This design comes from an exercise in tuning for small area on the open sky130 flow, not from production work. Where RTL was checked, it was by simulation tests only, not by an equivalence proof against the original. Some runs may be left out. An edit can pass the tests and still lose a function that they never use. The RTL of runs 4 to 9, 11 and 12 was laid out without a check of its function. Power and IR drop assume default switching activity.

==> flow/config.mk <==
export PLATFORM = sky130hd
export DESIGN_NAME = ram_single_port
export DESIGN_NICKNAME = ram_single_port
export VERILOG_FILES = /design/flow/design.v
export SDC_FILE = /design/flow/constraint.sdc
export NUM_CORES = 4
export LEC_CHECK = 0
export CAP_MARGIN = 20
export CORE_MARGIN = 2
export CORE_UTILIZATION = 55
export SLEW_MARGIN = 20
export SYNTH_HIERARCHICAL = 1
export SYNTH_MINIMUM_KEEP_SIZE = 0
==> flow/constraint.sdc <==
create_clock -name core_clock -period 5.0 [get_ports {clk}]
set_input_delay 1.0000 -clock core_clock [delete_from_list [all_inputs] [get_ports {clk}]]
set_output_delay 1.0000 -clock core_clock [all_outputs]
set_load 0.01 [all_outputs]
==> flow/design.v <==
`timescale 1ns/1ps
module ram_single_port(
    input clk,
    input write_en,
    input reset,
    input [6:0] addr,
    input [7:0] data_in,
    output reg [7:0] data_out
);
reg [7:0] memory [63:0];
wire [63:0] s, sn;
wire [7:0] wd, col, wcol, wcoln, wrow, wrown;
wire rd, rdn;
ram_ctrl u_ctrl (
    .write_en(write_en), .reset(reset), .addr(addr[5:0]), .data_in(data_in),
    .wcol(wcol), .wcoln(wcoln), .wrow(wrow), .wrown(wrown), .wd(wd), .col(col),
    .rd(rd), .rdn(rdn)
);
genvar w;
generate
    for (w = 0; w < 64; w = w + 1) begin : wordg
        ram_wsel u_wsel (.col(wcol[w % 8]), .coln(wcoln[w % 8]), .row(wrow[w / 8]), .rown(wrown[w / 8]),
                         .s(s[w]), .sn(sn[w]));
    end
endgenerate
integer i;
always @(posedge clk) begin
    for (i = 0; i < 64; i = i + 1)
        memory[i] <= (memory[i] & {8{sn[i]}}) | (wd & {8{s[i]}});
end
wire [7:0] rdata;
genvar b, h;
generate
    for (b = 0; b < 8; b = b + 1) begin : bitg
        wire [7:0] rowbit;
        for (h = 0; h < 8; h = h + 1) begin : rowg
            ram_rowsel u_row (
                .d({memory[8*h+7][b], memory[8*h+6][b], memory[8*h+5][b], memory[8*h+4][b],
                    memory[8*h+3][b], memory[8*h+2][b], memory[8*h+1][b], memory[8*h+0][b]}),
                .col(col), .rown(wrown[h]), .y(rowbit[h]));
        end
        ram_or8 u_or (.d(rowbit), .y(rdata[b]));
    end
endgenerate
always @(posedge clk) begin
    data_out <= (data_out & {8{rdn}}) | (rdata & {8{rd}});
end
endmodule
module ram_ctrl(
    input write_en,
    input reset,
    input [5:0] addr,
    input [7:0] data_in,
    output [7:0] wcol,
    output [7:0] wcoln,
    output [7:0] wrow,
    output [7:0] wrown,
    output [7:0] wd,
    output [7:0] col,
    output rd,
    output rdn
);
assign col = 8'd1 << addr[2:0];
assign wcol = reset ? 8'hff : (write_en ? col : 8'h00);
assign wcoln = ~wcol;
assign wrow = reset ? 8'hff : (8'd1 << addr[5:3]);
assign wrown = ~wrow;
assign wd = data_in & {8{~reset}};
assign rd = ~reset & ~write_en;
assign rdn = reset | write_en;
endmodule
module ram_wsel(
    input col,
    input coln,
    input row,
    input rown,
    output s,
    output sn
);
assign s = ~(coln | rown);
assign sn = ~(col & row);
endmodule
module ram_rowsel(
    input [7:0] d,
    input [7:0] col,
    input rown,
    output y
);
wire y0, y1, y2;
ram_ao3n u0 (.d(d[2:0]), .s(col[2:0]), .y(y0));
ram_ao3n u1 (.d(d[5:3]), .s(col[5:3]), .y(y1));
assign y2 = ~((d[6] & col[6]) | (d[7] & col[7]));
assign y = ~((y0 & y1 & y2) | rown);
endmodule
module ram_ao3n(
    input [2:0] d,
    input [2:0] s,
    output y
);
assign y = ~|(d & s);
endmodule
module ram_or8(
    input [7:0] d,
    output y
);
assign y = |d;
endmodule
==> flow/flow/run.sh <==
#!/bin/bash
# Standard ORFS layout (standard.sh) with two changes:
# - clock tree: no dummy loads, clkbuf_8 buffers, sink clusters of up to 16
#   flip-flops within 60 um
# - port buffers: buf_1 instead of the default choice
# ORFS writes each step's log under orfs/logs/; make's own output goes to
# standard.log here.
set -euo pipefail
export CTS_ARGS="-sink_clustering_enable -repair_clock_nets -dont_use_dummy_load -buf_list sky130_fd_sc_hd__clkbuf_8 -sink_clustering_size 16 -sink_clustering_max_diameter 60"
export BUFFER_PORTS_ARGS="-buffer_cell sky130_fd_sc_hd__buf_1"
bash standard.sh > standard.log 2>&1
==> flow/standard.sh <==
#!/bin/bash
# synth_recipe.tcl (not shown) runs the flow's synth.tcl, then flattens the netlist and writes it again
# the make line also repeats each setting of config.mk as NAME=value (left out here)
make -C /OpenROAD-flow-scripts/flow DESIGN_CONFIG=/design/flow/config.mk WORK_HOME=/design/flow/orfs CLKGATE_MAP_FILE= SYNTH_SCRIPT=/design/flow/synth_recipe.tcl "${@:-finish}"
==> impl_metrics.csv, run 1 <==
group,metric,value,unit
outcome,status,"finished clean",
floorplan,die_h,192,um
yosys,synth.avg_cell_area,11.3,um2
sta,max_slew.worst_pin.slew,1.17,ns
drt,first_pass_iters,11,
drt,ant_nets,0,
clock_tree,cts_setup_buffers,0,
global_route,grt_overflow,0,
critical_path,cpPeakStageDelay,0.75,ns
clock_tree,path_clk_slew,0.10,ns
global_route,busiest_layer,"met1",
drt,post-route-drc-count,0,
critical_path,reg2reg_depth,5,
sta,hold_violations,0,
clock_tree,cts_resized,0,
global_route,grt_max_degree,65,
critical_path,critical_path.slowest_cell,"buf_1",
yosys,syn_area,0.0193,mm2
drt,drt_iter0_drc,2039,
clock_tree,cts.htree.levels,2,
cells_and_area,nets,1632,
sta,slew_viol_final,0,
critical_path,worstSetupEndpointType,"flop",
clock_tree,cts_tree,"yes",
critical_path,crit_fanout,64,
critical_path,arrival,4.15,ns
sta,grt_setup_unrepaired,"false",
floorplan,rows,68,
critical_path,cp_cell_sequence,"buf_1 -> and2b_4 -> a222oi_1 -> a31oi_1 -> nor4_1 -> nand2_1 -> a22o_1",
yosys,syn_nets,1725,
placed_design,gp_congestion,0.868,
clock_tree,cts_inserted_buffers,39,
run,maxCapViolCount,0,
clock_tree,ctsLongestPathBuffers,3,
floorplan,io_pins,26,
yosys,ys_types,30,
clock_tree,hold_buffers,0,
placed_design,post-dp-hpwl,37.0,mm
global_route,antenna_found_initial,1,
yosys,ys_ff_latch,520,
global_route,track_usage,33.6,%
## run 1: cells in the mapped netlist
master	instances	area share [%]
a22o_1	520	24
dfxtp_1	520	54
a222oi_1	128	6.6
buf_1	112	2.2
nand2_1	74	1.4
a31oi_1	70	2.3
nor2_1	67	1.3
a22oi_1	64	2.5
buf_6	59	3.4
clkbuf_1	18	0.35
nor4_1	16	0.52
nor2b_1	10	0.32
a21oi_1	8	0.21
a21o_1	5	0.19
inv_1	5	0.097
a21o_2	3	0.14
a31o_2	3	0.14
and2_1	3	0.097
buf_2	3	0.078
buf_4	3	0.12
nor2b_4	3	0.21
and2b_1	2	0.078
clkbuf_2	2	0.052
nor3_1	2	0.052
or2_2	2	0.065
a31o_1	1	0.045
a41oi_1	1	0.045
and3_1	1	0.032
nor2_2	1	0.032
o21bai_1	1	0.039
## run 1: kinds of logic after synthesis
| kind of cell | after synthesis | synth area share, % |
|---|---|---|
| AO/OA/AOI/OAI | 804 | 35.7 |
| flip-flops | 520 | 53.8 |
| buffers and inverters | 202 | 6.30 |
| AND/OR/NAND/NOR | 181 | 4.15 |
## run 1: per-module statistics from Yosys, one instance, submodules excluded
module,flops+latches,cell area [um2],copies in the design
ram_or8,0,16.3,8
ram_single_port,520,16100,1
ram_ctrl,0,488,1
ram_rowsel,0,13.8,64
ram_ao3n,0,10.0,128
ram_wsel,0,7.51,64
## run 1: power breakdown
part           switching (mW)  internal (mW)  total (mW)
Sequential              0.293           4.65        4.95
Combinational           0.715          0.498        1.21
Clock                    1.32          0.704        2.02
## run 1: layout by cell type (no fill, tap or decap), types with 2 or more instances in the layout
cell type and n:
nand2_1 74, inv_1 5, a21oi_1 5, a21o_2 3, a22oi_1 64, or2_2 2, a22o_1 520, buf_4 38
a21o_1 5, a21oi_2 3, clkbuf_8 39, diode_2 2, nor4_1 16, and2_2 2, a31oi_2 2, dfxtp_1 520
nor2b_4 12, buf_1 23, a31o_2 3, a31oi_1 67, a222oi_1 128, nor2_1 66
## run 1: through the flow
step	setup WS, ns	area [um2]	util, %	std cells
5_1_grt	1.31	19800	57.1	2067
4_1_cts	1.63	19800	57.1	2067
3_3_place_gp	0.988	19200	55.5	2028
3_5_place_dp	0.945	19200	55.5	2028
2_1_floorplan	0.923	19300	-	1707
6_report	1.38	19800	57.1	2069
## run 1: flip-flops by register name (all words and copies together), names as in the netlist
signal	cells
data_out	8
memory	512
## run 1: critical path, delay by kind of cell
family | cells | cell delay [ns]
buf+inv | 1 | 0.75
simple gates | 3 | 1.40
compound gates | 3 | 0.94
## run 1: area by class of cell
type                    count  area [um2]
multi-input cells         985        7850
fillers                  2967       14800
flip-flops and latches    520       10400
well taps                 455         569
clock buffers              39         537
repair buffers             63         397
inverters                   5        18.8
diodes                      2        5.00
## run 1: layer usage
layer  routed length (um)  part of all wire (%)  vias up
li1                     -                     -     6674
met1                27200                    44     7673
met2                26500                    42      870
met3                 6490                    10      126
met4                 2290                   3.7        0
met5                    0                     0        -
## run 1: worst paths after layout
path	startpoint	end	slack (ns)
worst max-delay path	addr[0]	data_out[0]	1.38
worst max register to register	memory[11][5]	data_out[5]	2.84
worst min-delay path	memory[27][1]	memory[27][1]	0.48
worst min register to register	memory[27][1]	memory[27][1]	0.48
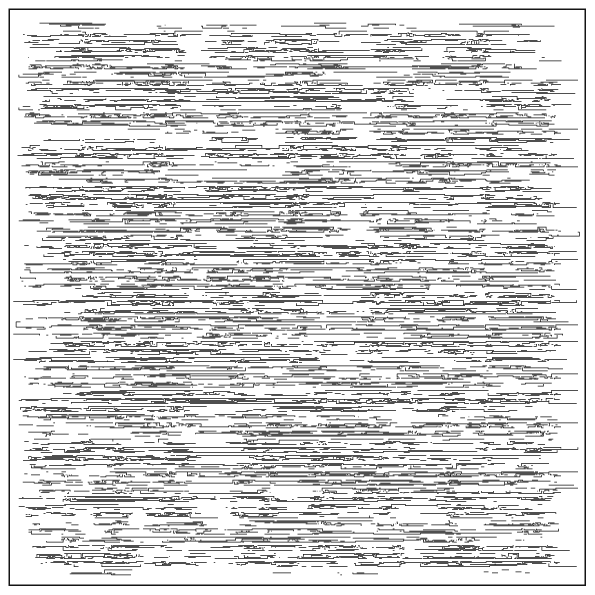
(run_1/layer_met1.png)
Drawn at 3 px/um.
1586 nets have wire on it. The longest straight run is 74.5 um. The layer carries 27.2 mm of wire.

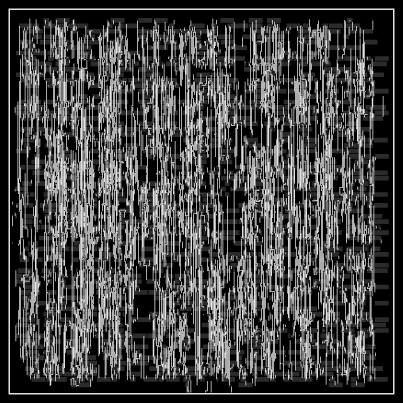
(run_1/layer_met2.png)
Drawn at 2 px/um. Cells faint in the background.
The layer carries 26.5 mm of wire. The layer holds 42% of the routed length. 1448 nets have wire on it. The wires run mostly vertical. The longest straight run is 104 um.
detailed-route via count: 15343
met2 global-route usage: 47.5%
DRT Wirelength: 62.5 mm

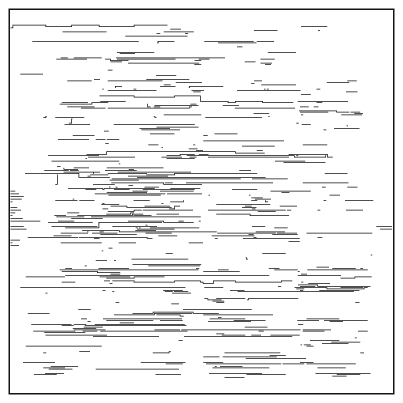
(run_1/layer_met3.png)
Drawn at 2 px/um.
238 nets have wire on it. The layer carries 6490 um of wire. The wires run mostly horizontal. The layer holds 10% of the routed length.

--- run 2 (diff from run 1) ---
--- a/flow/config.mk
+++ b/flow/config.mk
@@ -10,2 +10,3 @@
 export CORE_UTILIZATION = 55
+export GPL_TIMING_DRIVEN = 0
 export SLEW_MARGIN = 20
==> run 2 against run 1 <==
Clock-buffer cell count rose by 1; area after synthesis did not move; critical path depth rose by 4; register-to-register slack got worse by 0.30 ns; routed wire length rose by 2.4%; synthesized cell count did not move; first-iteration DRC count rose by 28%; non-clock buffer count rose by 176; sequential share of layout area fell by 3.2 points; combinational power rose by 9.9%; die area did not move; flip-flop and latch count did not move; critical endpoint is now data_out[1].
==> impl_metrics.csv, run 2 <==
group,metric,value,unit
yosys,syn_area,0.0193,mm2
cells_and_area,top_register,"memory",
yosys,synthTopCellsByCount,"a22o_1, dfxtp_1, a222oi_1",
drt,ant_nets,0,
yosys,synth_edf_count,0,
critical_path,cpPeakStageDelay,0.85,ns
clock_tree,cts_resized,0,
global_route,antenna_found_initial,1,
global_route,grt_max_degree,41,
drt,via_count,15914,
cells_and_area,nets,1809,
yosys,syn_nets,1725,
power,leakage,8.20,nW
global_route,grt_pass1_vias,14938,
global_route,grt_overflow,0,
critical_path,cp_cell_sequence,"buf_1 -> buf_4 -> nor3_4 -> buf_8 -> buf_8 -> buf_16 -> a222oi_1 -> a31oi_1 -> nor4_1 -> nand2_1 -> a22o_1",
clock_tree,cts.htree.levels,2,
clock_tree,ctsLongestPathBuffers,3,
yosys,async_reset_ff_share,0,%
critical_path,crit_family,"buffers and inverters",
global_route,track_usage,34.3,%
yosys,ys_types,30,
critical_path,crit_fanout,17,
critical_path,path_buf_inv,5,
sta,hold_violations,0,
placed_design,gp_congestion,0.859,
yosys,synth.area.top_cells,"dfxtp_1, a22o_1, a222oi_1",
cells_and_area,layout_common_cells,"a22o_1, dfxtp_1, buf_1",
sta,slew_viol_final,0,
sta,grt_setup_unrepaired,"false",
floorplan,die_h,192,um
placed_design,post-dp-hpwl,41.5,mm
run,maxCapViolCount,0,
yosys,synth.largest_area_cell,"dfxtp_1",
outcome,status,"finished clean",
clock_tree,hold_buffers,0,
critical_path,setup.worst_path.start_class,"input pin",
clock_tree,cts_tree,"yes",
floorplan,rows,68,
yosys,synth_flop_cell,"dfxtp_1",
sta,max_slew.worst_pin.slew,1.00,ns
yosys,ys_ff_latch,520,
drt,post-route-drc-count,0,
critical_path,arrival,4.25,ns
drt,routed_wl,64.0,mm
cells_and_area,largest_reg_flops,512,
clock_tree,cts_inserted_buffers,40,
clock_tree,cts_setup_buffers,0,
sta,fmax,0.269,GHz
critical_path,worstSetupEndpointType,"flop",
drt,first_pass_iters,9,
yosys,synth_top_cell_area_share,53.8,%
critical_path,critical_path.slowest_cell,"nor4_1",
## run 2: worst reg2reg max path, cell delays in order (launching register included)
cell      delay (ns)
dfxtp_1         0.33
a222oi_1        0.54
a31oi_1         0.20
nor4_1          0.89
nand2_1         0.19
a22o_1          0.22
## run 2: cell families (layout without fill, tap and decap cells)
family                 count (synthesis)  in the layout  synth area share [%]
AOI/OAI and AO/OA                    804            804                  35.7
DFF                                  520            520                  53.8
buffers and inverters                202            284                  6.30
and+or+nand+nor                      181            181                  4.15
other                                  0              1                     0
## run 2: path summary, 6_finish.rpt
kind	start	endpoint	slack, ns	cells past startpoint
worst min register to register	memory[17][2]	memory[17][2]	0.47	1
worst min-delay path	memory[17][2]	memory[17][2]	0.47	1
worst max register to register	memory[0][2]	data_out[2]	2.54	5
worst max-delay path	addr[0]	data_out[1]	1.28	11
## run 2: per-module statistics from Yosys (local to each module, per instance)
module           flip-flops and latches  area (um2)  times used  cells
ram_wsel                              0        7.51          64      2
ram_or8                               0        16.3           8      3
ram_single_port                     520       16100           1   1226
ram_ao3n                              0        10.0         128      1
ram_rowsel                            0        13.8          64      2
ram_ctrl                              0         488           1     73
## run 2: area by class of cell
cell class / instances / area (um2)
fillers: 2899 / 13600
repair buffers: 42 / 467
multi-input cells: 985 / 7830
clock buffers: 40 / 551
well taps: 455 / 569
inverters: 5 / 18.8
flip-flops and latches: 520 / 10400
diodes: 1 / 2.50
plain buffers: 197 / 1200
## run 2: layer usage
| metal | routed length [um] | GRT usage, % | vias up |
|---|---|---|---|
| li1 | - | - | 7027 |
| met1 | 27600 | 49.5 | 7894 |
| met2 | 27400 | 49.8 | 849 |
| met3 | 6390 | 7.45 | 144 |
| met4 | 2580 | 13.5 | 0 |
| met5 | 0 | 0 | - |
## run 2: power by group
group | internal, mW | switching [mW]
clock network | 0.721 | 1.32
registers | 4.65 | 0.280
logic | 0.576 | 0.755
total | 5.95 | 2.35
## run 2: per-stage QoR
step | cell area [um2] | setup TNS [ns] | setup WS [ns] | util (%) | std cells
6_report | 21000 | 0 | 1.28 | 60.8 | 2245
5_1_grt | 21000 | 0 | 1.33 | 60.8 | 2244
4_1_cts | 21000 | 0 | 1.41 | 60.8 | 2244
3_5_place_dp | 20500 | 0 | 0.739 | 59.2 | 2204
3_3_place_gp | 20000 | -17.05 | -2.29 | 57.7 | 2180
2_1_floorplan | 19300 | 0 | 0.923 | - | 1707
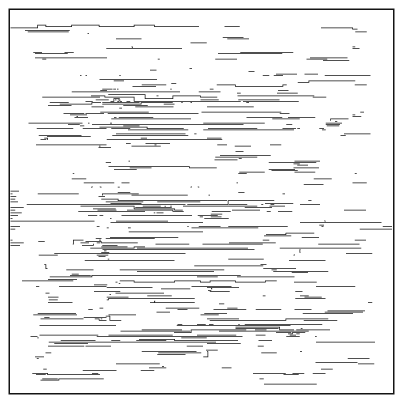
(run_2/layer_met3.png)
Drawn at 2 px/um.
The wires run mostly horizontal. The layer carries 6390 um of wire. The longest straight run is 83.3 um. 251 nets have wire on it.

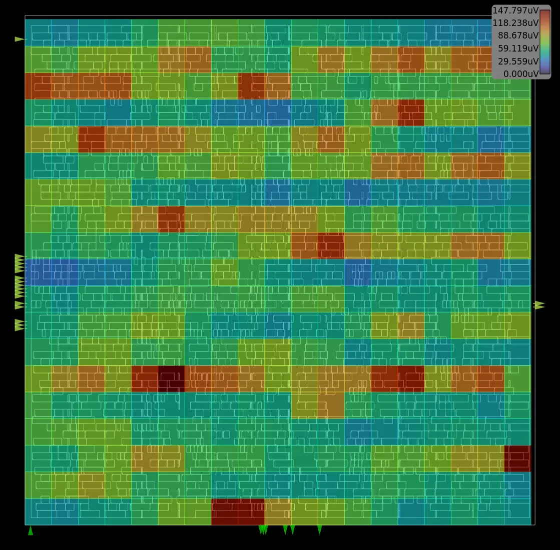
(run_2/ir_drop.png)
P_sw: 2.35 mW
Pwr Density: 394 mW/mm2

--- run 3 (diff from run 2) ---
--- a/flow/config.mk
+++ b/flow/config.mk
@@ -9,4 +9,3 @@
 export CORE_MARGIN = 2
-export CORE_UTILIZATION = 55
-export GPL_TIMING_DRIVEN = 0
+export CORE_UTILIZATION = 65
 export SLEW_MARGIN = 20
==> run 3 against run 2 <==
Still clean; global-route usage rose by 2.2 points; non-clock buffer count fell by 184; routed wire length fell by 8.6%; critical path depth fell by 2; sequential share of layout area rose by 3.4 points; synthesized cell count did not move; critical endpoint is now data_out[3]; largest power group unchanged; highest routed layer unchanged.
==> impl_metrics.csv, run 3 <==
group,metric,value,unit
yosys,synth-compound-area-share,35.7,%
critical_path,crit_family,"simple AND/OR/NAND/NOR gates",
drt,ant_nets,0,
clock_tree,cts_resized,0,
yosys,syn_nets,1725,
clock_tree,cts_tree,"yes",
floorplan,die_h,176,um
critical_path,cpPeakStageDelay,0.61,ns
sta,max_slew.worst_pin.slew,1.16,ns
placed_design,dp_cells,1955,
critical_path,setup.worst_path.start_class,"input pin",
global_route,grt_max_degree,65,
sta,slew_viol_final,0,
floorplan,io_pins,26,
global_route,antenna_found_initial,0,
yosys,synth.largest_area_cell,"dfxtp_1",
sta,grt_setup_unrepaired,"false",
clock_tree,ctsLongestPathBuffers,3,
cells_and_area,nets,1624,
drt,first_pass_iters,13,
yosys,synth_edf_count,0,
global_route,busiest_layer,"met2",
yosys,syn_area,0.0193,mm2
yosys,synthMuxAreaShare,0,%
floorplan,rows,63,
outcome,status,"finished clean",
clock_tree,cts.htree.levels,2,
critical_path,worstSetupEndpointType,"flop",
yosys,ys_types,30,
cells_and_area,largest_reg_flops,512,
global_route,grt_overflow,0,
placed_design,post-dp-hpwl,35.3,mm
global_route,met1_usage,52.0,%
power,powerDensity,411,mW/mm2
clock_tree,cts_inserted_buffers,39,
global_route,grt_use_met2,53.7,%
yosys,synth_flop_cell,"dfxtp_1",
critical_path,path_buf_inv,2,
cells_and_area,top_register,"memory",
yosys,async_reset_ff_share,0,%
drt,post-route-drc-count,0,
cells_and_area,layout_common_cells,"a22o_1, dfxtp_1, a222oi_1",
placed_design,gp_congestion,0.940,
sta,fmax,0.294,GHz
clock_tree,cts_setup_buffers,0,
global_route,grt_pass1_vias,14284,
critical_path,cp_cell_sequence,"buf_1 -> nor2b_4 -> and2_2 -> buf_12 -> a222oi_1 -> a31oi_1 -> nor4_1 -> nand2_1 -> a22o_1",
yosys,synth_top_family_by_area,"compound AO/OA/AOI/OAI gates",
sta,hold_violations,0,
critical_path,crit_fanout,48,
clock_tree,hold_buffers,0,
==> run 3: Yosys stat by module, one instance, submodules excluded <==
module,cells,cell area [um2],flip-flops and latches
ram_rowsel,2,13.8,0
ram_single_port,1226,16100,520
ram_ao3n,1,10.0,0
ram_wsel,2,7.51,0
ram_or8,3,16.3,0
ram_ctrl,73,488,0
==> run 3: path summary, 6_finish.rpt <==
check	start	end	slack, ns	cells after the start
worst max register to register	memory[24][4]	data_out[4]	2.95	5
worst min-delay path	memory[33][1]	memory[33][1]	0.47	1
worst min register to register	memory[33][1]	memory[33][1]	0.47	1
worst max-delay path	addr[2]	data_out[3]	1.60	9
==> run 3: stage by stage <==
stage                     utilization, %  setup WS, ns  instance area [um2]
after floorplan                        -         0.923                19300
after global placement              65.0          1.19                19200
after detailed placement            65.0          1.13                19200
after CTS                           66.8          1.74                19700
after global routing                66.8          1.57                19700
final                               66.8          1.60                19700
==> run 3: cells by family after synthesis <==
logic type,Yosys count
buffers and inverters,202
and+or+nand+nor,181
DFF,520
AOI/OAI and AO/OA,804
==> run 3: worst reg2reg max path: stages (launching register included) <==
cell and delay, ns:
dfxtp_1 0.33, a222oi_1 0.46, a31oi_1 0.33, nor4_1 0.54, nand2_1 0.09, a22o_1 0.19
==> run 3: metal layers <==
metal	vias to the layer above	share of wire [%]	wire, um
met1	7565	41	23700
met5	-	0	0
met2	956	44	25600
met3	187	10	5870
li1	6643	-	-
met4	0	5.5	3240
==> run 3: where the power goes <==
group / internal [mW] / switching, mW / total (mW)
clock network: 0.704 / 1.26 / 1.96
logic: 0.497 / 0.691 / 1.19
registers: 4.65 / 0.290 / 4.94
total: 5.85 / 2.24 / 8.09
==> run 3: area by class of cell <==
class / count / area share [%]
Sequential cell: 520 / 52.8
Multi-Input combinational cell: 985 / 39.8
Clock buffer: 39 / 2.73
Tap cell: 390 / 2.48
Timing Repair Buffer: 55 / 2.09
Inverter: 5 / 0.0953
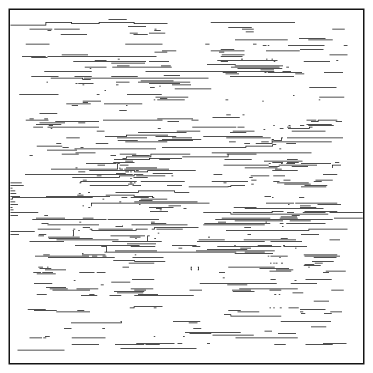
(run_3/layer_met3.png)
Drawn at 2 px/um.
The layer carries 5870 um of wire. The longest straight run is 65.6 um. The layer holds 10% of the routed length.
DRT Wirelength: 58.5 mm
detailed-route via count: 15351
GR Util met3: 6.24%

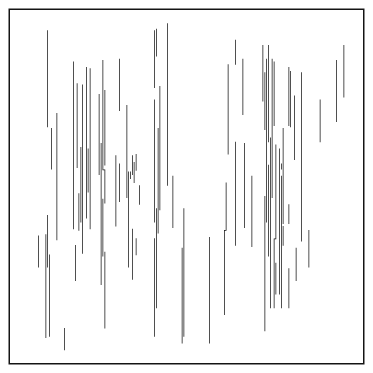
(run_3/layer_met4.png)
Drawn at 2 px/um.
59 nets have wire on it. The layer holds 5.5% of the routed length.

--- run 4 (diff from run 3) ---
--- a/flow/design.v
+++ b/flow/design.v
@@ -11,9 +11,14 @@
 wire [63:0] s, sn;
-wire [7:0] wd, col, wcol, wcoln, wrow, wrown;
+wire [7:0] wcol, wcoln, wrow, wrown;
+wire [7:0] col_lo, col_hi, wd_lo, wd_hi;
 wire rd, rdn;
 ram_ctrl u_ctrl (
-    .write_en(write_en), .reset(reset), .addr(addr[5:0]), .data_in(data_in),
-    .wcol(wcol), .wcoln(wcoln), .wrow(wrow), .wrown(wrown), .wd(wd), .col(col),
+    .write_en(write_en), .reset(reset), .addr(addr[5:0]),
+    .wcol(wcol), .wcoln(wcoln), .wrow(wrow), .wrown(wrown),
     .rd(rd), .rdn(rdn)
 );
+ram_coldec u_col_lo (.addr(addr[2:0]), .col(col_lo));
+ram_coldec u_col_hi (.addr(addr[2:0]), .col(col_hi));
+ram_wdata u_wd_lo (.reset(reset), .data_in(data_in), .wd(wd_lo));
+ram_wdata u_wd_hi (.reset(reset), .data_in(data_in), .wd(wd_hi));
 genvar w;
@@ -28,3 +33,3 @@
     for (i = 0; i < 64; i = i + 1)
-        memory[i] <= (memory[i] & {8{sn[i]}}) | (wd & {8{s[i]}});
+        memory[i] <= (memory[i] & {8{sn[i]}}) | ((i < 32 ? wd_lo : wd_hi) & {8{s[i]}});
 end
@@ -39,3 +44,3 @@
                     memory[8*h+3][b], memory[8*h+2][b], memory[8*h+1][b], memory[8*h+0][b]}),
-                .col(col), .rown(wrown[h]), .y(rowbit[h]));
+                .col(b < 4 ? col_lo : col_hi), .rown(wrown[h]), .y(rowbit[h]));
         end
@@ -52,3 +57,2 @@
     input [5:0] addr,
-    input [7:0] data_in,
     output [7:0] wcol,
@@ -57,4 +61,2 @@
     output [7:0] wrown,
-    output [7:0] wd,
-    output [7:0] col,
     output rd,
@@ -62,3 +64,3 @@
 );
-assign col = 8'd1 << addr[2:0];
+wire [7:0] col = 8'd1 << addr[2:0];
 assign wcol = reset ? 8'hff : (write_en ? col : 8'h00);
@@ -67,5 +69,17 @@
 assign wrown = ~wrow;
-assign wd = data_in & {8{~reset}};
 assign rd = ~reset & ~write_en;
 assign rdn = reset | write_en;
+endmodule
+module ram_coldec(
+    input [2:0] addr,
+    output [7:0] col
+);
+assign col = 8'd1 << addr;
+endmodule
+module ram_wdata(
+    input reset,
+    input [7:0] data_in,
+    output [7:0] wd
+);
+assign wd = data_in & {8{~reset}};
 endmodule
--- a/flow/config.mk
+++ b/flow/config.mk
@@ -9,3 +9,3 @@
 export CORE_MARGIN = 2
-export CORE_UTILIZATION = 65
+export CORE_UTILIZATION = 55
 export SLEW_MARGIN = 20
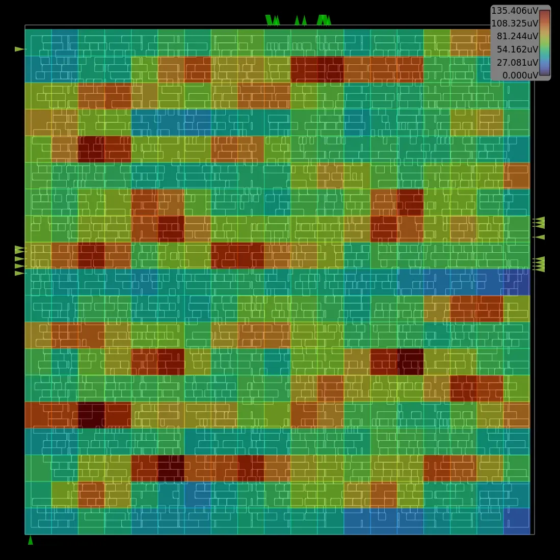
(run_4/ir_drop.png)
Pwr Density: 411 mW/mm2
P_sw: 2.29 mW
Int Power: 5.87 mW

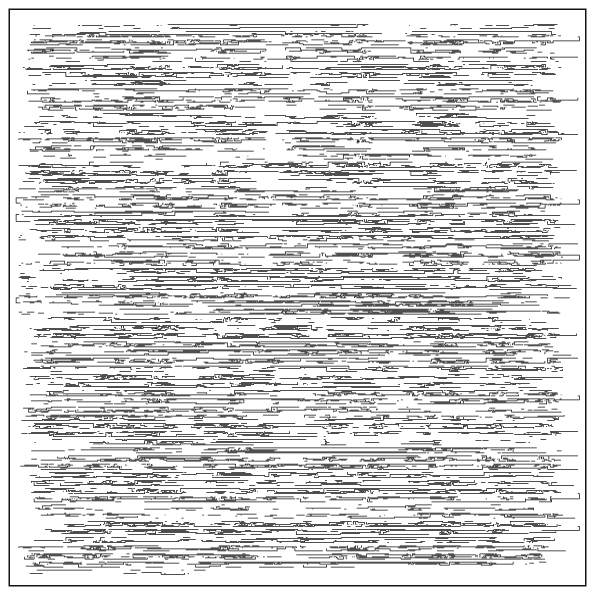
(run_4/layer_met1.png)
Drawn at 3 px/um.
The layer carries 26.8 mm of wire. The wires run mostly horizontal. The layer holds 44% of the routed length. 1596 nets have wire on it. The longest straight run is 82.3 um.

==> run 4 against run 3 <==
Clock power is 3% higher; worst setup slack worse by 0.26 ns; hold slack better by 0.0016 ns; sequential share of layout area is 0.44 points lower; first-iteration DRC count is 7.4% lower; flip-flop and latch count stayed put; total power is 0.81% higher; non-clock buffer count is 5 higher; core utilization is 9.5 points lower; design area is 0.85% higher; clock skew is 0.020 ns higher; maximum frequency is 7.0% lower.
==> impl_metrics.csv, run 4 <==
group,metric,value,unit
yosys,synth.area.top_cells,"dfxtp_1, a22o_1, a222oi_1",
critical_path,setup.worst_path.start_class,"input pin",
yosys,async_reset_ff_share,0,%
sta,grt_setup_unrepaired,"false",
sta,final.setup.tns,0,ns
critical_path,worstSetupEndpointType,"flop",
drt,via_count,15123,
outcome,status,"finished clean",
drt,drt_iter0_drc,2031,
sta,slew_viol_final,0,
yosys,synth_edf_count,0,
sta,max_slew.worst_pin.slew,1.20,ns
run,maxCapViolCount,0,
global_route,grt_pass1_vias,14056,
yosys,yosys.cell_count.top_type,"dfxtp_1",
clock_tree,cts_resized,0,
yosys,synth.largest_area_cell,"dfxtp_1",
drt,post-route-drc-count,0,
cells_and_area,mostFrequentLayoutCell,"dfxtp_1",
cells_and_area,antenna_cells,0,
power,leakage,7.73,nW
yosys,synth_top_cell_area_share,53.7,%
clock_tree,cts_tree,"yes",
yosys,ys_ff_latch,520,
critical_path,crit_family,"simple AND/OR/NAND/NOR gates",
yosys,syn_area,0.0194,mm2
yosys,ys_types,31,
clock_tree,cts.htree.levels,2,
yosys,synth_flop_cell,"dfxtp_1",
drt,first_pass_iters,6,
cells_and_area,largest_registers,"memory x512, data_out x8",
critical_path,crit_fanout,32,
clock_tree,path_clk_slew,0.10,ns
global_route,grt_overflow,0,
critical_path,arrival,4.18,ns
critical_path,path_buf_inv,1,
placed_design,post-dp-hpwl,38.0,mm
placed_design,dpl_cell_area,0.0193,mm2
global_route,grt_max_degree,33,
global_route,track_usage,32.5,%
cells_and_area,largest_reg_flops,512,
drt,routed_wl,60.5,mm
clock_tree,cts_setup_buffers,0,
global_route,antenna_found_initial,0,
cells_and_area,top_register,"memory",
cells_and_area,layout_common_cells,"dfxtp_1, a22o_1, a222oi_1",
run 4: modules after synthesis, one instance, submodules excluded, excerpt:
| module | flip-flops and latches | area (um2) |
|---|---|---|
| ram_wdata | 0 | 50.0 |
| ram_ao3n | 0 | 10.0 |
| ram_or8 | 0 | 16.3 |
| ram_wsel | 0 | 7.51 |
| ram_single_port | 520 | 16000 |
| ram_ctrl | 0 | 349 |
run 4: logic make-up (layout without fill, tap and decap cells):
logic type,after synthesis,in the layout,share of synthesized area [%]
buffers and inverters,189,104,5.77
DFF,520,520,53.7
and+or+nand+nor,196,196,4.82
AOI/OAI and AO/OA,804,804,35.7
run 4: worst paths after layout:
path                                    start      endpoint  slack (ns)  cells after the start
worst max-delay path                  addr[1]   data_out[2]        1.34                      7
worst min-delay path             memory[8][4]  memory[8][4]        0.47                      1
worst max register to register  memory[56][2]   data_out[2]        2.74                      5
worst min register to register   memory[8][4]  memory[8][4]        0.47                      1
run 4: routing by layer:
metal | wire (um) | vias up | GRT usage, %
met5 | 0 | - | 0
met4 | 2710 | 0 | 14.1
met3 | 4860 | 145 | 6.05
met2 | 26100 | 730 | 48.5
met1 | 26800 | 7538 | 46.0
li1 | - | 6710 | -
run 4: area by class of cell:
type	instances	area [um2]
Sequential cell	520	10400
Tap cell	455	569
Timing Repair Buffer	60	363
Multi-Input combinational cell	1000	7960
Fill cell	2998	14800
Inverter	4	15.0
Clock buffer	40	551
run 4: where the power goes:
part	switching (mW)	internal [mW]	total, mW
logic	0.690	0.497	1.19
registers	0.299	4.65	4.95
clock network	1.30	0.721	2.02
run 4: metrics by stage:
step / setup slack [ns] / utilization, %
after floorplan: 1.52 / -
after global placement: 0.793 / 55.8
after detailed placement: 0.685 / 55.8
after CTS: 1.35 / 57.4
after global routing: 1.32 / 57.4
final: 1.34 / 57.4
--- run 5 (diff from run 4) ---
==> flow/design.v (replaced) <==
`timescale 1ns/1ps
module ram_single_port(
    input clk,
    input write_en,
    input reset,
    input [6:0] addr,
    input [7:0] data_in,
    output reg [7:0] data_out
);
reg [7:0] memory [63:0];
wire [63:0] s, sn;
wire [7:0] wd, col, row, wcol, wcoln, wrow, wrown;
wire rd;
ram_ctrl u_ctrl (
    .write_en(write_en), .reset(reset), .addr(addr[5:0]), .data_in(data_in),
    .wcol(wcol), .wcoln(wcoln), .wrow(wrow), .wrown(wrown), .wd(wd), .col(col), .row(row), .rd(rd)
);
genvar w;
generate
    for (w = 0; w < 64; w = w + 1) begin : wordg
        ram_wsel u_wsel (.col(wcol[w % 8]), .coln(wcoln[w % 8]), .row(wrow[w / 8]), .rown(wrown[w / 8]),
                         .s(s[w]), .sn(sn[w]));
    end
endgenerate
integer i;
always @(posedge clk) begin
    for (i = 0; i < 64; i = i + 1)
        memory[i] <= (memory[i] & {8{sn[i]}}) | (wd & {8{s[i]}});
end
wire [7:0] rdata;
genvar b, h;
generate
    for (b = 0; b < 8; b = b + 1) begin : bitg
        wire [7:0] rowbit;
        for (h = 0; h < 8; h = h + 1) begin : rowg
            ram_ao8 u_col (
                .d({memory[8*h+7][b], memory[8*h+6][b], memory[8*h+5][b], memory[8*h+4][b],
                    memory[8*h+3][b], memory[8*h+2][b], memory[8*h+1][b], memory[8*h+0][b]}),
                .s(col), .y(rowbit[h]));
        end
        ram_ao8 u_row (.d(rowbit), .s(row), .y(rdata[b]));
    end
endgenerate
always @(posedge clk) begin
    if (rd)
        data_out <= rdata;
end
endmodule
module ram_ctrl(
    input write_en,
    input reset,
    input [5:0] addr,
    input [7:0] data_in,
    output [7:0] wcol,
    output [7:0] wcoln,
    output [7:0] wrow,
    output [7:0] wrown,
    output [7:0] wd,
    output [7:0] col,
    output [7:0] row,
    output rd
);
assign col = 8'd1 << addr[2:0];
assign row = 8'd1 << addr[5:3];
assign wcol = reset ? 8'hff : (write_en ? col : 8'h00);
assign wcoln = ~wcol;
assign wrow = reset ? 8'hff : row;
assign wrown = ~wrow;
assign wd = data_in & {8{~reset}};
assign rd = ~reset & ~write_en;
endmodule
module ram_wsel(
    input col,
    input coln,
    input row,
    input rown,
    output s,
    output sn
);
assign s = ~(coln | rown);
assign sn = ~(col & row);
endmodule
module ram_ao8(
    input [7:0] d,
    input [7:0] s,
    output y
);
wire y0, y1, y2;
ram_ao3n u0 (.d(d[2:0]), .s(s[2:0]), .y(y0));
ram_ao3n u1 (.d(d[5:3]), .s(s[5:3]), .y(y1));
assign y2 = ~((d[6] & s[6]) | (d[7] & s[7]));
assign y = ~(y0 & y1 & y2);
endmodule
module ram_ao3n(
    input [2:0] d,
    input [2:0] s,
    output y
);
assign y = ~|(d & s);
endmodule
==> flow/flow/run.sh (replaced) <==
#!/bin/bash
# Standard ORFS layout (standard.sh) with two changes:
# - clock tree: no dummy loads, clkbuf_4/clkbuf_8 buffers, larger sink clusters
# - port buffers: buf_1 instead of the default choice
# ORFS writes each step's log under orfs/logs/; make's own output goes to
# standard.log here.
set -euo pipefail
export CTS_ARGS="-sink_clustering_enable -repair_clock_nets -dont_use_dummy_load -buf_list {sky130_fd_sc_hd__clkbuf_4 sky130_fd_sc_hd__clkbuf_8} -sink_clustering_size 20 -sink_clustering_max_diameter 60"
export BUFFER_PORTS_ARGS="-buffer_cell sky130_fd_sc_hd__buf_1"
bash standard.sh > standard.log 2>&1
==> run 5 against run 4 <==
Cell count down 0.58%; register-to-register slack better by 0.15 ns; worst setup slack gained 0.046 ns; area after synthesis about the same; total power shrank 1.9%; flip-flop and latch count did not move; via count fell by 0.20%; clock power down 3%; design area barely moved; synthesized cell count decreased by 0.35%; critical endpoint is now data_out[7]; largest power group unchanged.
==> impl_metrics.csv, run 5 <==
group,metric,value,unit
outcome,status,"finished clean",
clock_tree,cts_resized,0,
drt,routed_wl,59.3,mm
critical_path,worstSetupEndpointType,"flop",
sta,hold_violations,0,
placed_design,gp_congestion,0.853,
power,clkPwrFrac,24.4,%
clock_tree,cts_inserted_buffers,37,
yosys,synth_edf_count,8,
yosys,synthTopCellsByCount,"a22o_1, dfxtp_1, a222oi_1",
global_route,grt_use_met2,44.8,%
power,power_frac_comb,14.1,%
critical_path,crit_fanout,47,
cells_and_area,final_cells,2067,
yosys,synth.avg_cell_area,11.4,um2
placed_design,dpl_cell_area,0.0193,mm2
cells_and_area,largest_reg_flops,512,
yosys,syn_nets,1721,
cells_and_area,layout_common_cells,"a22o_1, dfxtp_1, a222oi_1",
drt,post-route-drc-count,0,
yosys,synth_flop_cell,"dfxtp_1",
critical_path,cp.depth,8,
clock_tree,hold_buffers,0,
drt,drt_iter0_drc,2242,
clock_tree,cts.htree.levels,2,
critical_path,reg2reg_depth,4,
critical_path,arrival,3.97,ns
yosys,async_reset_ff_share,0,%
power,leakage,7.96,nW
global_route,use_met3,7.14,%
critical_path,critical_path.slowest_cell,"and2_2",
yosys,ys_types,31,
==> run 5: cell count changes after synthesis, sizes merged, moves of 12 or more <==
cell / previous run / this run
nand3: 0 / 72
a31oi: 70 / 4
a222oi: 128 / 144
nor4: 16 / 0
clkbuf: 5 / 17
==> run 5: per-module statistics from Yosys, one instance, submodules excluded <==
module | cells | area (um2) | flops+latches | times used
ram_wsel | 2 | 7.51 | 0 | 64
ram_ctrl | 71 | 465 | 0 | 1
ram_ao3n | 1 | 10.0 | 0 | 144
ram_ao8 | 2 | 12.5 | 0 | 72
ram_single_port | 1216 | 16100 | 520 | 1
==> run 5: stage by stage <==
step	setup WS, ns	hold WS (ns)
after floorplan	0.822	0.439
after global placement	0.887	0.452
after detailed placement	0.816	0.452
after CTS	1.52	0.476
after global routing	1.28	0.480
final	1.39	0.473
==> run 5: power by group through the flow <==
stage / Sequential (mW) / Combinational [mW] / Clock [mW]
global placement: 5.00 / 1.08 / 0
floorplan: 4.93 / 0.849 / 0
finish: 4.92 / 1.13 / 1.95
detailed placement: 5.00 / 1.11 / 0
CTS: 4.91 / 1.11 / 2.00
global route: 4.98 / 1.21 / 2.15
==> run 5: routing by layer <==
| metal | routed length [um] | vias up |
|---|---|---|
| li1 | - | 6639 |
| met1 | 25900 | 7489 |
| met2 | 25000 | 835 |
| met3 | 6110 | 130 |
| met4 | 2220 | 0 |
| met5 | 0 | - |
==> run 5: cells by family (layout without fill, tap and decap cells) <==
| family | after synthesis | in the layout | synth area share (%) |
|---|---|---|---|
| and+or+nand+nor | 246 | 246 | 5.88 |
| buffers and inverters | 194 | 102 | 6.03 |
| AOI/OAI and AO/OA | 743 | 743 | 33.9 |
| other | 0 | 1 | 0 |
| DFF | 520 | 520 | 54.2 |
==> run 5: area by class of cell <==
cell class | count | area (um2)
Antenna cell | 1 | 2.50
Clock buffer | 37 | 509
Fill cell | 2905 | 14800
Inverter | 1 | 3.75
Multi-Input combinational cell | 989 | 7840
Sequential cell | 520 | 10500
Tap cell | 455 | 569
Timing Repair Buffer | 64 | 437
==> run 5: worst register-to-register path: cells and delay by family, from the launching register on <==
kind               cells  cell delay, ns
AOI/OAI and AO/OA      2            1.12
DFF                    1            0.33
and+or+nand+nor        2            0.40
==> run 5: path summary, 6_finish.rpt <==
| check | from | slack (ns) | endpoint |
|---|---|---|---|
| hold / removal | memory[9][7] | 0.47 | memory[9][7] |
| hold reg to reg | memory[9][7] | 0.47 | memory[9][7] |
| setup reg to reg | memory[3][6] | 2.89 | data_out[6] |
| setup / recovery | addr[1] | 1.39 | data_out[7] |
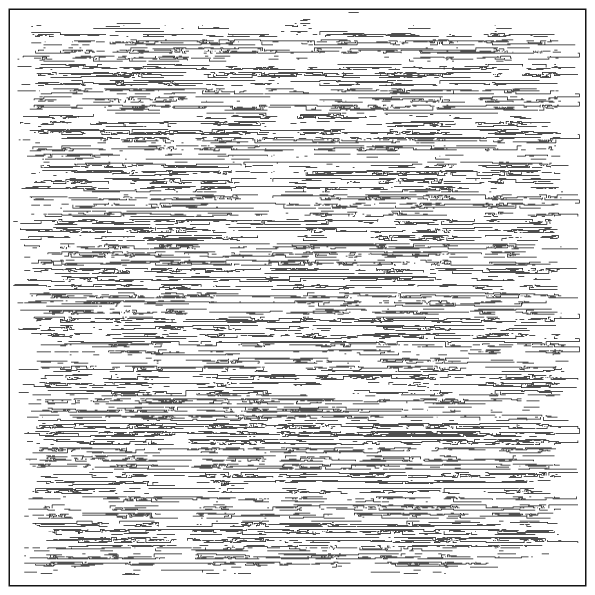
(run_5/layer_met1.png)
Drawn at 3 px/um.
The layer carries 25.9 mm of wire. The longest straight run is 62.6 um.

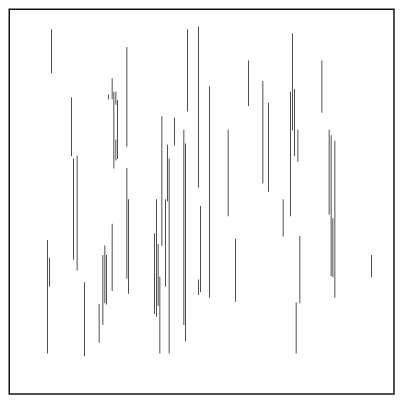
(run_5/layer_met4.png)
Drawn at 2 px/um.
The wires run mostly vertical. The longest straight run is 105 um. The layer holds 3.8% of the routed length.

==> run_5/layer_met2.png <==
Drawn at 2 px/um. Cells faint in the background.
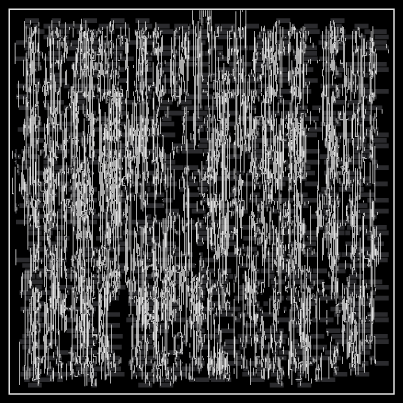

--- run 6 (diff from run 5) ---
--- a/flow/design.v
+++ b/flow/design.v
@@ -11,3 +11,3 @@
 wire [63:0] s, sn;
-wire [7:0] wd, col, row, wcol, wcoln, wrow, wrown;
+wire [7:0] wd, col, row;
 wire rd;
@@ -15,11 +15,4 @@
     .write_en(write_en), .reset(reset), .addr(addr[5:0]), .data_in(data_in),
-    .wcol(wcol), .wcoln(wcoln), .wrow(wrow), .wrown(wrown), .wd(wd), .col(col), .row(row), .rd(rd)
+    .s(s), .sn(sn), .wd(wd), .col(col), .row(row), .rd(rd)
 );
-genvar w;
-generate
-    for (w = 0; w < 64; w = w + 1) begin : wordg
-        ram_wsel u_wsel (.col(wcol[w % 8]), .coln(wcoln[w % 8]), .row(wrow[w / 8]), .rown(wrown[w / 8]),
-                         .s(s[w]), .sn(sn[w]));
-    end
-endgenerate
 integer i;
@@ -53,6 +46,4 @@
     input [7:0] data_in,
-    output [7:0] wcol,
-    output [7:0] wcoln,
-    output [7:0] wrow,
-    output [7:0] wrown,
+    output [63:0] s,
+    output [63:0] sn,
     output [7:0] wd,
@@ -62,21 +53,15 @@
 );
+wire [7:0] wcol;
 assign col = 8'd1 << addr[2:0];
-assign row = 8'd1 << addr[5:3];
 assign wcol = reset ? 8'hff : (write_en ? col : 8'h00);
-assign wcoln = ~wcol;
-assign wrow = reset ? 8'hff : row;
-assign wrown = ~wrow;
+assign row = reset ? 8'hff : (8'd1 << addr[5:3]);
+genvar w;
+generate
+    for (w = 0; w < 64; w = w + 1) begin : wg
+        assign s[w] = wcol[w % 8] & row[w / 8];
+    end
+endgenerate
+assign sn = ~s;
 assign wd = data_in & {8{~reset}};
 assign rd = ~reset & ~write_en;
-endmodule
-module ram_wsel(
-    input col,
-    input coln,
-    input row,
-    input rown,
-    output s,
-    output sn
-);
-assign s = ~(coln | rown);
-assign sn = ~(col & row);
 endmodule
==> flow/run.sh (new file) <==
#!/bin/bash
# synth_recipe.tcl (not shown) runs the flow's synth.tcl, then flattens the netlist and writes it again
# the make line also repeats each setting of config.mk as NAME=value (left out here)
make -C /OpenROAD-flow-scripts/flow DESIGN_CONFIG=/design/flow/config.mk WORK_HOME=/design/flow/orfs CLKGATE_MAP_FILE= SYNTH_SCRIPT=/design/flow/synth_recipe.tcl finish
--- a/flow/config.mk
+++ b/flow/config.mk
@@ -9,3 +9,4 @@
 export CORE_MARGIN = 2
-export CORE_UTILIZATION = 55
+export CORE_UTILIZATION = 70
+export CTS_BUF_LIST = sky130_fd_sc_hd__clkbuf_4
 export SLEW_MARGIN = 20
removed: flow/flow/run.sh
removed: flow/standard.sh
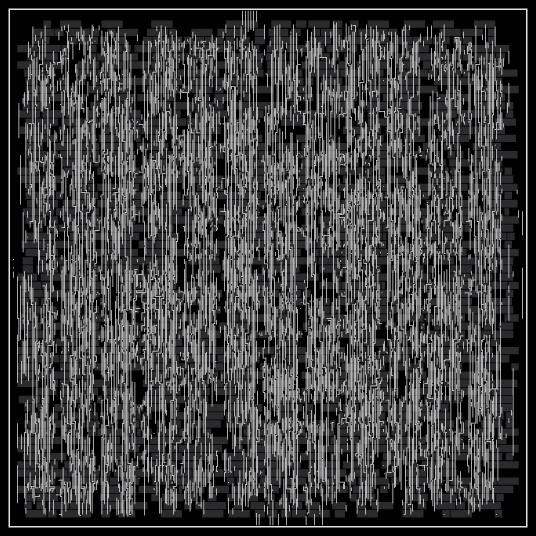
(run_6/layer_met2.png)
Drawn at 3 px/um. Cells faint in the background.
The layer holds 43% of the routed length. The longest straight run is 71.7 um. The layer carries 26.5 mm of wire. 1608 nets have wire on it. The wires run mostly vertical.
met2 global-route usage: 61.0%
DRT Wirelength: 61.4 mm
detailed-route via count: 16667

==> run 6 against run 5 <==
Largest power group unchanged; still clean; maximum frequency grew 6.9%; routed wire length grew 3.5%; area after synthesis grew 2.0%; die area shrank 19%; sequential power shrank 3%.
==> impl_metrics.csv, run 6 <==
group,metric,value,unit
sta,fmax,0.296,GHz
global_route,grt_pass1_vias,15904,
drt,wl_met3,7.66,mm
drt,ant_nets,0,
placed_design,gp_congestion,0.914,
floorplan,rows,61,
global_route,antenna_found_initial,1,
sta,hold_violations,0,
drt,first_pass_iters,10,
clock_tree,cts_resized,0,
placed_design,post-place-ws,0.914,ns
outcome,status,"finished clean",
placed_design,dp_cells,1966,
drt,wirelength_met1,23.6,mm
critical_path,arrival,3.88,ns
drt,post-route-drc-count,0,
yosys,async_reset_ff_share,0,%
sta,max_slew.worst_pin.slew,1.16,ns
sta,grt_setup_unrepaired,"false",
yosys,synthTopCellsByCount,"a22o_1, dfxtp_1, a222oi_1",
yosys,synth_top_cell_area_share,51.9,%
drt,topRoutingLayerUsed,"met4",
floorplan,core_area,0.0278,mm2
run,maxCapViolCount,0,
cells_and_area,fillers,1939,
yosys,syn_area,0.0198,mm2
clock_tree,cts_inserted_buffers,131,
cells_and_area,final_cells,2185,
yosys,syn_nets,1747,
yosys,synth.avg_cell_area,11.4,um2
sta,final.setup.tns,0,ns
clock_tree,cts_tree,"yes",
yosys,synth.largest_area_cell,"dfxtp_1",
cells_and_area,top_register,"memory",
cells_and_area,nets,1740,
floorplan,die_h,172,um
yosys,synth.area.top_cells,"dfxtp_1, a22o_1, a222oi_1",
floorplan,io_pins,26,
clock_tree,ctsLongestPathBuffers,3,
clock_tree,cts.htree.levels,4,
drt,drt_iter0_drc,2637,
power,leakage,8.64,nW
sta,fin_ws,1.62,ns
clock_tree,hold_buffers,0,
critical_path,worstSetupEndpointType,"flop",
global_route,grt_overflow,0,
drt,wl_met2,26.5,mm
cells_and_area,layout_common_cells,"a22o_1, dfxtp_1, clkbuf_4",
yosys,ys_types,42,
cells_and_area,largest_registers,"memory x512, data_out x8",
yosys,synth_flop_cell,"dfxtp_1",
cells_and_area,largest_reg_flops,512,
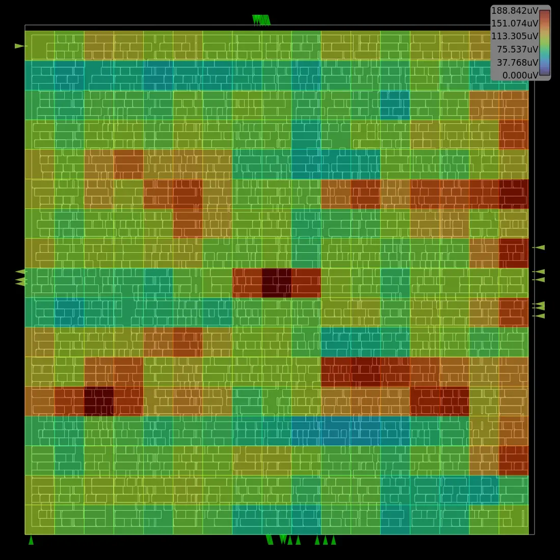
(run_6/ir_drop.png)
Int Power: 6.89 mW
P_sw: 2.55 mW
Final Power: 9.43 mW
Pwr Density: 440 mW/mm2

-- run 6: cell count changes in the layout (fill, tap and decap cells not counted), moves of 23 or more --
cell             before  now
o21ai_0               0   38
nand2_1              65    9
clkdlybuf4s50_1       0   23
a21oi_1               2   62
buf_1                23    0
o21ai_1               0   24
nor2_1               73    2
clkbuf_8             37    0
clkbuf_4              0  178
-- run 6: modules after synthesis, one instance, submodules excluded --
module | cell area [um2] | flops+latches
ram_ao8 | 12.5 | 0
ram_ao3n | 10.0 | 0
ram_single_port | 16100 | 520
ram_ctrl | 1340 | 0
-- run 6: area by class of cell --
type                            count  area [um2]  share of cell area [%]
Sequential cell                   520       10500                    49.0
Multi-Input combinational cell    984        8080                    37.7
Inverter                            2        7.51                  0.0350
Antenna cell                        3        7.51                  0.0350
Timing Repair Buffer               83         736                    3.43
Clock inverter                     37         298                    1.39
Tap cell                          378         473                    2.21
Clock buffer                      178        1340                    6.24
-- run 6: path summary, 6_finish.rpt --
path,from,end,depth (start not counted)
worst min register to register,memory[27][1],memory[27][1],1
worst min-delay path,memory[27][1],memory[27][1],1
worst max-delay path,addr[2],data_out[6],7
worst max register to register,memory[32][7],data_out[7],4
-- run 6: critical path, cell delays in order --
cell	delay, ns
clkdlybuf4s50_1	0.71
and3b_2	0.54
buf_4	0.39
a222oi_1	0.43
nand3_1	0.23
a22oi_1	0.43
nand3_1	0.12
-- run 6: kinds of logic after synthesis --
group | after synthesis | share of synthesized area, %
compound gates | 857 | 36.1
buf+inv | 225 | 6.72
flops | 520 | 53.1
simple gates | 127 | 4.07
-- run 6: power by group --
group | internal [mW] | switching (mW)
logic | 0.434 | 0.619
clock network | 1.90 | 1.71
registers | 4.55 | 0.219
-- run 6: per-layer routing --
layer	up-vias	track usage, %
met1	8062	54.2
met5	-	0
li1	7115	-
met3	232	11.2
met4	0	23.8
met2	1258	61.0
-- run 6: per-stage QoR --
stage / hold WS (ns) / cell area (um2)
2_1_floorplan: 0.439 / 19800
3_3_place_gp: 0.451 / 19800
3_5_place_dp: 0.452 / 19800
4_1_cts: 0.473 / 21400
5_1_grt: 0.479 / 21400
6_report: 0.469 / 21400
--- run 7 (diff from run 6) ---
==> flow/design.v (replaced) <==
`timescale 1ns/1ps
module ram_single_port(
    input clk,
    input write_en,
    input reset,
    input [6:0] addr,
    input [7:0] data_in,
    output reg [7:0] data_out
);
reg [7:0] memory [63:0];
wire [2:0] lo = addr[2:0];
wire [2:0] hi = addr[5:3];
wire [7:0] wdata = data_in & {8{~reset}};
wire [7:0] col = 8'd1 << lo;               
wire [7:0] wcol = reset ? 8'hff : (write_en ? col : 8'h00);
wire [7:0] row = reset ? 8'hff : (8'd1 << hi);
integer i;
always @(posedge clk) begin
    for (i = 0; i < 64; i = i + 1)
        if (wcol[i % 8] & row[i / 8])
            memory[i] <= wdata;
end
wire [7:0] rdata;
genvar b, h;
generate
    for (b = 0; b < 8; b = b + 1) begin : bitg
        wire [7:0] rowbit;
        for (h = 0; h < 8; h = h + 1) begin : rowg
            ram_ao8 u_col (
                .d({memory[8*h+7][b], memory[8*h+6][b], memory[8*h+5][b], memory[8*h+4][b],
                    memory[8*h+3][b], memory[8*h+2][b], memory[8*h+1][b], memory[8*h+0][b]}),
                .s(col), .y(rowbit[h]));
        end
        ram_ao8 u_row (.d(rowbit), .s(row), .y(rdata[b]));
    end
endgenerate
always @(posedge clk) begin
    if (!reset && !write_en)
        data_out <= rdata;
end
endmodule
module ram_ao8(
    input [7:0] d,
    input [7:0] s,
    output y
);
assign y = |(d & s);
endmodule
--- a/flow/config.mk
+++ b/flow/config.mk
@@ -9,4 +9,3 @@
 export CORE_MARGIN = 2
-export CORE_UTILIZATION = 70
-export CTS_BUF_LIST = sky130_fd_sc_hd__clkbuf_4
+export CORE_UTILIZATION = 45
 export SLEW_MARGIN = 20
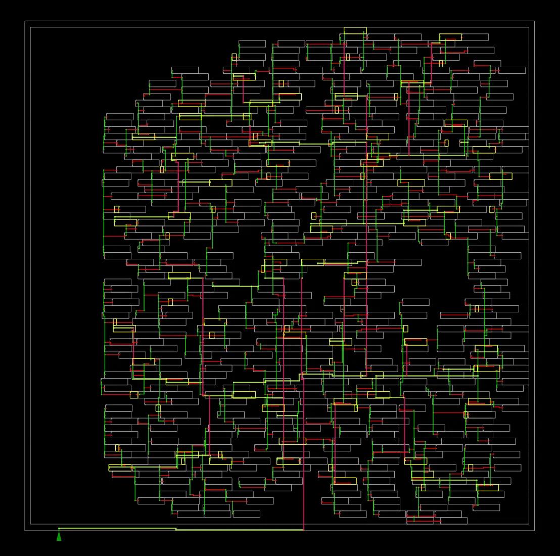
(run_7/clocks.png)
total number of sequential cells: 520
clock latency on the worst-skew pair: 0.57 ns
Clock Power: 3.56 mW
CLK BUF: 62
Num CTS Buffers: 49

==> run 7 against run 6 <==
Design area is 2.9% higher; critical path type unchanged; still clean on timing, DRC and antenna; register-to-register slack better by 0.06 ns; global-route usage is 20 points lower; clock skew fell by 0.040 ns.
==> impl_metrics.csv, run 7 <==
group,metric,value,unit
yosys,synth_fa_ha_area_share,0,%
critical_path,arrival,4.06,ns
global_route,antenna_found_initial,0,
yosys,syn_area,0.0190,mm2
clock_tree,cts_tree,"yes",
drt,routed_wl,45.8,mm
critical_path,setup.worst_path.start_class,"input pin",
global_route,grt_overflow,0,
sta,hold_violations,0,
critical_path,reg2reg_to,"data_out[0]",
global_route,grt_max_degree,65,
yosys,synthTopCellsByCount,"edfxtp_1, a22oi_1, nand4_1",
critical_path,reg2reg_depth,4,
power,clkPwrFrac,37.5,%
floorplan,die_h,209,um
power,power_frac_seq,55.8,%
critical_path,worstSetupEndpointType,"flop",
cells_and_area,antenna_cells,0,
min_path,whs_endpoint,"data_out[7]",
yosys,yosys.cell_count.top_type,"edfxtp_1",
power,power_frac_comb,6.6,%
outcome,status,"finished clean",
cells_and_area,mostFrequentLayoutCell,"edfxtp_1",
sta,fin_hold_ws,0.788,ns
drt,post-route-drc-count,0,
clock_tree,cts_resized,0,
cells_and_area,fillers,3274,
power,swShare,21.9,%
yosys,synth-compound-area-share,13.3,%
cells_and_area,layout_common_cells,"edfxtp_1, a22oi_1, buf_4",
floorplan,io_pins,26,
yosys,synth.largest_area_cell,"edfxtp_1",
drt,drt_iter0_drc,1271,
sta,slew_viol_final,0,
global_route,grt_pass1_vias,10195,
clock_tree,hold_buffers,0,
yosys,synth_edf_count,520,
yosys,synth_top_family_by_area,"compound AO/OA/AOI/OAI gates",
min_path,hold_start,"memory[52][7]",
yosys,ys_ff_latch,520,
floorplan,core_area,0.0418,mm2
sta,final.setup.tns,0,ns
drt,ant_nets,0,
clock_tree,ctsLongestPathBuffers,3,
yosys,synth.avg_cell_area,18.8,um2
placed_design,gp_congestion,0.870,
critical_path,crit_fanout,50,
sta,fmax,0.274,GHz
clock_tree,cts_setup_buffers,0,
global_route,track_usage,21.0,%
yosys,synthMuxAreaShare,0,%
clock_tree,cts.htree.levels,2,
cells_and_area,largest_reg_flops,512,
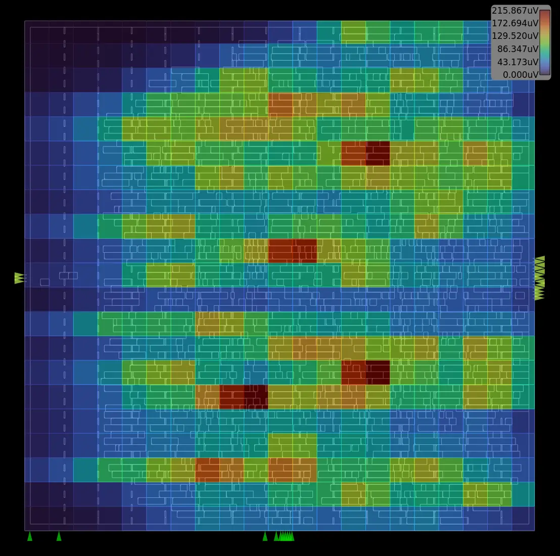
(run_7/ir_drop.png)
Int Power: 7.40 mW
P_sw: 2.07 mW
Pwr Density: 430 mW/mm2

==> run 7: changes by cell type after synthesis, moves of 26 or more <==
| cell | delta |
|---|---|
| a222oi_1 | -144 |
| nand4_1 | +72 |
| edfxtp_1 | +512 |
| a22oi_1 | +216 |
| clkbuf_1 | -26 |
| buf_6 | -58 |
| nand3_1 | -72 |
| a21oi_1 | -49 |
| dfxtp_1 | -512 |
| buf_1 | -115 |
| a22o_1 | -512 |
==> run 7: kinds of logic after synthesis <==
| group | after synthesis |
|---|---|
| compound gates | 353 |
| flops | 520 |
| buf+inv | 22 |
| simple gates | 112 |
==> run 7: worst max-delay path by stage <==
stage | from | cells after the start | to | slack, ns
2_1_floorplan | addr[2] | 7 | data_out[0] | 1.16
3_3_place_gp | addr[2] | 8 | data_out[0] | 0.88
3_5_place_dp | addr[2] | 8 | data_out[3] | 0.89
4_1_cts | addr[2] | 8 | data_out[3] | 1.47
5_1_grt | addr[2] | 8 | data_out[0] | 1.25
6_report | addr[2] | 8 | data_out[3] | 1.35
==> run 7: worst max-delay path: stages <==
cell and delay [ns]:
clkdlybuf4s50_1 0.58, buf_4 0.27, nor3b_4 0.72, buf_4 0.68, a22oi_1 0.14, nand4_1 0.20, a22oi_1 0.21, nand4_1 0.21
==> run 7: metal layers <==
layer  routed length (um)  global-route usage [%]  up-vias
met5                    0                       0        -
met4                 1350                    7.39        0
met3                 3260                    4.00       81
met2                21600                    32.7      409
met1                19600                    29.8     5322
li1                     -                       -     4676
==> run 7: layout make-up <==
type / instances / share of cell area [%]
Clock buffer: 62 / 5.98
Clock inverter: 30 / 1.00
Inverter: 2 / 0.0341
Multi-Input combinational cell: 465 / 15.3
Sequential cell: 520 / 70.9
Tap cell: 539 / 3.06
Timing Repair Buffer: 100 / 3.79
==> run 7: power by group through the flow <==
stage,registers [mW],clock network (mW),logic [mW]
2_1_floorplan,5.37,0,0.325
3_5_place_dp,5.39,0,0.624
5_1_grt,5.32,3.80,0.670
3_3_place_gp,5.37,0,0.613
4_1_cts,5.29,3.63,0.625
6_report,5.29,3.56,0.627
==> run 7: Yosys stat by module, one instance, submodules excluded <==
module,times used,cell area (um2),cells inside
ram_ao8,72,36.3,5
ram_single_port,1,16400,647
==> run 7: metrics by stage <==
step / util, % / std cells / setup WS, ns / cell area (um2) / power, mW
3_5_place_dp: 49.1 / 1626 / 0.888 / 20500 / 6.01
5_1_grt: 52.8 / 1718 / 1.25 / 22000 / 9.79
3_3_place_gp: 49.1 / 1626 / 0.885 / 20500 / 5.98
4_1_cts: 52.8 / 1718 / 1.47 / 22000 / 9.55
2_1_floorplan: - / 1007 / 1.16 / 19000 / 5.69
6_report: 52.8 / 1718 / 1.35 / 22000 / 9.48
==> run_7/layer_met4.png <==
Drawn at 2 px/um.
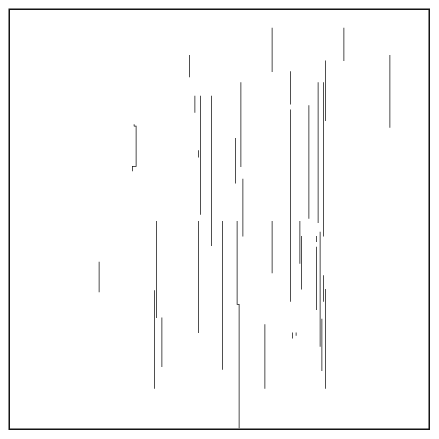

--- run 8 (diff from run 7) ---
--- a/flow/config.mk
+++ b/flow/config.mk
@@ -9,3 +9,4 @@
 export CORE_MARGIN = 2
-export CORE_UTILIZATION = 45
+export CORE_UTILIZATION = 70
+export CTS_BUF_LIST = sky130_fd_sc_hd__clkbuf_4
 export SLEW_MARGIN = 20
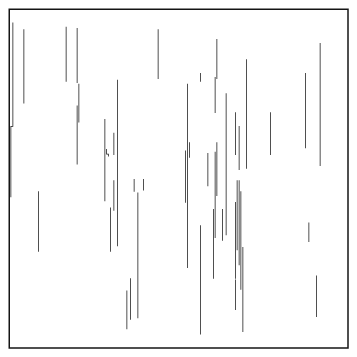
(run_8/layer_met4.png)
Drawn at 2 px/um.
The wires run mostly vertical. 34 nets have wire on it.
detailed-route via count: 11365
DRT Wirelength: 46.2 mm

==> run 8 against run 7 <==
Still clean; core utilization is 29 points higher; synthesized cell count stayed put; via count is 8.4% higher; routed wire length is 0.98% higher; non-clock buffer count is 9 higher; largest cell class unchanged.
==> impl_metrics.csv, run 8 <==
group,metric,value,unit
critical_path,setup.worst_path.start_class,"input pin",
power,p_switching,2.13,mW
critical_path,critical_path.slowest_cell,"clkdlybuf4s50_1",
sta,max_slew.worst_pin.slew,1.09,ns
floorplan,io_pins,26,
power,clkPwrFrac,35.2,%
yosys,async_reset_ff_share,0,%
yosys,syn_nets,1025,
yosys,synthTopCellsByCount,"edfxtp_1, a22oi_1, nand4_1",
global_route,grt_overflow,0,
clock_tree,cts.htree.levels,3,
sta,hold_violations,0,
sta,fin_hold_ws,0.722,ns
cells_and_area,mostFrequentLayoutCell,"edfxtp_1",
yosys,ys_types,28,
yosys,syn_area,0.0190,mm2
clock_tree,hold_buffers,0,
clock_tree,cts_setup_buffers,0,
power,powerDensity,419,mW/mm2
cells_and_area,nets,1233,
drt,ant_nets,0,
global_route,antenna_found_initial,1,
critical_path,crit_family,"buffers and inverters",
sta,final.setup.tns,0,ns
outcome,status,"finished clean",
run,maxCapViolCount,0,
cells_and_area,fillers,1388,
yosys,ys_ff_latch,520,
power,power_frac_seq,57.8,%
power,leakage,7.20,nW
power,power.internal,7.04,mW
global_route,grt_max_degree,65,
clock_tree,clock_latency,0.77,ns
global_route,track_usage,33.3,%
clock_tree,cts_inserted_buffers,117,
drt,post-route-drc-count,0,
cells_and_area,top_register,"memory",
critical_path,arrival,3.88,ns
yosys,synth_edf_count,520,
cells_and_area,layout_common_cells,"edfxtp_1, a22oi_1, clkbuf_4",
clock_tree,path_clk_slew,0.07,ns
cells_and_area,multi_input_area,0.00337,mm2
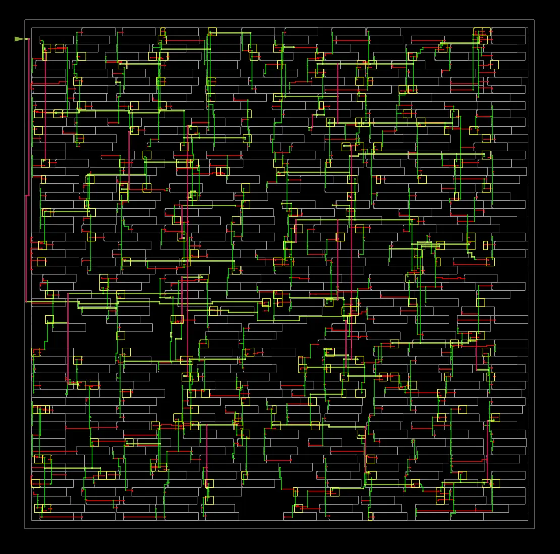
(run_8/clocks.png)
Final Skew: 0.0475 ns
CLK BUF: 180

==> run 8: changes by cell type in the layout (fill, tap and decap cells not counted), moves of 8 or more <==
| cell | delta |
|---|---|
| clkbuf_1 | -11 |
| clkbuf_16 | -51 |
| clkinv_2 | -13 |
| clkbuf_4 | +180 |
| buf_4 | +8 |
| clkinv_1 | +20 |
==> run 8: cell type report <==
| type | count | share of cell area [%] |
|---|---|---|
| Timing Repair Buffer | 109 | 4.19 |
| Inverter | 2 | 0.0343 |
| Tap cell | 341 | 1.95 |
| Clock inverter | 37 | 0.756 |
| Sequential cell | 520 | 71.4 |
| Multi-Input combinational cell | 465 | 15.4 |
| Clock buffer | 180 | 6.18 |
| Antenna cell | 1 | 0.0114 |
==> run 8: power by group through the flow <==
stage | clock network (mW) | logic [mW] | registers [mW]
final | 3.23 | 0.639 | 5.30
after floorplan | 0 | 0.325 | 5.37
after CTS | 3.27 | 0.628 | 5.30
after detailed placement | 0 | 0.625 | 5.39
after global routing | 3.48 | 0.673 | 5.33
after global placement | 0 | 0.610 | 5.37
==> run 8: worst paths after layout <==
kind / from / endpoint / slack (ns) / cells past startpoint
min reg2reg: memory[22][1] / data_out[1] / 0.72 / 4
min: memory[22][1] / data_out[1] / 0.72 / 4
max reg2reg: memory[11][1] / data_out[1] / 3.32 / 4
max: addr[1] / data_out[7] / 1.73 / 7
==> run 8: metrics by stage <==
stage,instance area (um2),cells,setup slack (ns)
6_report,21900,1655,1.73
3_5_place_dp,20300,1436,1.03
2_1_floorplan,19000,1007,1.16
4_1_cts,21800,1653,1.81
3_3_place_gp,20300,1436,1.09
5_1_grt,21900,1655,1.62
==> run 8: metal layers <==
metal / GRT usage (%) / vias to the layer above / share of wire (%)
li1: - / 4928 / -
met1: 46.5 / 5591 / 37
met2: 51.9 / 743 / 48
met3: 8.28 / 103 / 12
met4: 13.5 / 0 / 3.2
met5: 0 / - / 0
==> run 8: modules after synthesis, one instance, submodules excluded <==
module / copies in the design / cells inside
ram_single_port: 1 / 647
ram_ao8: 72 / 5
==> run 8: worst register-to-register path: cells and delay by family (launching register included) <==
kind,cells,cell delay (ns)
flops,1,0.36
compound gates,2,0.62
simple gates,2,0.41
==> run 8: cell families (layout without fill, tap and decap cells) <==
kind of cell | Yosys count | count (layout) | share of synthesized area [%]
DFF | 520 | 520 | 82.3
and+or+nand+nor | 112 | 112 | 3.79
buffers and inverters | 22 | 328 | 0.561
AOI/OAI and AO/OA | 353 | 353 | 13.3
other | 0 | 1 | 0
--- run 9 (diff from run 8) ---
==> flow/design.v (replaced) <==
`timescale 1ns/1ps
module ram_single_port(
    input clk,
    input write_en,
    input reset,
    input [6:0] addr,
    input [7:0] data_in,
    output reg [7:0] data_out    
);
integer i;
reg [7:0] memory [63:0];
reg [7:0] temp;
reg [7:0] op_buff;
always@(posedge clk) 
begin
    if (reset == 1'b1)
    begin
        for (i=0;i<64;i=i+1) 
            memory[i] <= 8'h00;
        temp<=8'h00;
    end
    else
    begin
        if (write_en == 1)
        begin
            temp <= data_in;
            memory[addr[5:0]] <= data_in;
        end
        else
        begin
            temp <= memory[addr[5:0]];
            data_out <= memory[addr[5:0]];
        end
    end  
end
endmodule
--- a/flow/config.mk
+++ b/flow/config.mk
@@ -9,6 +9,3 @@
 export CORE_MARGIN = 2
-export CORE_UTILIZATION = 70
-export CTS_BUF_LIST = sky130_fd_sc_hd__clkbuf_4
+export CORE_UTILIZATION = 45
 export SLEW_MARGIN = 20
-export SYNTH_HIERARCHICAL = 1
-export SYNTH_MINIMUM_KEEP_SIZE = 0
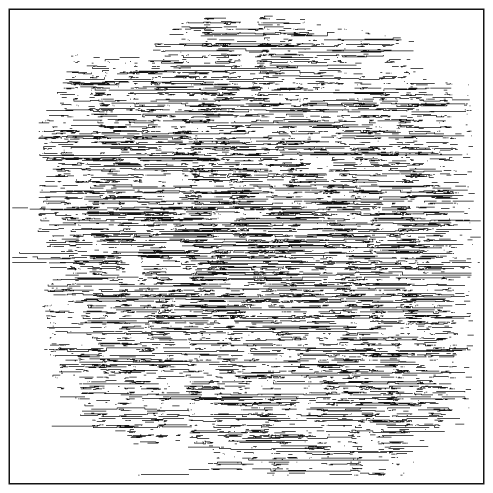
(run_9/layer_met1.png)
Drawn at 2 px/um.
The layer holds 42% of the routed length. The longest straight run is 69.9 um.

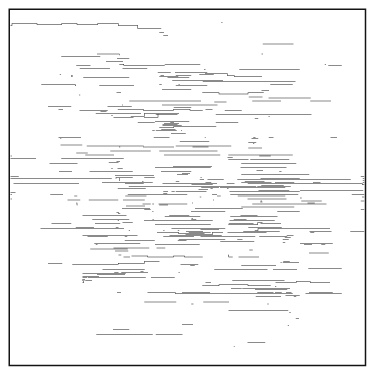
(run_9/layer_met3.png)
Drawn at 1.5 px/um.
The layer holds 7.8% of the routed length. The longest straight run is 84.6 um.

==> run 9 against run 8 <==
Synthesized cell count rose by 82%; maximum frequency decreased by 6.8%; total power increased by 6.0%; core utilization down 31 points; design area is 23% higher; critical path type unchanged; largest cell class unchanged.
==> impl_metrics.csv, run 9 <==
group,metric,value,unit
global_route,grt_pass1_vias,15363,
critical_path,crit_fanout,9,
min_path,hold_start,"memory[10][0]",
sta,fin_ws,1.49,ns
critical_path,r2r-start,"memory[54][1]",
yosys,yosys.cell_count.top_type,"edfxtp_1",
min_path,whs_endpoint,"data_out[0]",
floorplan,die_h,236,um
clock_tree,path_clk_slew,0.06,ns
drt,wirelength_met1,29.6,mm
yosys,synth_edf_count,520,
min_path,whs_path_depth,4,
sta,fin_hold_ws,0.854,ns
critical_path,cp_cell_sequence,"clkdlybuf4s50_1 -> nor3b_1 -> nand2_1 -> nor2_1 -> or2_2",
sta,fmax,0.285,GHz
drt,ant_nets,0,
yosys,synth_xor_xnor_area_share,0,%
yosys,synthSimpleGateAreaFrac,19.5,%
placed_design,dp_cells,2456,
cells_and_area,antenna_cells,0,
critical_path,reg2reg_depth,5,
cells_and_area,mostFrequentLayoutCell,"edfxtp_1",
cells_and_area,nets,1834,
yosys,synthTopCellsByCount,"edfxtp_1, and2_1, clkbuf_1",
global_route,track_usage,25.4,%
power,leakage,9.30,nW
drt,post-route-drc-count,0,
clock_tree,cts.htree.levels,2,
cells_and_area,finalInstanceArea,0.0269,mm2
clock_tree,cts_resized,0,
critical_path,worstSetupEndpointType,"flop",
yosys,synth.area.top_cells,"edfxtp_1, and2_1, a221oi_1",
critical_path,critical_path.slowest_cell,"nor2_1",
critical_path,arrival,3.80,ns
yosys,synth_top_family_by_area,"simple AND/OR/NAND/NOR gates",
outcome,status,"finished clean",
cells_and_area,final_cells,2553,
cells_and_area,largest_registers,"memory x512, data_out x8",
global_route,grt_overflow,0,
yosys,synth-compound-area-share,8.60,%
-- run 9: changes by cell type in the layout (fill, tap and decap cells not counted), moves of 22 or more --
cell	change
clkbuf_4	-180
a22oi_1	-226
and2_1	+516
buf_4	-22
or2_2	+68
nor2_1	+70
clkbuf_16	+57
o21ai_0	-22
nand4_1	-67
mux2_2	+26
a221oi_1	+55
mux2i_1	+44
-- run 9: kinds of logic after synthesis --
logic type,count (synthesis)
AO/OA/AOI/OAI,270
multiplexers,91
buffers and inverters,158
flip-flops,520
AND/OR/NAND/NOR,792
-- run 9: per-layer routing --
metal / GRT usage [%] / up-vias
met4: 8.55 / 4
met2: 40.8 / 628
met3: 4.48 / 130
li1: - / 6756
met5: 0 / -
met1: 35.0 / 7841
-- run 9: cell type report --
| type | instances | area, um2 | share of cell area (%) |
|---|---|---|---|
| flip-flops and latches | 520 | 15600 | 58.1 |
| repair buffers | 82 | 642 | 2.39 |
| clock inverters | 26 | 186 | 0.694 |
| well taps | 696 | 871 | 3.24 |
| multi-input cells | 1153 | 8060 | 30.0 |
| inverters | 5 | 18.8 | 0.0698 |
| clock buffers | 71 | 1480 | 5.50 |
-- run 9: worst max path at each step --
stage,from,endpoint,slack [ns],cells after the start
2_1_floorplan,addr[4],memory[12][0],2.09,7
3_3_place_gp,addr[2],memory[13][3],1.02,7
3_5_place_dp,addr[2],memory[13][3],0.99,7
4_1_cts,addr[2],memory[13][5],1.65,7
5_1_grt,addr[2],memory[61][1],1.46,7
6_report,write_en,memory[19][1],1.49,5
-- run 9: worst max-delay path: cells and delay by family --
| family | cells | cell delay [ns] |
|---|---|---|
| AND/OR/NAND/NOR | 4 | 2.22 |
| buffers and inverters | 1 | 0.57 |
-- run 9: stage by stage --
| stage | utilization (%) | total power, mW |
|---|---|---|
| 2_1_floorplan | - | 5.59 |
| 3_3_place_gp | 47.0 | 5.91 |
| 3_5_place_dp | 47.0 | 5.92 |
| 4_1_cts | 50.1 | 9.75 |
| 5_1_grt | 50.1 | 9.98 |
| 6_report | 50.1 | 9.72 |
-- run 9: report_power, final --
group          switching (mW)  internal, mW  leakage, nW  total, mW
clock                    1.67          2.21        0.816       3.89
sequential             0.0749          5.02         4.94       5.09
combinational           0.516         0.227         3.55      0.743
--- run 10 (diff from run 9) ---
==> flow/design.v (replaced) <==
`timescale 1ns/1ps
module ram_single_port(
    input clk,
    input write_en,
    input reset,
    input [6:0] addr,
    input [7:0] data_in,
    output reg [7:0] data_out
);
reg [7:0] memory [63:0];
wire [63:0] s, sn;
wire [7:0] wd, col, wcol, wcoln, wrow, wrown;
wire rd, rdn;
ram_ctrl u_ctrl (
    .write_en(write_en), .reset(reset), .addr(addr[5:0]), .data_in(data_in),
    .wcol(wcol), .wcoln(wcoln), .wrow(wrow), .wrown(wrown), .wd(wd), .col(col),
    .rd(rd), .rdn(rdn)
);
genvar w;
generate
    for (w = 0; w < 64; w = w + 1) begin : wordg
        ram_wsel u_wsel (.col(wcol[w % 8]), .coln(wcoln[w % 8]), .row(wrow[w / 8]), .rown(wrown[w / 8]),
                         .s(s[w]), .sn(sn[w]));
    end
endgenerate
integer i;
always @(posedge clk) begin
    for (i = 0; i < 64; i = i + 1)
        memory[i] <= (memory[i] & {8{sn[i]}}) | (wd & {8{s[i]}});
end
wire [7:0] rdata;
genvar b, h;
generate
    for (b = 0; b < 8; b = b + 1) begin : bitg
        wire [7:0] rowbit;
        for (h = 0; h < 8; h = h + 1) begin : rowg
            ram_rowsel u_row (
                .d({memory[8*h+7][b], memory[8*h+6][b], memory[8*h+5][b], memory[8*h+4][b],
                    memory[8*h+3][b], memory[8*h+2][b], memory[8*h+1][b], memory[8*h+0][b]}),
                .col(col), .rown(wrown[h]), .y(rowbit[h]));
        end
        ram_or8 u_or (.d(rowbit), .y(rdata[b]));
    end
endgenerate
always @(posedge clk) begin
    data_out <= (data_out & {8{rdn}}) | (rdata & {8{rd}});
end
endmodule
module ram_ctrl(
    input write_en,
    input reset,
    input [5:0] addr,
    input [7:0] data_in,
    output [7:0] wcol,
    output [7:0] wcoln,
    output [7:0] wrow,
    output [7:0] wrown,
    output [7:0] wd,
    output [7:0] col,
    output rd,
    output rdn
);
assign col = 8'd1 << addr[2:0];
assign wcol = reset ? 8'hff : (write_en ? col : 8'h00);
assign wcoln = ~wcol;
assign wrow = reset ? 8'hff : (8'd1 << addr[5:3]);
assign wrown = ~wrow;
assign wd = data_in & {8{~reset}};
assign rd = ~reset & ~write_en;
assign rdn = reset | write_en;
endmodule
module ram_wsel(
    input col,
    input coln,
    input row,
    input rown,
    output s,
    output sn
);
assign s = ~(coln | rown);
assign sn = ~(col & row);
endmodule
module ram_rowsel(
    input [7:0] d,
    input [7:0] col,
    input rown,
    output y
);
wire y0, y1, y2;
ram_ao3n u0 (.d(d[2:0]), .s(col[2:0]), .y(y0));
ram_ao3n u1 (.d(d[5:3]), .s(col[5:3]), .y(y1));
assign y2 = ~((d[6] & col[6]) | (d[7] & col[7]));
assign y = ~((y0 & y1 & y2) | rown);
endmodule
module ram_ao3n(
    input [2:0] d,
    input [2:0] s,
    output y
);
assign y = ~|(d & s);
endmodule
module ram_or8(
    input [7:0] d,
    output y
);
assign y = |d;
endmodule
--- a/flow/config.mk
+++ b/flow/config.mk
@@ -9,3 +9,8 @@
 export CORE_MARGIN = 2
-export CORE_UTILIZATION = 45
+export CORE_UTILIZATION = 55
+export CTS_BUF_LIST = sky130_fd_sc_hd__clkbuf_8
+export CTS_CLUSTER_DIAMETER = 60
+export CTS_CLUSTER_SIZE = 16
 export SLEW_MARGIN = 20
+export SYNTH_HIERARCHICAL = 1
+export SYNTH_MINIMUM_KEEP_SIZE = 0
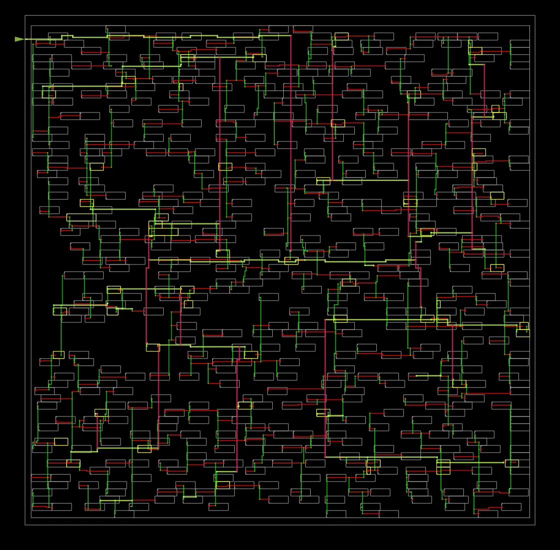
(run_10/clocks.png)
Num CTS Buffers: 41
Final Skew: 0.0209 ns
Clock Power: 2.29 mW

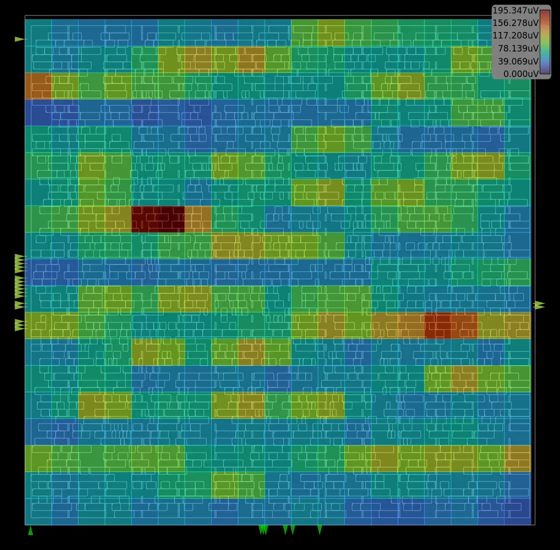
(run_10/ir_drop.png)
Final Power: 8.46 mW
Pwr Density: 420 mW/mm2
Int Power: 6.11 mW

==> run 10 against run 9 <==
Critical endpoint is now data_out[3]; synthesized cell count down 6.8%; critical path depth is 2 higher; flip-flop and latch count unchanged; critical path type unchanged; sequential share of layout area shrank 6.4 points; core utilization increased by 8.1 points; via count shrank 0.30%; maximum frequency decreased by 7.6%; sequential power fell by 3%; worst setup slack worse by 0.29 ns; total power down 13%.
==> impl_metrics.csv, run 10 <==
group,metric,value,unit
yosys,synth_top_cell_area_share,53.8,%
cells_and_area,nets,1635,
drt,routed_wl,61.3,mm
drt,drt_iter0_drc,2131,
critical_path,crit_fanout,64,
sta,fmax,0.263,GHz
floorplan,die_h,192,um
floorplan,core_area,0.0346,mm2
clock_tree,cts_tree,"yes",
placed_design,post-dp-hpwl,37.3,mm
global_route,antenna_found_initial,0,
drt,post-route-drc-count,0,
sta,grt_setup_unrepaired,"false",
yosys,synth_edf_count,0,
placed_design,post-place-ws,0.723,ns
yosys,synth.avg_cell_area,11.3,um2
clock_tree,path_clk_slew,0.10,ns
cells_and_area,final_util,58.2,%
critical_path,arrival,4.29,ns
cells_and_area,largest_registers,"memory x512, data_out x8",
yosys,syn_nets,1725,
sta,fin_ws,1.20,ns
sta,slew_viol_final,0,
sta,fin_hold_ws,0.479,ns
clock_tree,cts_setup_buffers,0,
placed_design,dp_cells,2029,
cells_and_area,top_register,"memory",
power,leakage,7.90,nW
floorplan,io_pins,26,
cells_and_area,antenna_cells,0,
global_route,grt_max_degree,65,
critical_path,critical_path.slowest_cell,"clkdlybuf4s50_1",
run,maxCapViolCount,0,
clock_tree,clock_latency,0.60,ns
sta,hold_violations,0,
outcome,status,"finished clean",
yosys,synth.area.top_cells,"dfxtp_1, a22o_1, a222oi_1",
critical_path,cpPeakStageDelay,0.96,ns
cells_and_area,drive_above_1_share,7.42,%
cells_and_area,largest_reg_flops,512,
clock_tree,ctsLongestPathBuffers,3,
cells_and_area,final_cells,2085,
critical_path,worstSetupEndpointType,"flop",
critical_path,worst-setup-path-type,"input pin to flop",
clock_tree,hold_buffers,0,
clock_tree,cts.htree.levels,2,
sta,max_slew.worst_pin.slew,1.10,ns
critical_path,setup.worst_path.start_class,"input pin",
floorplan,rows,68,
drt,via_count,15313,
global_route,grt_overflow,0,
sta,final.setup.tns,0,ns
clock_tree,clock-root-buffer,"clkbuf_8",
global_route,grt_pass1_vias,14351,
cells_and_area,layout_common_cells,"a22o_1, dfxtp_1, a222oi_1",
yosys,ys_types,30,
clock_tree,cts_resized,0,
drt,first_pass_iters,11,
==> run 10: kinds of logic (layout without fill, tap and decap cells) <==
| logic type | count (synthesis) | count (layout) | synth area share, % |
|---|---|---|---|
| compound gates | 804 | 804 | 35.7 |
| flops | 520 | 520 | 53.8 |
| simple gates | 181 | 181 | 4.15 |
| buf+inv | 202 | 125 | 6.30 |
==> run 10: power breakdown <==
group	switching, mW	leakage [nW]	internal [mW]
logic	0.703	3.19	0.531
clock network	1.37	0.390	0.922
registers	0.290	4.32	4.65
==> run 10: critical path: cells and delay by family <==
family | cells | cell delay [ns]
buffers and inverters | 1 | 0.96
AOI/OAI and AO/OA | 3 | 0.98
and+or+nand+nor | 3 | 1.32
==> run 10: worst paths after layout <==
kind	start	end	slack [ns]	depth (start not counted)
worst min-delay path	memory[59][0]	memory[59][0]	0.48	1
worst min register to register	memory[59][0]	memory[59][0]	0.48	1
worst max-delay path	addr[0]	data_out[3]	1.20	7
worst max register to register	memory[3][3]	data_out[3]	2.85	5
==> run 10: metal layers <==
layer | global-route usage (%) | share of wire [%]
met4 | 12.0 | 3.8
met1 | 48.0 | 44
met2 | 48.9 | 43
met3 | 5.29 | 9.0
met5 | 0 | 0
==> run 10: stage by stage <==
step / cell area (um2) / total power, mW
2_1_floorplan: 19300 / 5.83
3_3_place_gp: 19400 / 6.21
3_5_place_dp: 19400 / 6.23
4_1_cts: 20100 / 8.47
5_1_grt: 20100 / 8.78
6_report: 20100 / 8.46
==> run 10: per-module statistics from Yosys (local to each module, per instance) <==
module           cell area [um2]  cells  times used  flip-flops and latches
ram_rowsel                  13.8      2          64                       0
ram_ctrl                     488     73           1                       0
ram_or8                     16.3      3           8                       0
ram_ao3n                    10.0      1         128                       0
ram_wsel                    7.51      2          64                       0
ram_single_port            16100   1226           1                     520
==> run 10: final cells by class <==
class                      instances  area [um2]
tap                              455         569
inverter                           5        18.8
clock buffer                      44         606
sequential                       520       10400
multi-input combinational        985        7810
clock inverter                    12         128
fill                            2918       14500
timing repair buffer              64         611
==> run_10/layer_met3.png <==
Drawn at 2 px/um.
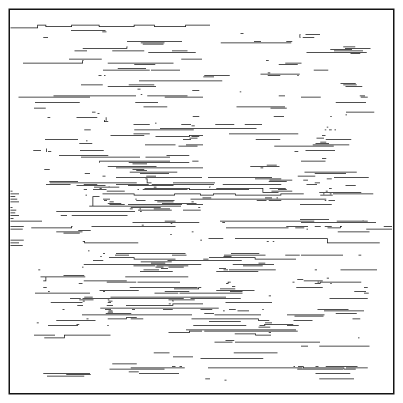

--- run 11 (diff from run 10) ---
==> flow/design.v (replaced) <==
`timescale 1ns/1ps
module ram_single_port(
    input clk,
    input write_en,
    input reset,
    input [6:0] addr,
    input [7:0] data_in,
    output reg [7:0] data_out
);
reg [7:0] memory [63:0];
wire [31:0] wcol;
wire [1:0] whalf;
wire [7:0] wdh [1:0];
wire [63:0] sn;
wire [7:0] col, rown;
wire rd, rdn;
ram_ctrl u_ctrl (
    .write_en(write_en), .reset(reset), .addr(addr[5:0]), .data_in(data_in),
    .wcol(wcol), .whalf(whalf), .wdh0(wdh[0]), .wdh1(wdh[1]),
    .col(col), .rown(rown), .rd(rd), .rdn(rdn)
);
genvar w;
generate
    for (w = 0; w < 64; w = w + 1) begin : wordg
        ram_hold u_hold (.col(wcol[w % 32]), .half(whalf[w / 32]), .sn(sn[w]));
    end
endgenerate
integer i;
always @(posedge clk) begin
    for (i = 0; i < 64; i = i + 1)
        memory[i] <= (memory[i] & {8{sn[i]}}) | (wdh[i / 32] & {8{wcol[i % 32]}});
end
wire [7:0] rdata;
genvar b, r;
generate
    for (b = 0; b < 8; b = b + 1) begin : bitg
        wire [7:0] rowbit;
        for (r = 0; r < 8; r = r + 1) begin : rowg
            ram_rowsel u_row (
                .d({memory[8*r+7][b], memory[8*r+6][b], memory[8*r+5][b], memory[8*r+4][b],
                    memory[8*r+3][b], memory[8*r+2][b], memory[8*r+1][b], memory[8*r+0][b]}),
                .col(col), .rown(rown[r]), .y(rowbit[r]));
        end
        ram_or8 u_or (.d(rowbit), .y(rdata[b]));
    end
endgenerate
always @(posedge clk) begin
    data_out <= (data_out & {8{rdn}}) | (rdata & {8{rd}});
end
endmodule
module ram_ctrl(
    input write_en,
    input reset,
    input [5:0] addr,
    input [7:0] data_in,
    output [31:0] wcol,
    output [1:0] whalf,
    output [7:0] wdh0,
    output [7:0] wdh1,
    output [7:0] col,
    output [7:0] rown,
    output rd,
    output rdn
);
wire [3:0] plon = ~(reset ? 4'hf : (write_en ? (4'd1 << addr[1:0]) : 4'd0));
wire [7:0] phin = ~(reset ? 8'hff : (8'd1 << addr[4:2]));
genvar c;
generate
    for (c = 0; c < 32; c = c + 1) begin : colg
        ram_nor2 u_col (.a(plon[c % 4]), .b(phin[c / 4]), .y(wcol[c]));
    end
endgenerate
assign whalf = reset ? 2'b11 : (2'd1 << addr[5]);
assign wdh0 = data_in & {8{~reset & ~addr[5]}};
assign wdh1 = data_in & {8{~reset & addr[5]}};
assign col = 8'd1 << addr[2:0];
assign rown = ~(8'd1 << addr[5:3]);
assign rd = ~reset & ~write_en;
assign rdn = reset | write_en;
endmodule
module ram_nor2(
    input a,
    input b,
    output y
);
assign y = ~(a | b);
endmodule
module ram_hold(
    input col,
    input half,
    output sn
);
assign sn = ~(col & half);
endmodule
module ram_rowsel(
    input [7:0] d,
    input [7:0] col,
    input rown,
    output y
);
wire y0, y1, y2;
ram_ao3n u0 (.d(d[2:0]), .s(col[2:0]), .y(y0));
ram_ao3n u1 (.d(d[5:3]), .s(col[5:3]), .y(y1));
assign y2 = ~((d[6] & col[6]) | (d[7] & col[7]));
assign y = ~((y0 & y1 & y2) | rown);
endmodule
module ram_ao3n(
    input [2:0] d,
    input [2:0] s,
    output y
);
assign y = ~|(d & s);
endmodule
module ram_or8(
    input [7:0] d,
    output y
);
assign y = |d;
endmodule
==> flow/flow/run.sh (new file) <==
#!/bin/bash
# Standard ORFS layout (standard.sh) with two changes:
# - clock tree: no dummy loads, clkbuf_8 buffers, sink clusters of up to 16
#   flip-flops within 60 um
# - port buffers: buf_1 instead of the default choice
# ORFS writes each step's log under orfs/logs/; make's own output goes to
# standard.log here.
set -euo pipefail
export CTS_ARGS="-sink_clustering_enable -repair_clock_nets -dont_use_dummy_load -buf_list sky130_fd_sc_hd__clkbuf_8 -sink_clustering_size 16 -sink_clustering_max_diameter 60"
export BUFFER_PORTS_ARGS="-buffer_cell sky130_fd_sc_hd__buf_1"
bash standard.sh > standard.log 2>&1
==> flow/standard.sh (new file) <==
#!/bin/bash
# synth_recipe.tcl (not shown) runs the flow's synth.tcl, then flattens the netlist and writes it again
# the make line also repeats each setting of config.mk as NAME=value (left out here)
make -C /OpenROAD-flow-scripts/flow DESIGN_CONFIG=/design/flow/config.mk WORK_HOME=/design/flow/orfs CLKGATE_MAP_FILE= SYNTH_SCRIPT=/design/flow/synth_recipe.tcl "${@:-finish}"
--- a/flow/config.mk
+++ b/flow/config.mk
@@ -10,5 +10,2 @@
 export CORE_UTILIZATION = 55
-export CTS_BUF_LIST = sky130_fd_sc_hd__clkbuf_8
-export CTS_CLUSTER_DIAMETER = 60
-export CTS_CLUSTER_SIZE = 16
 export SLEW_MARGIN = 20
removed: flow/run.sh
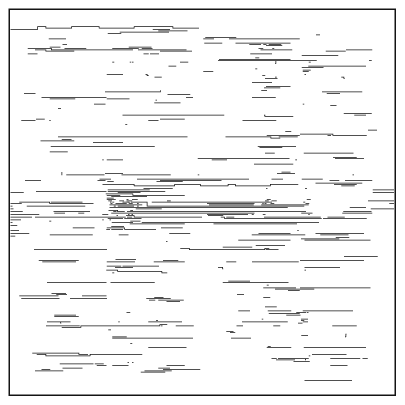
(run_11/layer_met3.png)
Drawn at 2 px/um.
The layer carries 4820 um of wire. The wires run mostly horizontal. The layer holds 8.6% of the routed length.

==> run 11 against run 10 <==
Still clean on timing, DRC and antenna; clock-buffer cell count fell by 4; flip-flop and latch count did not move; maximum frequency rose by 0.71%; area after synthesis rose by 0.82%; total power fell by 7.0%; critical path depth rose by 1; sequential power fell by 2%; core utilization fell by 0.94 points; cell count fell by 1.0%; hold slack got worse by 0.0042 ns; register-to-register slack got worse by 0.38 ns; die area rose by 0.80%; largest cell class unchanged; highest routed layer unchanged.
==> impl_metrics.csv, run 11 <==
group,metric,value,unit
drt,via_count,14674,
min_path,whs_path_depth,1,
run,maxCapViolCount,0,
sta,finClkSkew,0.0491,ns
cells_and_area,largest_reg_flops,512,
min_path,hold_start,"memory[35][2]",
outcome,status,"finished clean",
sta,fmax,0.265,GHz
drt,drt_iter0_drc,1841,
drt,routed_wl,56.0,mm
sta,fin_hold_ws,0.474,ns
yosys,syn_nets,1674,
yosys,synth.avg_cell_area,11.8,um2
yosys,synth.largest_area_cell,"dfxtp_1",
clock_tree,cts_setup_buffers,0,
critical_path,ff2ff_setup_slack,2.47,ns
sta,final.setup.tns,0,ns
critical_path,cpPeakStageDelay,0.93,ns
cells_and_area,largest_registers,"memory x512, data_out x8",
clock_tree,hold_buffers,0,
sta,slew_viol_final,0,
clock_tree,clock-root-buffer,"clkbuf_8",
floorplan,io_pins,26,
floorplan,die_h,192,um
yosys,synth_flop_cell,"dfxtp_1",
global_route,grt_pass1_vias,13663,
yosys,ys_ff_latch,520,
yosys,synth.area.top_cells,"dfxtp_1, a22o_1, a222oi_1",
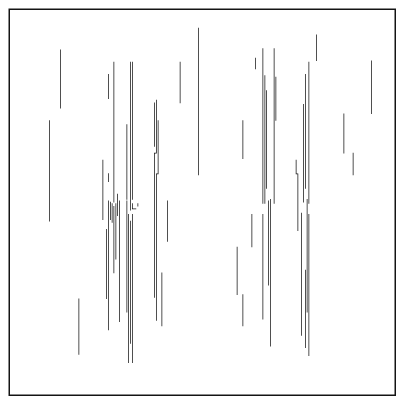
(run_11/layer_met4.png)
Drawn at 2 px/um.
The layer holds 4.2% of the routed length. The wires run mostly vertical.

## run 11: metal layers
layer,up-vias,track usage [%]
met5,-,0
met4,0,11.7
met3,118,5.16
met2,703,41.3
met1,7240,45.7
li1,6613,-
## run 11: per-module statistics from Yosys (local to each module, per instance)
module / flops+latches / cells / area, um2 / times used
ram_single_port: 520 / 1218 / 16500 / 1
ram_ctrl: 0 / 62 / 363 / 1
ram_or8: 0 / 3 / 16.3 / 8
ram_rowsel: 0 / 2 / 13.8 / 64
ram_ao3n: 0 / 1 / 10.0 / 128
ram_hold: 0 / 1 / 3.75 / 64
ram_nor2: 0 / 1 / 3.75 / 32
## run 11: area by class of cell
| class | count | area, um2 |
|---|---|---|
| clock buffer | 40 | 551 |
| fill | 2953 | 14800 |
| timing repair buffer | 96 | 718 |
| inverter | 6 | 22.5 |
| sequential | 520 | 10400 |
| tap | 455 | 569 |
| multi-input combinational | 947 | 7600 |
## run 11: cells by family (layout without fill, tap and decap cells)
logic type,count (synthesis),count (layout),synth area share [%]
simple gates,159,159,3.75
flops,520,520,53.4
buf+inv,189,142,8.05
compound gates,788,788,34.8
## run 11: where the power goes
part	switching [mW]	internal [mW]	total (mW)
clock network	1.29	0.720	2.01
registers	0.252	4.60	4.85
logic	0.566	0.443	1.01
total	2.10	5.76	7.87
## run 11: metrics by stage
stage / total power [mW] / area (um2) / std cells / util [%] / worst slack (ns)
final: 7.87 / 19900 / 2064 / 57.2 / 1.23
after global routing: 8.18 / 19900 / 2064 / 57.2 / 1.34
after CTS: 7.91 / 19900 / 2064 / 57.2 / 1.59
after detailed placement: 5.92 / 19300 / 2024 / 55.7 / 0.969
after global placement: 5.90 / 19300 / 2024 / 55.7 / 0.994
after floorplan: 5.68 / 19500 / 1656 / - / 0.888
## run 11: how the worst max path moves through the flow
stage	from	end	slack, ns	depth (start not counted)
after floorplan	addr[2]	data_out[5]	0.89	8
after global placement	addr[1]	data_out[3]	0.99	8
after detailed placement	addr[0]	data_out[7]	0.97	8
after CTS	addr[1]	data_out[5]	1.59	10
after global routing	addr[0]	data_out[7]	1.34	8
final	addr[0]	data_out[7]	1.23	8
## run 11: worst max-delay path, delay by kind of cell
kind | cells | cell delay (ns)
AO/OA/AOI/OAI | 3 | 1.02
buffers and inverters | 2 | 0.91
AND/OR/NAND/NOR | 3 | 1.29
==> run_11/layer_met2.png <==
Drawn at 2 px/um. Cells faint in the background.
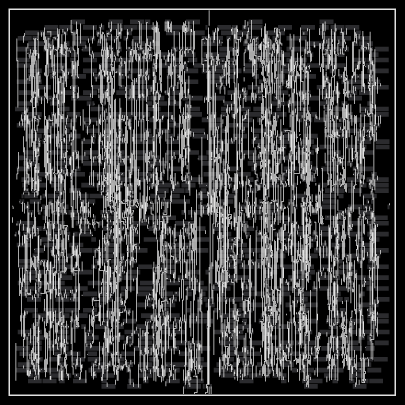

--- run 12 (diff from run 11) ---
--- a/flow/design.v
+++ b/flow/design.v
@@ -64,8 +64,10 @@
 );
-wire [3:0] plon = ~(reset ? 4'hf : (write_en ? (4'd1 << addr[1:0]) : 4'd0));
-wire [7:0] phin = ~(reset ? 8'hff : (8'd1 << addr[4:2]));
-genvar c;
+wire [3:0] plo = reset ? 4'hf : (write_en ? (4'd1 << addr[1:0]) : 4'd0);
+wire [7:0] phi = reset ? 8'hff : (8'd1 << addr[4:2]);
+genvar c, b;
 generate
     for (c = 0; c < 32; c = c + 1) begin : colg
-        ram_nor2 u_col (.a(plon[c % 4]), .b(phin[c / 4]), .y(wcol[c]));
+        wire n;
+        ram_nand2 u_nand (.a(plo[c % 4]), .b(phi[c / 4]), .y(n));
+        ram_inv u_inv (.a(n), .y(wcol[c]));
     end
@@ -73,4 +75,12 @@
 assign whalf = reset ? 2'b11 : (2'd1 << addr[5]);
-assign wdh0 = data_in & {8{~reset & ~addr[5]}};
-assign wdh1 = data_in & {8{~reset & addr[5]}};
+wire [1:0] hsel = reset ? 2'b00 : (2'd1 << addr[5]);
+generate
+    for (b = 0; b < 8; b = b + 1) begin : wdg
+        wire n0, n1;
+        ram_nand2 u_nand0 (.a(data_in[b]), .b(hsel[0]), .y(n0));
+        ram_inv u_inv0 (.a(n0), .y(wdh0[b]));
+        ram_nand2 u_nand1 (.a(data_in[b]), .b(hsel[1]), .y(n1));
+        ram_inv u_inv1 (.a(n1), .y(wdh1[b]));
+    end
+endgenerate
 assign col = 8'd1 << addr[2:0];
@@ -80,3 +90,3 @@
 endmodule
-module ram_nor2(
+module ram_nand2(
     input a,
@@ -85,3 +95,9 @@
 );
-assign y = ~(a | b);
+assign y = ~(a & b);
+endmodule
+module ram_inv(
+    input a,
+    output y
+);
+assign y = ~a;
 endmodule
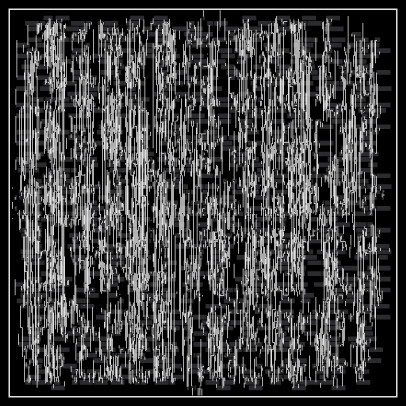
(run_12/layer_met2.png)
Drawn at 2 px/um. Cells faint in the background.
The layer carries 24.9 mm of wire. 1427 nets have wire on it.
DRT Wirelength: 59.7 mm
detailed-route via count: 15034
met2 global-route usage: 44.5%

==> run 12 against run 11 <==
Still clean on timing, DRC and antenna; first-iteration DRC count is 27% higher; sequential power hardly changed; largest power group unchanged; largest cell class unchanged; flip-flop and latch count unchanged; highest routed layer is now met5; critical endpoint is now data_out[3]; design area fell by 0.11%.
==> impl_metrics.csv, run 12 <==
group,metric,value,unit
drt,post-route-drc-count,0,
global_route,grt_max_degree,41,
clock_tree,cts_resized,0,
yosys,synth.largest_area_cell,"dfxtp_1",
power,leakage,7.85,nW
clock_tree,cts.htree.levels,2,
floorplan,die_h,193,um
cells_and_area,final_util,56.1,%
clock_tree,hold_buffers,0,
yosys,ys_ff_latch,520,
sta,final.setup.tns,0,ns
cells_and_area,layout_common_cells,"dfxtp_1, a22o_1, a222oi_1",
power,powerDensity,399,mW/mm2
sta,slew_viol_final,0,
cells_and_area,top_register,"memory",
critical_path,worstSetupEndpointType,"flop",
yosys,async_reset_ff_share,0,%
yosys,syn_nets,1720,
sta,hold_violations,0,
floorplan,core_area,0.0354,mm2
floorplan,die_w,193,um
global_route,track_usage,31.6,%
critical_path,arrival,4.30,ns
yosys,synth_flop_cell,"dfxtp_1",
floorplan,io_pins,26,
clock_tree,cts_setup_buffers,0,
clock_tree,path_clk_slew,0.10,ns
global_route,grt_overflow,0,
sta,max_slew.worst_pin.slew,1.17,ns
drt,drt_iter0_drc,2339,
sta,fmax,0.266,GHz
yosys,synth_top_cell_area_share,53.0,%
sta,grt_setup_unrepaired,"false",
cells_and_area,nets,1655,
cells_and_area,largest_registers,"memory x512, data_out x8",
yosys,yosys.cell_count.top_type,"dfxtp_1",
yosys,syn_area,0.0197,mm2
cells_and_area,final_cells,2097,
yosys,synthTopCellsByCount,"dfxtp_1, a22o_1, a222oi_1",
drt,first_pass_iters,10,
cells_and_area,drive_above_1_share,6.67,%
placed_design,gp_congestion,0.876,
floorplan,rows,69,
global_route,antenna_found_initial,4,
yosys,synth.avg_cell_area,11.5,um2
yosys,synth_edf_count,0,
placed_design,post-dp-hpwl,37.8,mm
clock_tree,cts_inserted_buffers,41,
cells_and_area,mostFrequentLayoutCell,"dfxtp_1",
critical_path,setup.worst_path.start_class,"input pin",
yosys,synth.area.top_cells,"dfxtp_1, a22o_1, a222oi_1",
clock_tree,cts_tree,"yes",
placed_design,dp_cells,2054,
global_route,grt_pass1_vias,13894,
critical_path,crit_fanout,26,
yosys,ys_types,27,
cells_and_area,largest_reg_flops,512,
drt,ant_nets,0,
outcome,status,"finished clean",
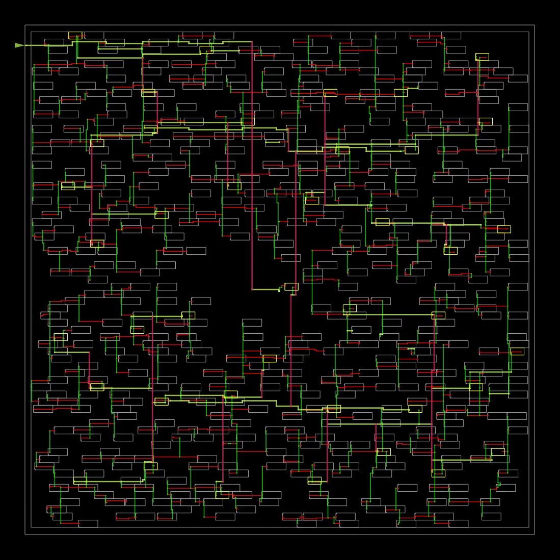
(run_12/clocks.png)
Final Skew: 0.0333 ns
clock latency on the worst-skew pair: 0.63 ns

[run 12: cell count changes after synthesis, sizes merged, moves of 6 or more]
cell and change:
a21o +6, a21oi -6, a31oi -6, and2 -16
inv +48, nand2 +48, nor2 -35
[run 12: cells by family (layout without fill, tap and decap cells)]
kind of cell	count (synthesis)	in the layout	share of synthesized area [%]
buffers and inverters	235	168	8.86
other	0	1	0
AO/OA/AOI/OAI	788	788	34.7
AND/OR/NAND/NOR	159	159	3.49
flip-flops	520	520	53.0
[run 12: modules after synthesis, one instance, submodules excluded]
module | times used | area [um2] | flops+latches | cells
ram_or8 | 8 | 16.3 | 0 | 3
ram_single_port | 1 | 16500 | 520 | 1218
ram_rowsel | 64 | 13.8 | 0 | 2
ram_hold | 64 | 3.75 | 0 | 1
ram_ao3n | 128 | 10.0 | 0 | 1
ram_ctrl | 1 | 274 | 0 | 44
ram_nand2 | 48 | 3.75 | 0 | 1
ram_inv | 48 | 3.75 | 0 | 1
[run 12: final timing paths]
kind | start | to | slack (ns) | cells past startpoint
setup / recovery | addr[0] | data_out[3] | 1.23 | 10
hold / removal | memory[46][4] | memory[46][4] | 0.47 | 1
setup reg to reg | memory[51][3] | data_out[3] | 2.63 | 5
hold reg to reg | memory[46][4] | memory[46][4] | 0.47 | 1
[run 12: metrics by stage]
step | hold slack, ns | instance area (um2) | setup WS [ns]
6_report | 0.472 | 19800 | 1.23
3_5_place_dp | 0.453 | 19300 | 0.760
5_1_grt | 0.485 | 19800 | 1.24
2_1_floorplan | 0.439 | 19700 | 1.04
4_1_cts | 0.476 | 19800 | 1.44
3_3_place_gp | 0.451 | 19300 | 0.771
[run 12: layout make-up]
type / count / area [um2]
diodes: 1 / 2.50
flip-flops and latches: 520 / 10400
fillers: 3088 / 15500
well taps: 461 / 577
inverters: 54 / 203
multi-input cells: 947 / 7590
clock buffers: 41 / 564
repair buffers: 73 / 503
[run 12: per-layer routing]
metal	vias up	routed length, um	GRT usage (%)
met5	-	43	0
met4	6	1830	10.3
met3	106	5730	7.00
met2	764	24900	44.5
met1	7493	27200	47.6
li1	6665	-	-
[run 12: where the power goes]
group / leakage, nW / switching, mW / internal (mW) / total [mW]
clock network: 0.295 / 1.32 / 0.738 / 2.06
logic: 3.27 / 0.590 / 0.424 / 1.01
registers: 4.28 / 0.252 / 4.60 / 4.85
total: 7.85 / 2.16 / 5.76 / 7.92
[run 12: worst max-delay path: stages]
cell	delay, ns
buf_1	0.26
inv_1	0.40
nor3_4	0.09
buf_4	0.26
buf_4	0.28
a222oi_1	0.48
a31oi_1	0.24
nor4_1	0.93
nand2_1	0.10
a22o_1	0.22
==> run_12/layer_met3.png <==
Drawn at 2 px/um.
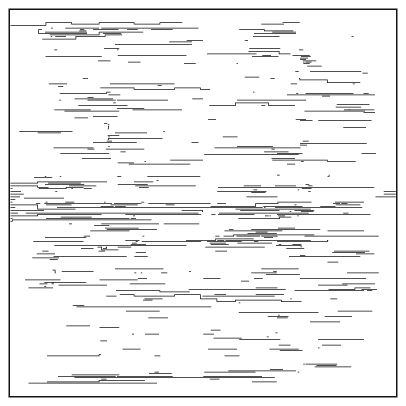

--- run 13 (diff from run 12) ---
--- a/flow/design.v
+++ b/flow/design.v
@@ -85,3 +85,12 @@
 endgenerate
-assign col = 8'd1 << addr[2:0];
+wire [2:0] an = ~addr[2:0];
+genvar l;
+generate
+    for (l = 0; l < 8; l = l + 1) begin : rcolg
+        wire n;
+        ram_nand3 u_nand (.a(l & 1 ? addr[0] : an[0]), .b(l & 2 ? addr[1] : an[1]),
+                          .c(l & 4 ? addr[2] : an[2]), .y(n));
+        ram_inv u_inv (.a(n), .y(col[l]));
+    end
+endgenerate
 assign rown = ~(8'd1 << addr[5:3]);
@@ -96,2 +105,10 @@
 assign y = ~(a & b);
+endmodule
+module ram_nand3(
+    input a,
+    input b,
+    input c,
+    output y
+);
+assign y = ~(a & b & c);
 endmodule
--- a/flow/flow/run.sh
+++ b/flow/flow/run.sh
@@ -1,3 +1,5 @@
 #!/bin/bash
-# Standard ORFS layout (standard.sh) with two changes:
+# Standard ORFS layout (standard.sh) with three changes:
+# - before global placement, flow/upsize.tcl removes the synthesis buffers
+#   and gives high-fanout drivers a stronger size of the same cell family
 # - clock tree: no dummy loads, clkbuf_8 buffers, sink clusters of up to 16
@@ -8,2 +10,3 @@
 set -euo pipefail
+export PRE_GLOBAL_PLACE_TCL="$PWD/flow/upsize.tcl"
 export CTS_ARGS="-sink_clustering_enable -repair_clock_nets -dont_use_dummy_load -buf_list sky130_fd_sc_hd__clkbuf_8 -sink_clustering_size 16 -sink_clustering_max_diameter 60"
==> flow/flow/upsize.tcl (new file) <==
# Before global placement: remove synthesis buffers (as the standard step
# does next anyway), then give each high-fanout combinational driver the
# smallest drive strength of its family that can carry its estimated load,
# so that placement's repair does not have to split the net with buffers.
remove_buffers
set per_load 0.0075
set margin 1.3
array set maxcap {inv_1 0.1813 inv_2 0.3314 inv_4 0.5631 inv_6 0.7828 inv_8 1.0355 and2_1 0.1584 and2_2 0.3030 and2_4 0.5393 and3_1 0.1575 and3_2 0.3095 and3_4 0.5328 and4_1 0.1611 and4_2 0.3003 and4_4 0.5319 nand2_1 0.1666 nand2_2 0.2957 nand2_4 0.5301 nand2_8 0.9338 nand3_1 0.1465 nand3_2 0.2600 nand3_4 0.4697 nor2_1 0.0861 nor2_2 0.1419 nor2_4 0.2518 nor2_8 0.4331 nor3_1 0.0522 nor3_2 0.0925 nor3_4 0.1538 or2_1 0.1648 or2_2 0.2994 or2_4 0.5145 or3_1 0.1676 or3_2 0.3104 or3_4 0.5319}
set block [ord::get_db_block]
set n_resized 0
foreach inst [$block getInsts] {
  set mname [[$inst getMaster] getName]
  if { ![regexp {^sky130_fd_sc_hd__([a-z0-9]+)_(\d+)$} $mname -> fam size] } {
    continue
  }
  if { ![info exists maxcap(${fam}_$size)] } { continue }
  set net ""
  foreach it [$inst getITerms] {
    if { [$it isOutputSignal] } { set net [$it getNet] }
  }
  if { $net == "" || $net == "NULL" } { continue }
  set fanout 0
  foreach it [$net getITerms] {
    if { [$it isInputSignal] } { incr fanout }
  }
  if { $fanout < 12 } { continue }
  set need [expr { $fanout * $per_load * $margin }]
  if { $maxcap(${fam}_$size) >= $need } { continue }
  foreach s {1 2 4 6 8} {
    if { $s <= $size || ![info exists maxcap(${fam}_$s)] } { continue }
    if { $maxcap(${fam}_$s) >= $need } {
      puts "upsize [$inst getName] $mname -> sky130_fd_sc_hd__${fam}_$s (fanout $fanout)"
      replace_cell [$inst getName] sky130_fd_sc_hd__${fam}_$s
      incr n_resized
      break
    }
  }
}
puts "upsized $n_resized drivers"
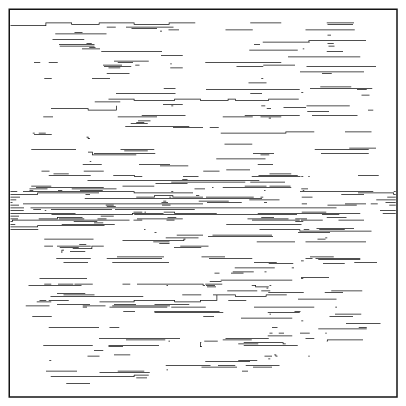
(run_13/layer_met3.png)
Drawn at 2 px/um.
The wires run mostly horizontal. The layer holds 9.4% of the routed length. The layer carries 5640 um of wire. 201 nets have wire on it.
detailed-route via count: 15003
GR Util met3: 6.97%
DRT Wirelength: 59.8 mm

==> run 13 against run 12 <==
Still clean; total power shrank 0.31%; sequential share of layout area grew 0.91 points; sequential power is essentially flat; clock-buffer cell count is the same; register-to-register slack gained 0.12 ns.
==> impl_metrics.csv, run 13 <==
group,metric,value,unit
power,powerDensity,405,mW/mm2
critical_path,path_buf_inv,3,
drt,first_pass_iters,9,
sta,fin_hold_ws,0.473,ns
power,leakage,7.64,nW
outcome,status,"finished clean",
sta,final.setup.tns,0,ns
clock_tree,clock_latency,0.63,ns
critical_path,worstSetupEndpointType,"flop",
sta,max_slew.worst_pin.slew,1.01,ns
clock_tree,path_clk_slew,0.10,ns
global_route,grt_pass1_vias,13561,
cells_and_area,largest_registers,"memory x512, data_out x8",
cells_and_area,nets,1627,
floorplan,core_area,0.0354,mm2
sta,hold_violations,0,
floorplan,die_w,193,um
clock_tree,hold_buffers,0,
global_route,track_usage,31.3,%
cells_and_area,largest_reg_flops,512,
yosys,async_reset_ff_share,0,%
yosys,synth-compound-area-share,34.6,%
cells_and_area,finalInstanceArea,0.0195,mm2
yosys,syn_area,0.0197,mm2
yosys,synth_xor_xnor_area_share,0,%
clock_tree,ctsLongestPathBuffers,3,
yosys,synth_fa_ha_area_share,0,%
cells_and_area,final_cells,2069,
cells_and_area,top_register,"memory",
yosys,synth.area.top_cells,"dfxtp_1, a22o_1, a222oi_1",
clock_tree,clock-root-buffer,"clkbuf_8",
yosys,synth.largest_area_cell,"dfxtp_1",
critical_path,worst-setup-path-type,"input pin to flop",
placed_design,post-dp-hpwl,34.4,mm
cells_and_area,fillers,3088,
sta,grt_setup_unrepaired,"false",
yosys,synthSimpleGateAreaFrac,3.50,%
critical_path,cp_cell_sequence,"buf_1 -> inv_1 -> nand3_1 -> inv_6 -> a222oi_1 -> a31oi_1 -> nor4_1 -> nand2_1 -> a22o_1",
global_route,grt_overflow,0,
placed_design,post-place-ws,1.21,ns
placed_design,gp_congestion,0.872,
yosys,synthTopCellsByCount,"dfxtp_1, a22o_1, a222oi_1",
power,power,7.90,mW
cells_and_area,multi_input_area,0.00750,mm2
drt,post-route-drc-count,0,
critical_path,crit_family,"simple AND/OR/NAND/NOR gates",
cells_and_area,final_util,55.1,%
yosys,synth.avg_cell_area,11.5,um2
yosys,synth_edf_count,0,
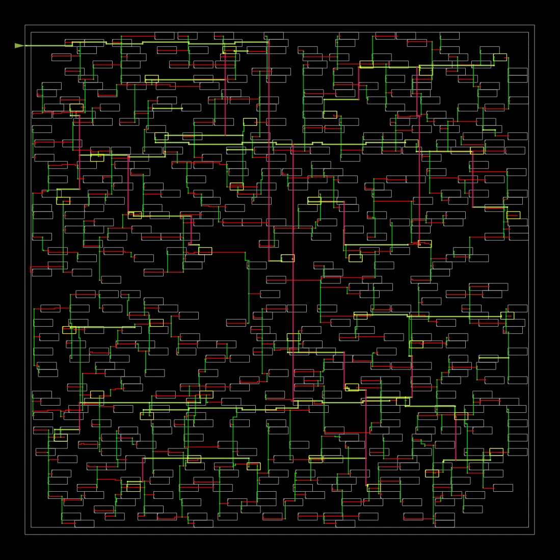
(run_13/clocks.png)
Sink Count: 520
Clock Power: 2.05 mW
Final Skew: 0.0480 ns

## run 13: cell count changes after synthesis
| cell | change |
|---|---|
| nand2_1 | +1 |
| or2_2 | -1 |
| nand3_1 | +8 |
| inv_2 | -1 |
| a31o_2 | -2 |
| inv_1 | +9 |
| or2_1 | +1 |
| nor3_1 | -8 |
| o21bai_1 | +2 |
| buf_2 | -1 |
## run 13: report_power, final
part	total [mW]	internal, mW	switching, mW
combinational	0.991	0.408	0.584
clock	2.05	0.738	1.31
sequential	4.85	4.60	0.253
## run 13: worst register-to-register path: cells and delay by family (launching register included)
kind	cells	cell delay [ns]
and+or+nand+nor	2	0.96
DFF	1	0.33
AOI/OAI and AO/OA	3	0.84
## run 13: area by class of cell
type	instances	area share (%)
flip-flops and latches	520	53.4
multi-input cells	948	38.5
well taps	461	2.96
clock buffers	41	2.89
inverters	62	1.40
repair buffers	36	0.923
diodes	1	0.0128
## run 13: kinds of logic after synthesis
group	Yosys count
AOI/OAI and AO/OA	788
DFF	520
buffers and inverters	242
and+or+nand+nor	160
## run 13: path summary, 6_finish.rpt
path	from	to	slack [ns]	cells after the start
max reg2reg	memory[11][2]	data_out[2]	2.75	5
min	memory[32][5]	memory[32][5]	0.47	1
min reg2reg	memory[32][5]	memory[32][5]	0.47	1
max	addr[0]	data_out[6]	1.67	9
## run 13: per-module statistics from Yosys, one instance, submodules excluded, excerpt
module           cell area, um2  flops+latches
ram_ctrl                    230              0
ram_hold                   3.75              0
ram_nand2                  3.75              0
ram_nand3                  5.00              0
ram_or8                    16.3              0
ram_rowsel                 13.8              0
ram_single_port           16500            520
## run 13: metal layers
layer | GRT usage [%] | share of wire (%) | wire length [um] | vias to the layer above
met5 | 0 | 0.043 | 26 | -
met2 | 45.6 | 43 | 25600 | 740
met3 | 6.97 | 9.4 | 5640 | 95
met4 | 9.29 | 2.6 | 1570 | 4
met1 | 46.1 | 45 | 27000 | 7550
li1 | - | - | - | 6614
--- run 14 (diff from run 13) ---
--- a/flow/flow/upsize.tcl
+++ b/flow/flow/upsize.tcl
@@ -4,2 +4,3 @@
 # so that placement's repair does not have to split the net with buffers.
+# An inv_1 driving 8 or more loads becomes at least an inv_2 (same area).
 remove_buffers
@@ -25,4 +26,10 @@
   }
-  if { $fanout < 12 } { continue }
-  set need [expr { $fanout * $per_load * $margin }]
+  if { $mname == "sky130_fd_sc_hd__inv_1" && $fanout >= 8 } {
+    # inv_2 has the same area as inv_1
+    set need [expr { max($fanout * $per_load * $margin, 0.2) }]
+  } elseif { $fanout < 12 } {
+    continue
+  } else {
+    set need [expr { $fanout * $per_load * $margin }]
+  }
   if { $maxcap(${fam}_$size) >= $need } { continue }
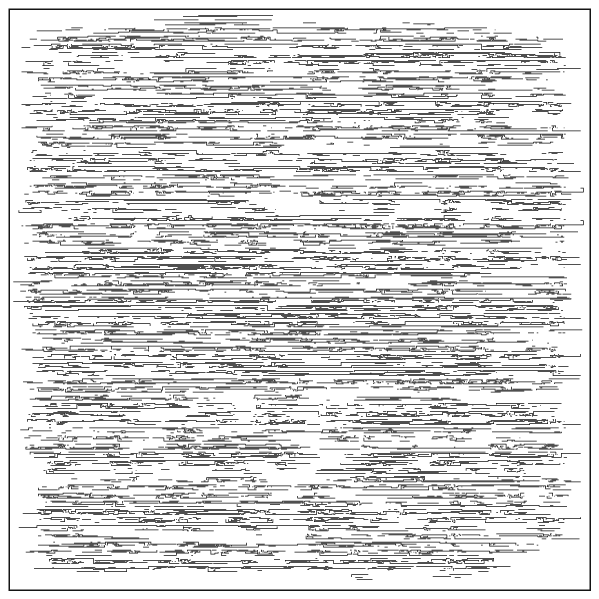
(run_14/layer_met1.png)
Drawn at 3 px/um.
The layer carries 25.9 mm of wire. The wires run mostly horizontal. The longest straight run is 75.0 um. The layer holds 44% of the routed length.

==> run 14 against run 13 <==
Total power shrank 0.55%; critical endpoint is now data_out[2]; largest power group unchanged; flip-flop and latch count is the same; sequential power is essentially flat; register-to-register slack lost 0.11 ns; still clean on timing, DRC and antenna.
==> impl_metrics.csv, run 14 <==
group,metric,value,unit
outcome,status,"finished clean",
sta,fmax,0.288,GHz
clock_tree,cts.htree.levels,2,
run,maxCapViolCount,0,
cells_and_area,nets,1614,
floorplan,die_w,193,um
drt,post-route-drc-count,0,
yosys,synth_flop_cell,"dfxtp_1",
yosys,synthTopCellsByCount,"dfxtp_1, a22o_1, a222oi_1",
critical_path,setup.worst_path.start_class,"input pin",
cells_and_area,layout_common_cells,"dfxtp_1, a22o_1, a222oi_1",
clock_tree,cts_tree,"yes",
clock_tree,cts.sinks,520,
clock_tree,cts_setup_buffers,0,
cells_and_area,multi_input_area,0.00750,mm2
yosys,ys_ff_latch,520,
yosys,synth.area.top_cells,"dfxtp_1, a22o_1, a222oi_1",
placed_design,post-place-ws,1.09,ns
clock_tree,clock-root-buffer,"clkbuf_8",
sta,max_slew.worst_pin.slew,1.14,ns
power,powerDensity,404,mW/mm2
global_route,grt_max_degree,65,
global_route,antenna_found_initial,8,
sta,slew_viol_final,0,
drt,routed_wl,58.9,mm
yosys,syn_nets,1728,
critical_path,arrival,3.97,ns
cells_and_area,drive_above_1_share,6.78,%
drt,first_pass_iters,9,
critical_path,worstSetupEndpointType,"flop",
sta,fin_ws,1.53,ns
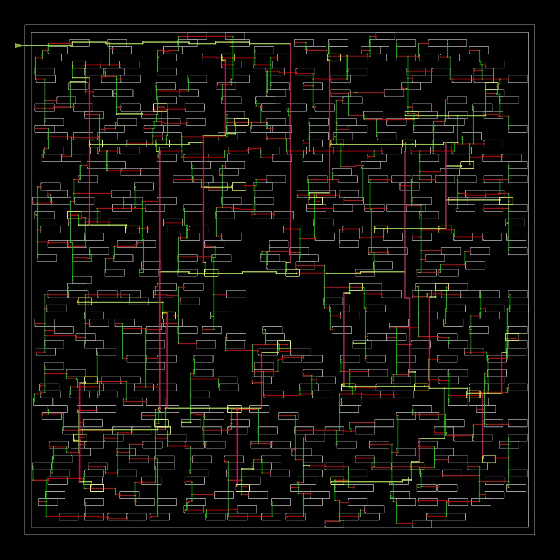
(run_14/clocks.png)
Clock Power: 2.02 mW
Num CTS Buffers: 40
CLK BUF: 40
Final Skew: 0.0311 ns

[run 14: stage by stage]
step	utilization, %	hold WS (ns)	std cells	instance area, um2
finish	54.9	0.475	2061	19400
CTS	54.8	0.478	2055	19400
global route	54.8	0.488	2056	19400
detailed placement	53.3	0.453	2015	18900
floorplan	-	0.439	1710	19700
global placement	53.3	0.452	2015	18900
[run 14: power breakdown]
group	leakage (nW)	total, mW	switching (mW)	internal (mW)
clock	0.288	2.02	1.30	0.721
combinational	2.94	0.980	0.579	0.401
sequential	4.28	4.85	0.252	4.60
[run 14: logic make-up (layout without fill, tap and decap cells)]
logic type,Yosys count,after routing,synth area share (%)
compound gates,788,788,34.6
buf+inv,242,126,8.97
flops,520,520,52.9
other cells,0,6,0
simple gates,160,160,3.50
[run 14: cell type report]
class                   count  share of cell area [%]
repair buffers             24                   0.464
multi-input cells         948                    38.6
clock buffers              40                    2.84
diodes                      6                  0.0773
inverters                  62                    1.40
flip-flops and latches    520                    53.6
well taps                 461                    2.97
[run 14: worst paths after layout]
| kind | start | end | slack (ns) | depth (start not counted) |
|---|---|---|---|---|
| hold reg to reg | memory[51][3] | memory[51][3] | 0.48 | 1 |
| setup reg to reg | memory[0][2] | data_out[2] | 2.64 | 5 |
| hold / removal | memory[51][3] | memory[51][3] | 0.48 | 1 |
| setup / recovery | addr[2] | data_out[2] | 1.53 | 9 |
[run 14: critical path: stages]
cell and delay [ns]:
buf_1 0.35, inv_2 0.17, nand3_1 0.20, inv_6 0.22, a222oi_1 0.52, a31oi_1 0.25
nor4_1 0.88, nand2_1 0.12, a22o_1 0.20
[run 14: per-module statistics from Yosys (local to each module, per instance)]
module	cells inside	copies in the design
ram_single_port	1218	1
ram_ctrl	36	1
ram_or8	3	8
ram_rowsel	2	64
ram_ao3n	1	128
ram_nand3	1	8
ram_hold	1	64
ram_inv	1	56
ram_nand2	1	48
[run 14: routing by layer]
layer	share of wire, %	vias up	global-route usage (%)
met5	0.051	-	0
met1	44	7470	44.9
met4	3.5	4	12.0
li1	-	6580	-
met2	43	762	45.0
met3	9.5	111	6.66
--- run 15 (diff from run 14) ---
--- a/flow/flow/run.sh
+++ b/flow/flow/run.sh
@@ -5,3 +5,3 @@
 # - clock tree: no dummy loads, clkbuf_8 buffers, sink clusters of up to 16
-#   flip-flops within 60 um
+#   flip-flops within 80 um
 # - port buffers: buf_1 instead of the default choice
@@ -11,3 +11,3 @@
 export PRE_GLOBAL_PLACE_TCL="$PWD/flow/upsize.tcl"
-export CTS_ARGS="-sink_clustering_enable -repair_clock_nets -dont_use_dummy_load -buf_list sky130_fd_sc_hd__clkbuf_8 -sink_clustering_size 16 -sink_clustering_max_diameter 60"
+export CTS_ARGS="-sink_clustering_enable -repair_clock_nets -dont_use_dummy_load -buf_list sky130_fd_sc_hd__clkbuf_8 -sink_clustering_size 16 -sink_clustering_max_diameter 80"
 export BUFFER_PORTS_ARGS="-buffer_cell sky130_fd_sc_hd__buf_1"
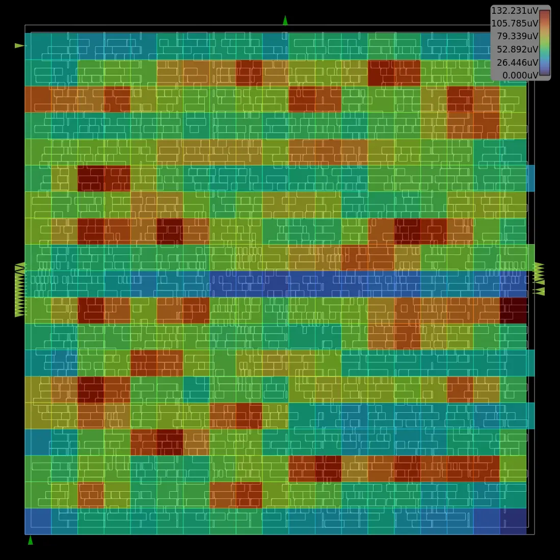
(run_15/ir_drop.png)
P_sw: 2.12 mW
Pwr Density: 403 mW/mm2
Int Power: 5.69 mW

==> run 15 against run 14 <==
Still clean; maximum frequency shrank 1.6%; first-iteration DRC count grew 3.4%; die area is the same; non-clock buffer count is the same; highest routed layer unchanged; clock-buffer cell count shrank 2; routed wire length grew 0.22%; flip-flop and latch count is the same.
==> impl_metrics.csv, run 15 <==
group,metric,value,unit
placed_design,post-dp-hpwl,34.2,mm
global_route,grt_overflow,0,
yosys,synth.largest_area_cell,"dfxtp_1",
sta,fin_hold_ws,0.475,ns
critical_path,worstSetupEndpointType,"flop",
global_route,antenna_found_initial,7,
critical_path,setup.worst_path.start_class,"input pin",
global_route,grt_pass1_vias,13616,
yosys,synth.avg_cell_area,11.5,um2
cells_and_area,drive_above_1_share,6.66,%
drt,first_pass_iters,9,
yosys,ys_types,25,
critical_path,r2r-start,"memory[0][2]",
sta,fmax,0.283,GHz
cells_and_area,top_register,"memory",
drt,post-route-drc-count,0,
floorplan,io_pins,26,
drt,ant_nets,0,
clock_tree,cts.htree.levels,2,
floorplan,die_h,193,um
sta,final.setup.tns,0,ns
sta,max_slew.worst_pin.slew,1.12,ns
critical_path,ff2ff_setup_slack,2.61,ns
min_path,hold_start,"memory[36][0]",
yosys,syn_nets,1728,
critical_path,reg2reg_depth,5,
yosys,synth_edf_count,0,
outcome,status,"finished clean",
critical_path,endpoint,"data_out[2]",
cells_and_area,finalInstanceArea,0.0194,mm2
cells_and_area,mostFrequentLayoutCell,"dfxtp_1",
clock_tree,path_clk_slew,0.11,ns
cells_and_area,fillers,3135,
placed_design,gp_congestion,0.866,
yosys,yosys.cell_count.top_type,"dfxtp_1",
critical_path,arrival,4.04,ns
floorplan,core_area,0.0354,mm2
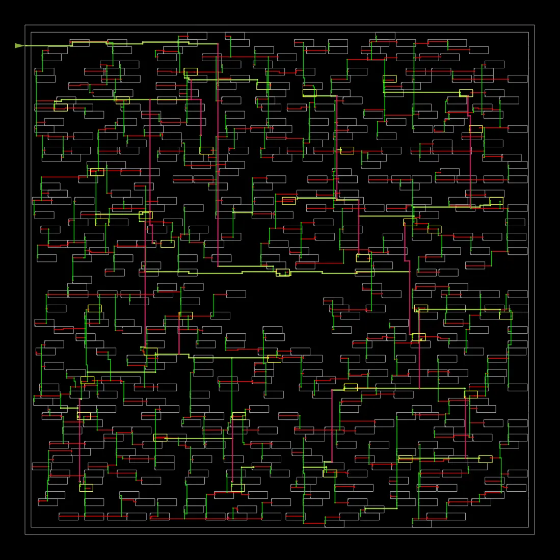
(run_15/clocks.png)
Num CTS Buffers: 38
Clock Power: 1.97 mW
Final Skew: 0.0389 ns
CLK BUF: 38
clock latency on the worst-skew pair: 0.60 ns

==> run 15: cell counts after synthesis <==
No cell type changed its count.
==> run 15: critical path: stages <==
cell	delay, ns
buf_1	0.35
inv_2	0.17
nand3_1	0.20
inv_6	0.23
a222oi_1	0.52
a31oi_1	0.26
nor4_1	0.94
nand2_1	0.12
a22o_1	0.20
==> run 15: how the worst min path moves through the flow <==
stage,slack (ns),to,cells past startpoint
final,0.48,memory[36][0],1
after global routing,0.49,memory[33][4],1
after CTS,0.48,memory[36][0],1
after detailed placement,0.45,memory[38][1],1
after global placement,0.45,memory[27][7],1
after floorplan,0.44,memory[32][0],1
==> run 15: area by class of cell <==
class,count,area [um2],area share [%]
Multi-Input combinational cell,948,7500,38.7
Antenna cell,5,12.5,0.0645
Inverter,62,273,1.41
Sequential cell,520,10400,53.7
Tap cell,461,577,2.97
Clock buffer,38,523,2.70
Timing Repair Buffer,24,90.1,0.465
==> run 15: kinds of logic after synthesis <==
family / after synthesis / share of synthesized area [%]
buffers and inverters: 242 / 8.97
DFF: 520 / 52.9
AOI/OAI and AO/OA: 788 / 34.6
and+or+nand+nor: 160 / 3.50
==> run 15: report_power, final <==
| part | internal, mW | total [mW] | switching (mW) |
|---|---|---|---|
| sequential | 4.60 | 4.85 | 0.253 |
| clock | 0.688 | 1.97 | 1.28 |
| combinational | 0.401 | 0.981 | 0.580 |
| total | 5.69 | 7.81 | 2.12 |
==> run 15: modules after synthesis, one instance, submodules excluded <==
module / flip-flops and latches / times used
ram_nand3: 0 / 8
ram_ctrl: 0 / 1
ram_single_port: 520 / 1
ram_ao3n: 0 / 128
ram_hold: 0 / 64
ram_inv: 0 / 56
ram_nand2: 0 / 48
ram_rowsel: 0 / 64
ram_or8: 0 / 8
==> run 15: stage by stage <==
step                power, mW  setup WS (ns)  instances  util (%)
floorplan                5.69           2.11       1710         -
global placement         5.87           1.07       2015      53.3
detailed placement       5.90           1.09       2015      53.3
CTS                      7.82           1.71       2053      54.7
global route             8.11           1.39       2054      54.7
finish                   7.81           1.47       2058      54.8
==> run 15: routing by layer <==
metal	vias up	track usage, %	share of wire, %
met3	103	6.75	10
met1	7348	45.0	44
li1	6579	-	-
met2	749	45.0	43
met5	-	0	0.046
met4	4	10.1	3.1

-- port drivers added, routing unchanged --
How much do the figures lean on ideal ports? The routed layouts below were timed once more, with nothing changed but the port constraints. Step 1, drivers: a clkbuf_16 drives clk and a buf_2 each remaining input, both assumed. Step 2 adds t to the input delays and takes it off the output delays; t is the mean of the earliest and latest rising clock arrival at the registers after step 1. Input paths then give back, and output paths get back, about the clock's delay inside the block. Slacks: ideal / step 1 / step 2; pairs: ideal / step 1.
run	shift t [ns]	setup WS [ns]	worst hold slack (ns)	worst setup path after step 2	clock arrival spread, ns
run 1	0.658	1.377 / 1.391 / 0.733	0.476 / 0.476 / 0.476	input to register	0.051 / 0.050
run 2	0.666	1.282 / 1.307 / 0.641	0.474 / 0.474 / 0.474	input to register	0.034 / 0.034
run 3	0.605	1.596 / 1.613 / 1.008	0.471 / 0.471 / 0.471	input to register	0.064 / 0.064
run 4	0.631	1.341 / 1.359 / 0.728	0.473 / 0.473 / 0.473	input to register	0.074 / 0.074
run 5	0.659	1.386 / 1.408 / 0.749	0.473 / 0.473 / 0.473	input to register	0.096 / 0.096
run 6	0.847	1.619 / 1.642 / 0.796	0.469 / 0.469 / 0.469	input to register	0.069 / 0.069
run 7	0.614	1.348 / 1.371 / 0.757	0.788 / 0.788 / 0.788	input to register	0.028 / 0.028
run 8	0.797	1.727 / 1.739 / 0.942	0.722 / 0.722 / 0.722	input to register	0.053 / 0.053
run 9	0.663	1.488 / 1.515 / 0.852	0.854 / 0.854 / 0.854	input to register	0.019 / 0.018
run 10	0.637	1.198 / 1.229 / 0.591	0.479 / 0.479 / 0.479	input to register	0.030 / 0.029
run 11	0.627	1.225 / 1.246 / 0.619	0.474 / 0.474 / 0.474	input to register	0.049 / 0.049
run 12	0.673	1.234 / 1.218 / 0.545	0.472 / 0.472 / 0.472	input to register	0.036 / 0.036
run 13	0.667	1.665 / 1.681 / 1.014	0.473 / 0.473 / 0.473	input to register	0.068 / 0.068
run 14	0.670	1.529 / 1.482 / 0.812	0.475 / 0.475 / 0.475	input to register	0.033 / 0.032
run 15	0.634	1.471 / 1.433 / 0.799	0.475 / 0.475 / 0.475	input to register	0.040 / 0.040
After both steps setup and hold are still met in every run listed. For run 6, which loses most, drivers alone change the setup slack by +0.023 ns; drivers and shift together by -0.823 ns.
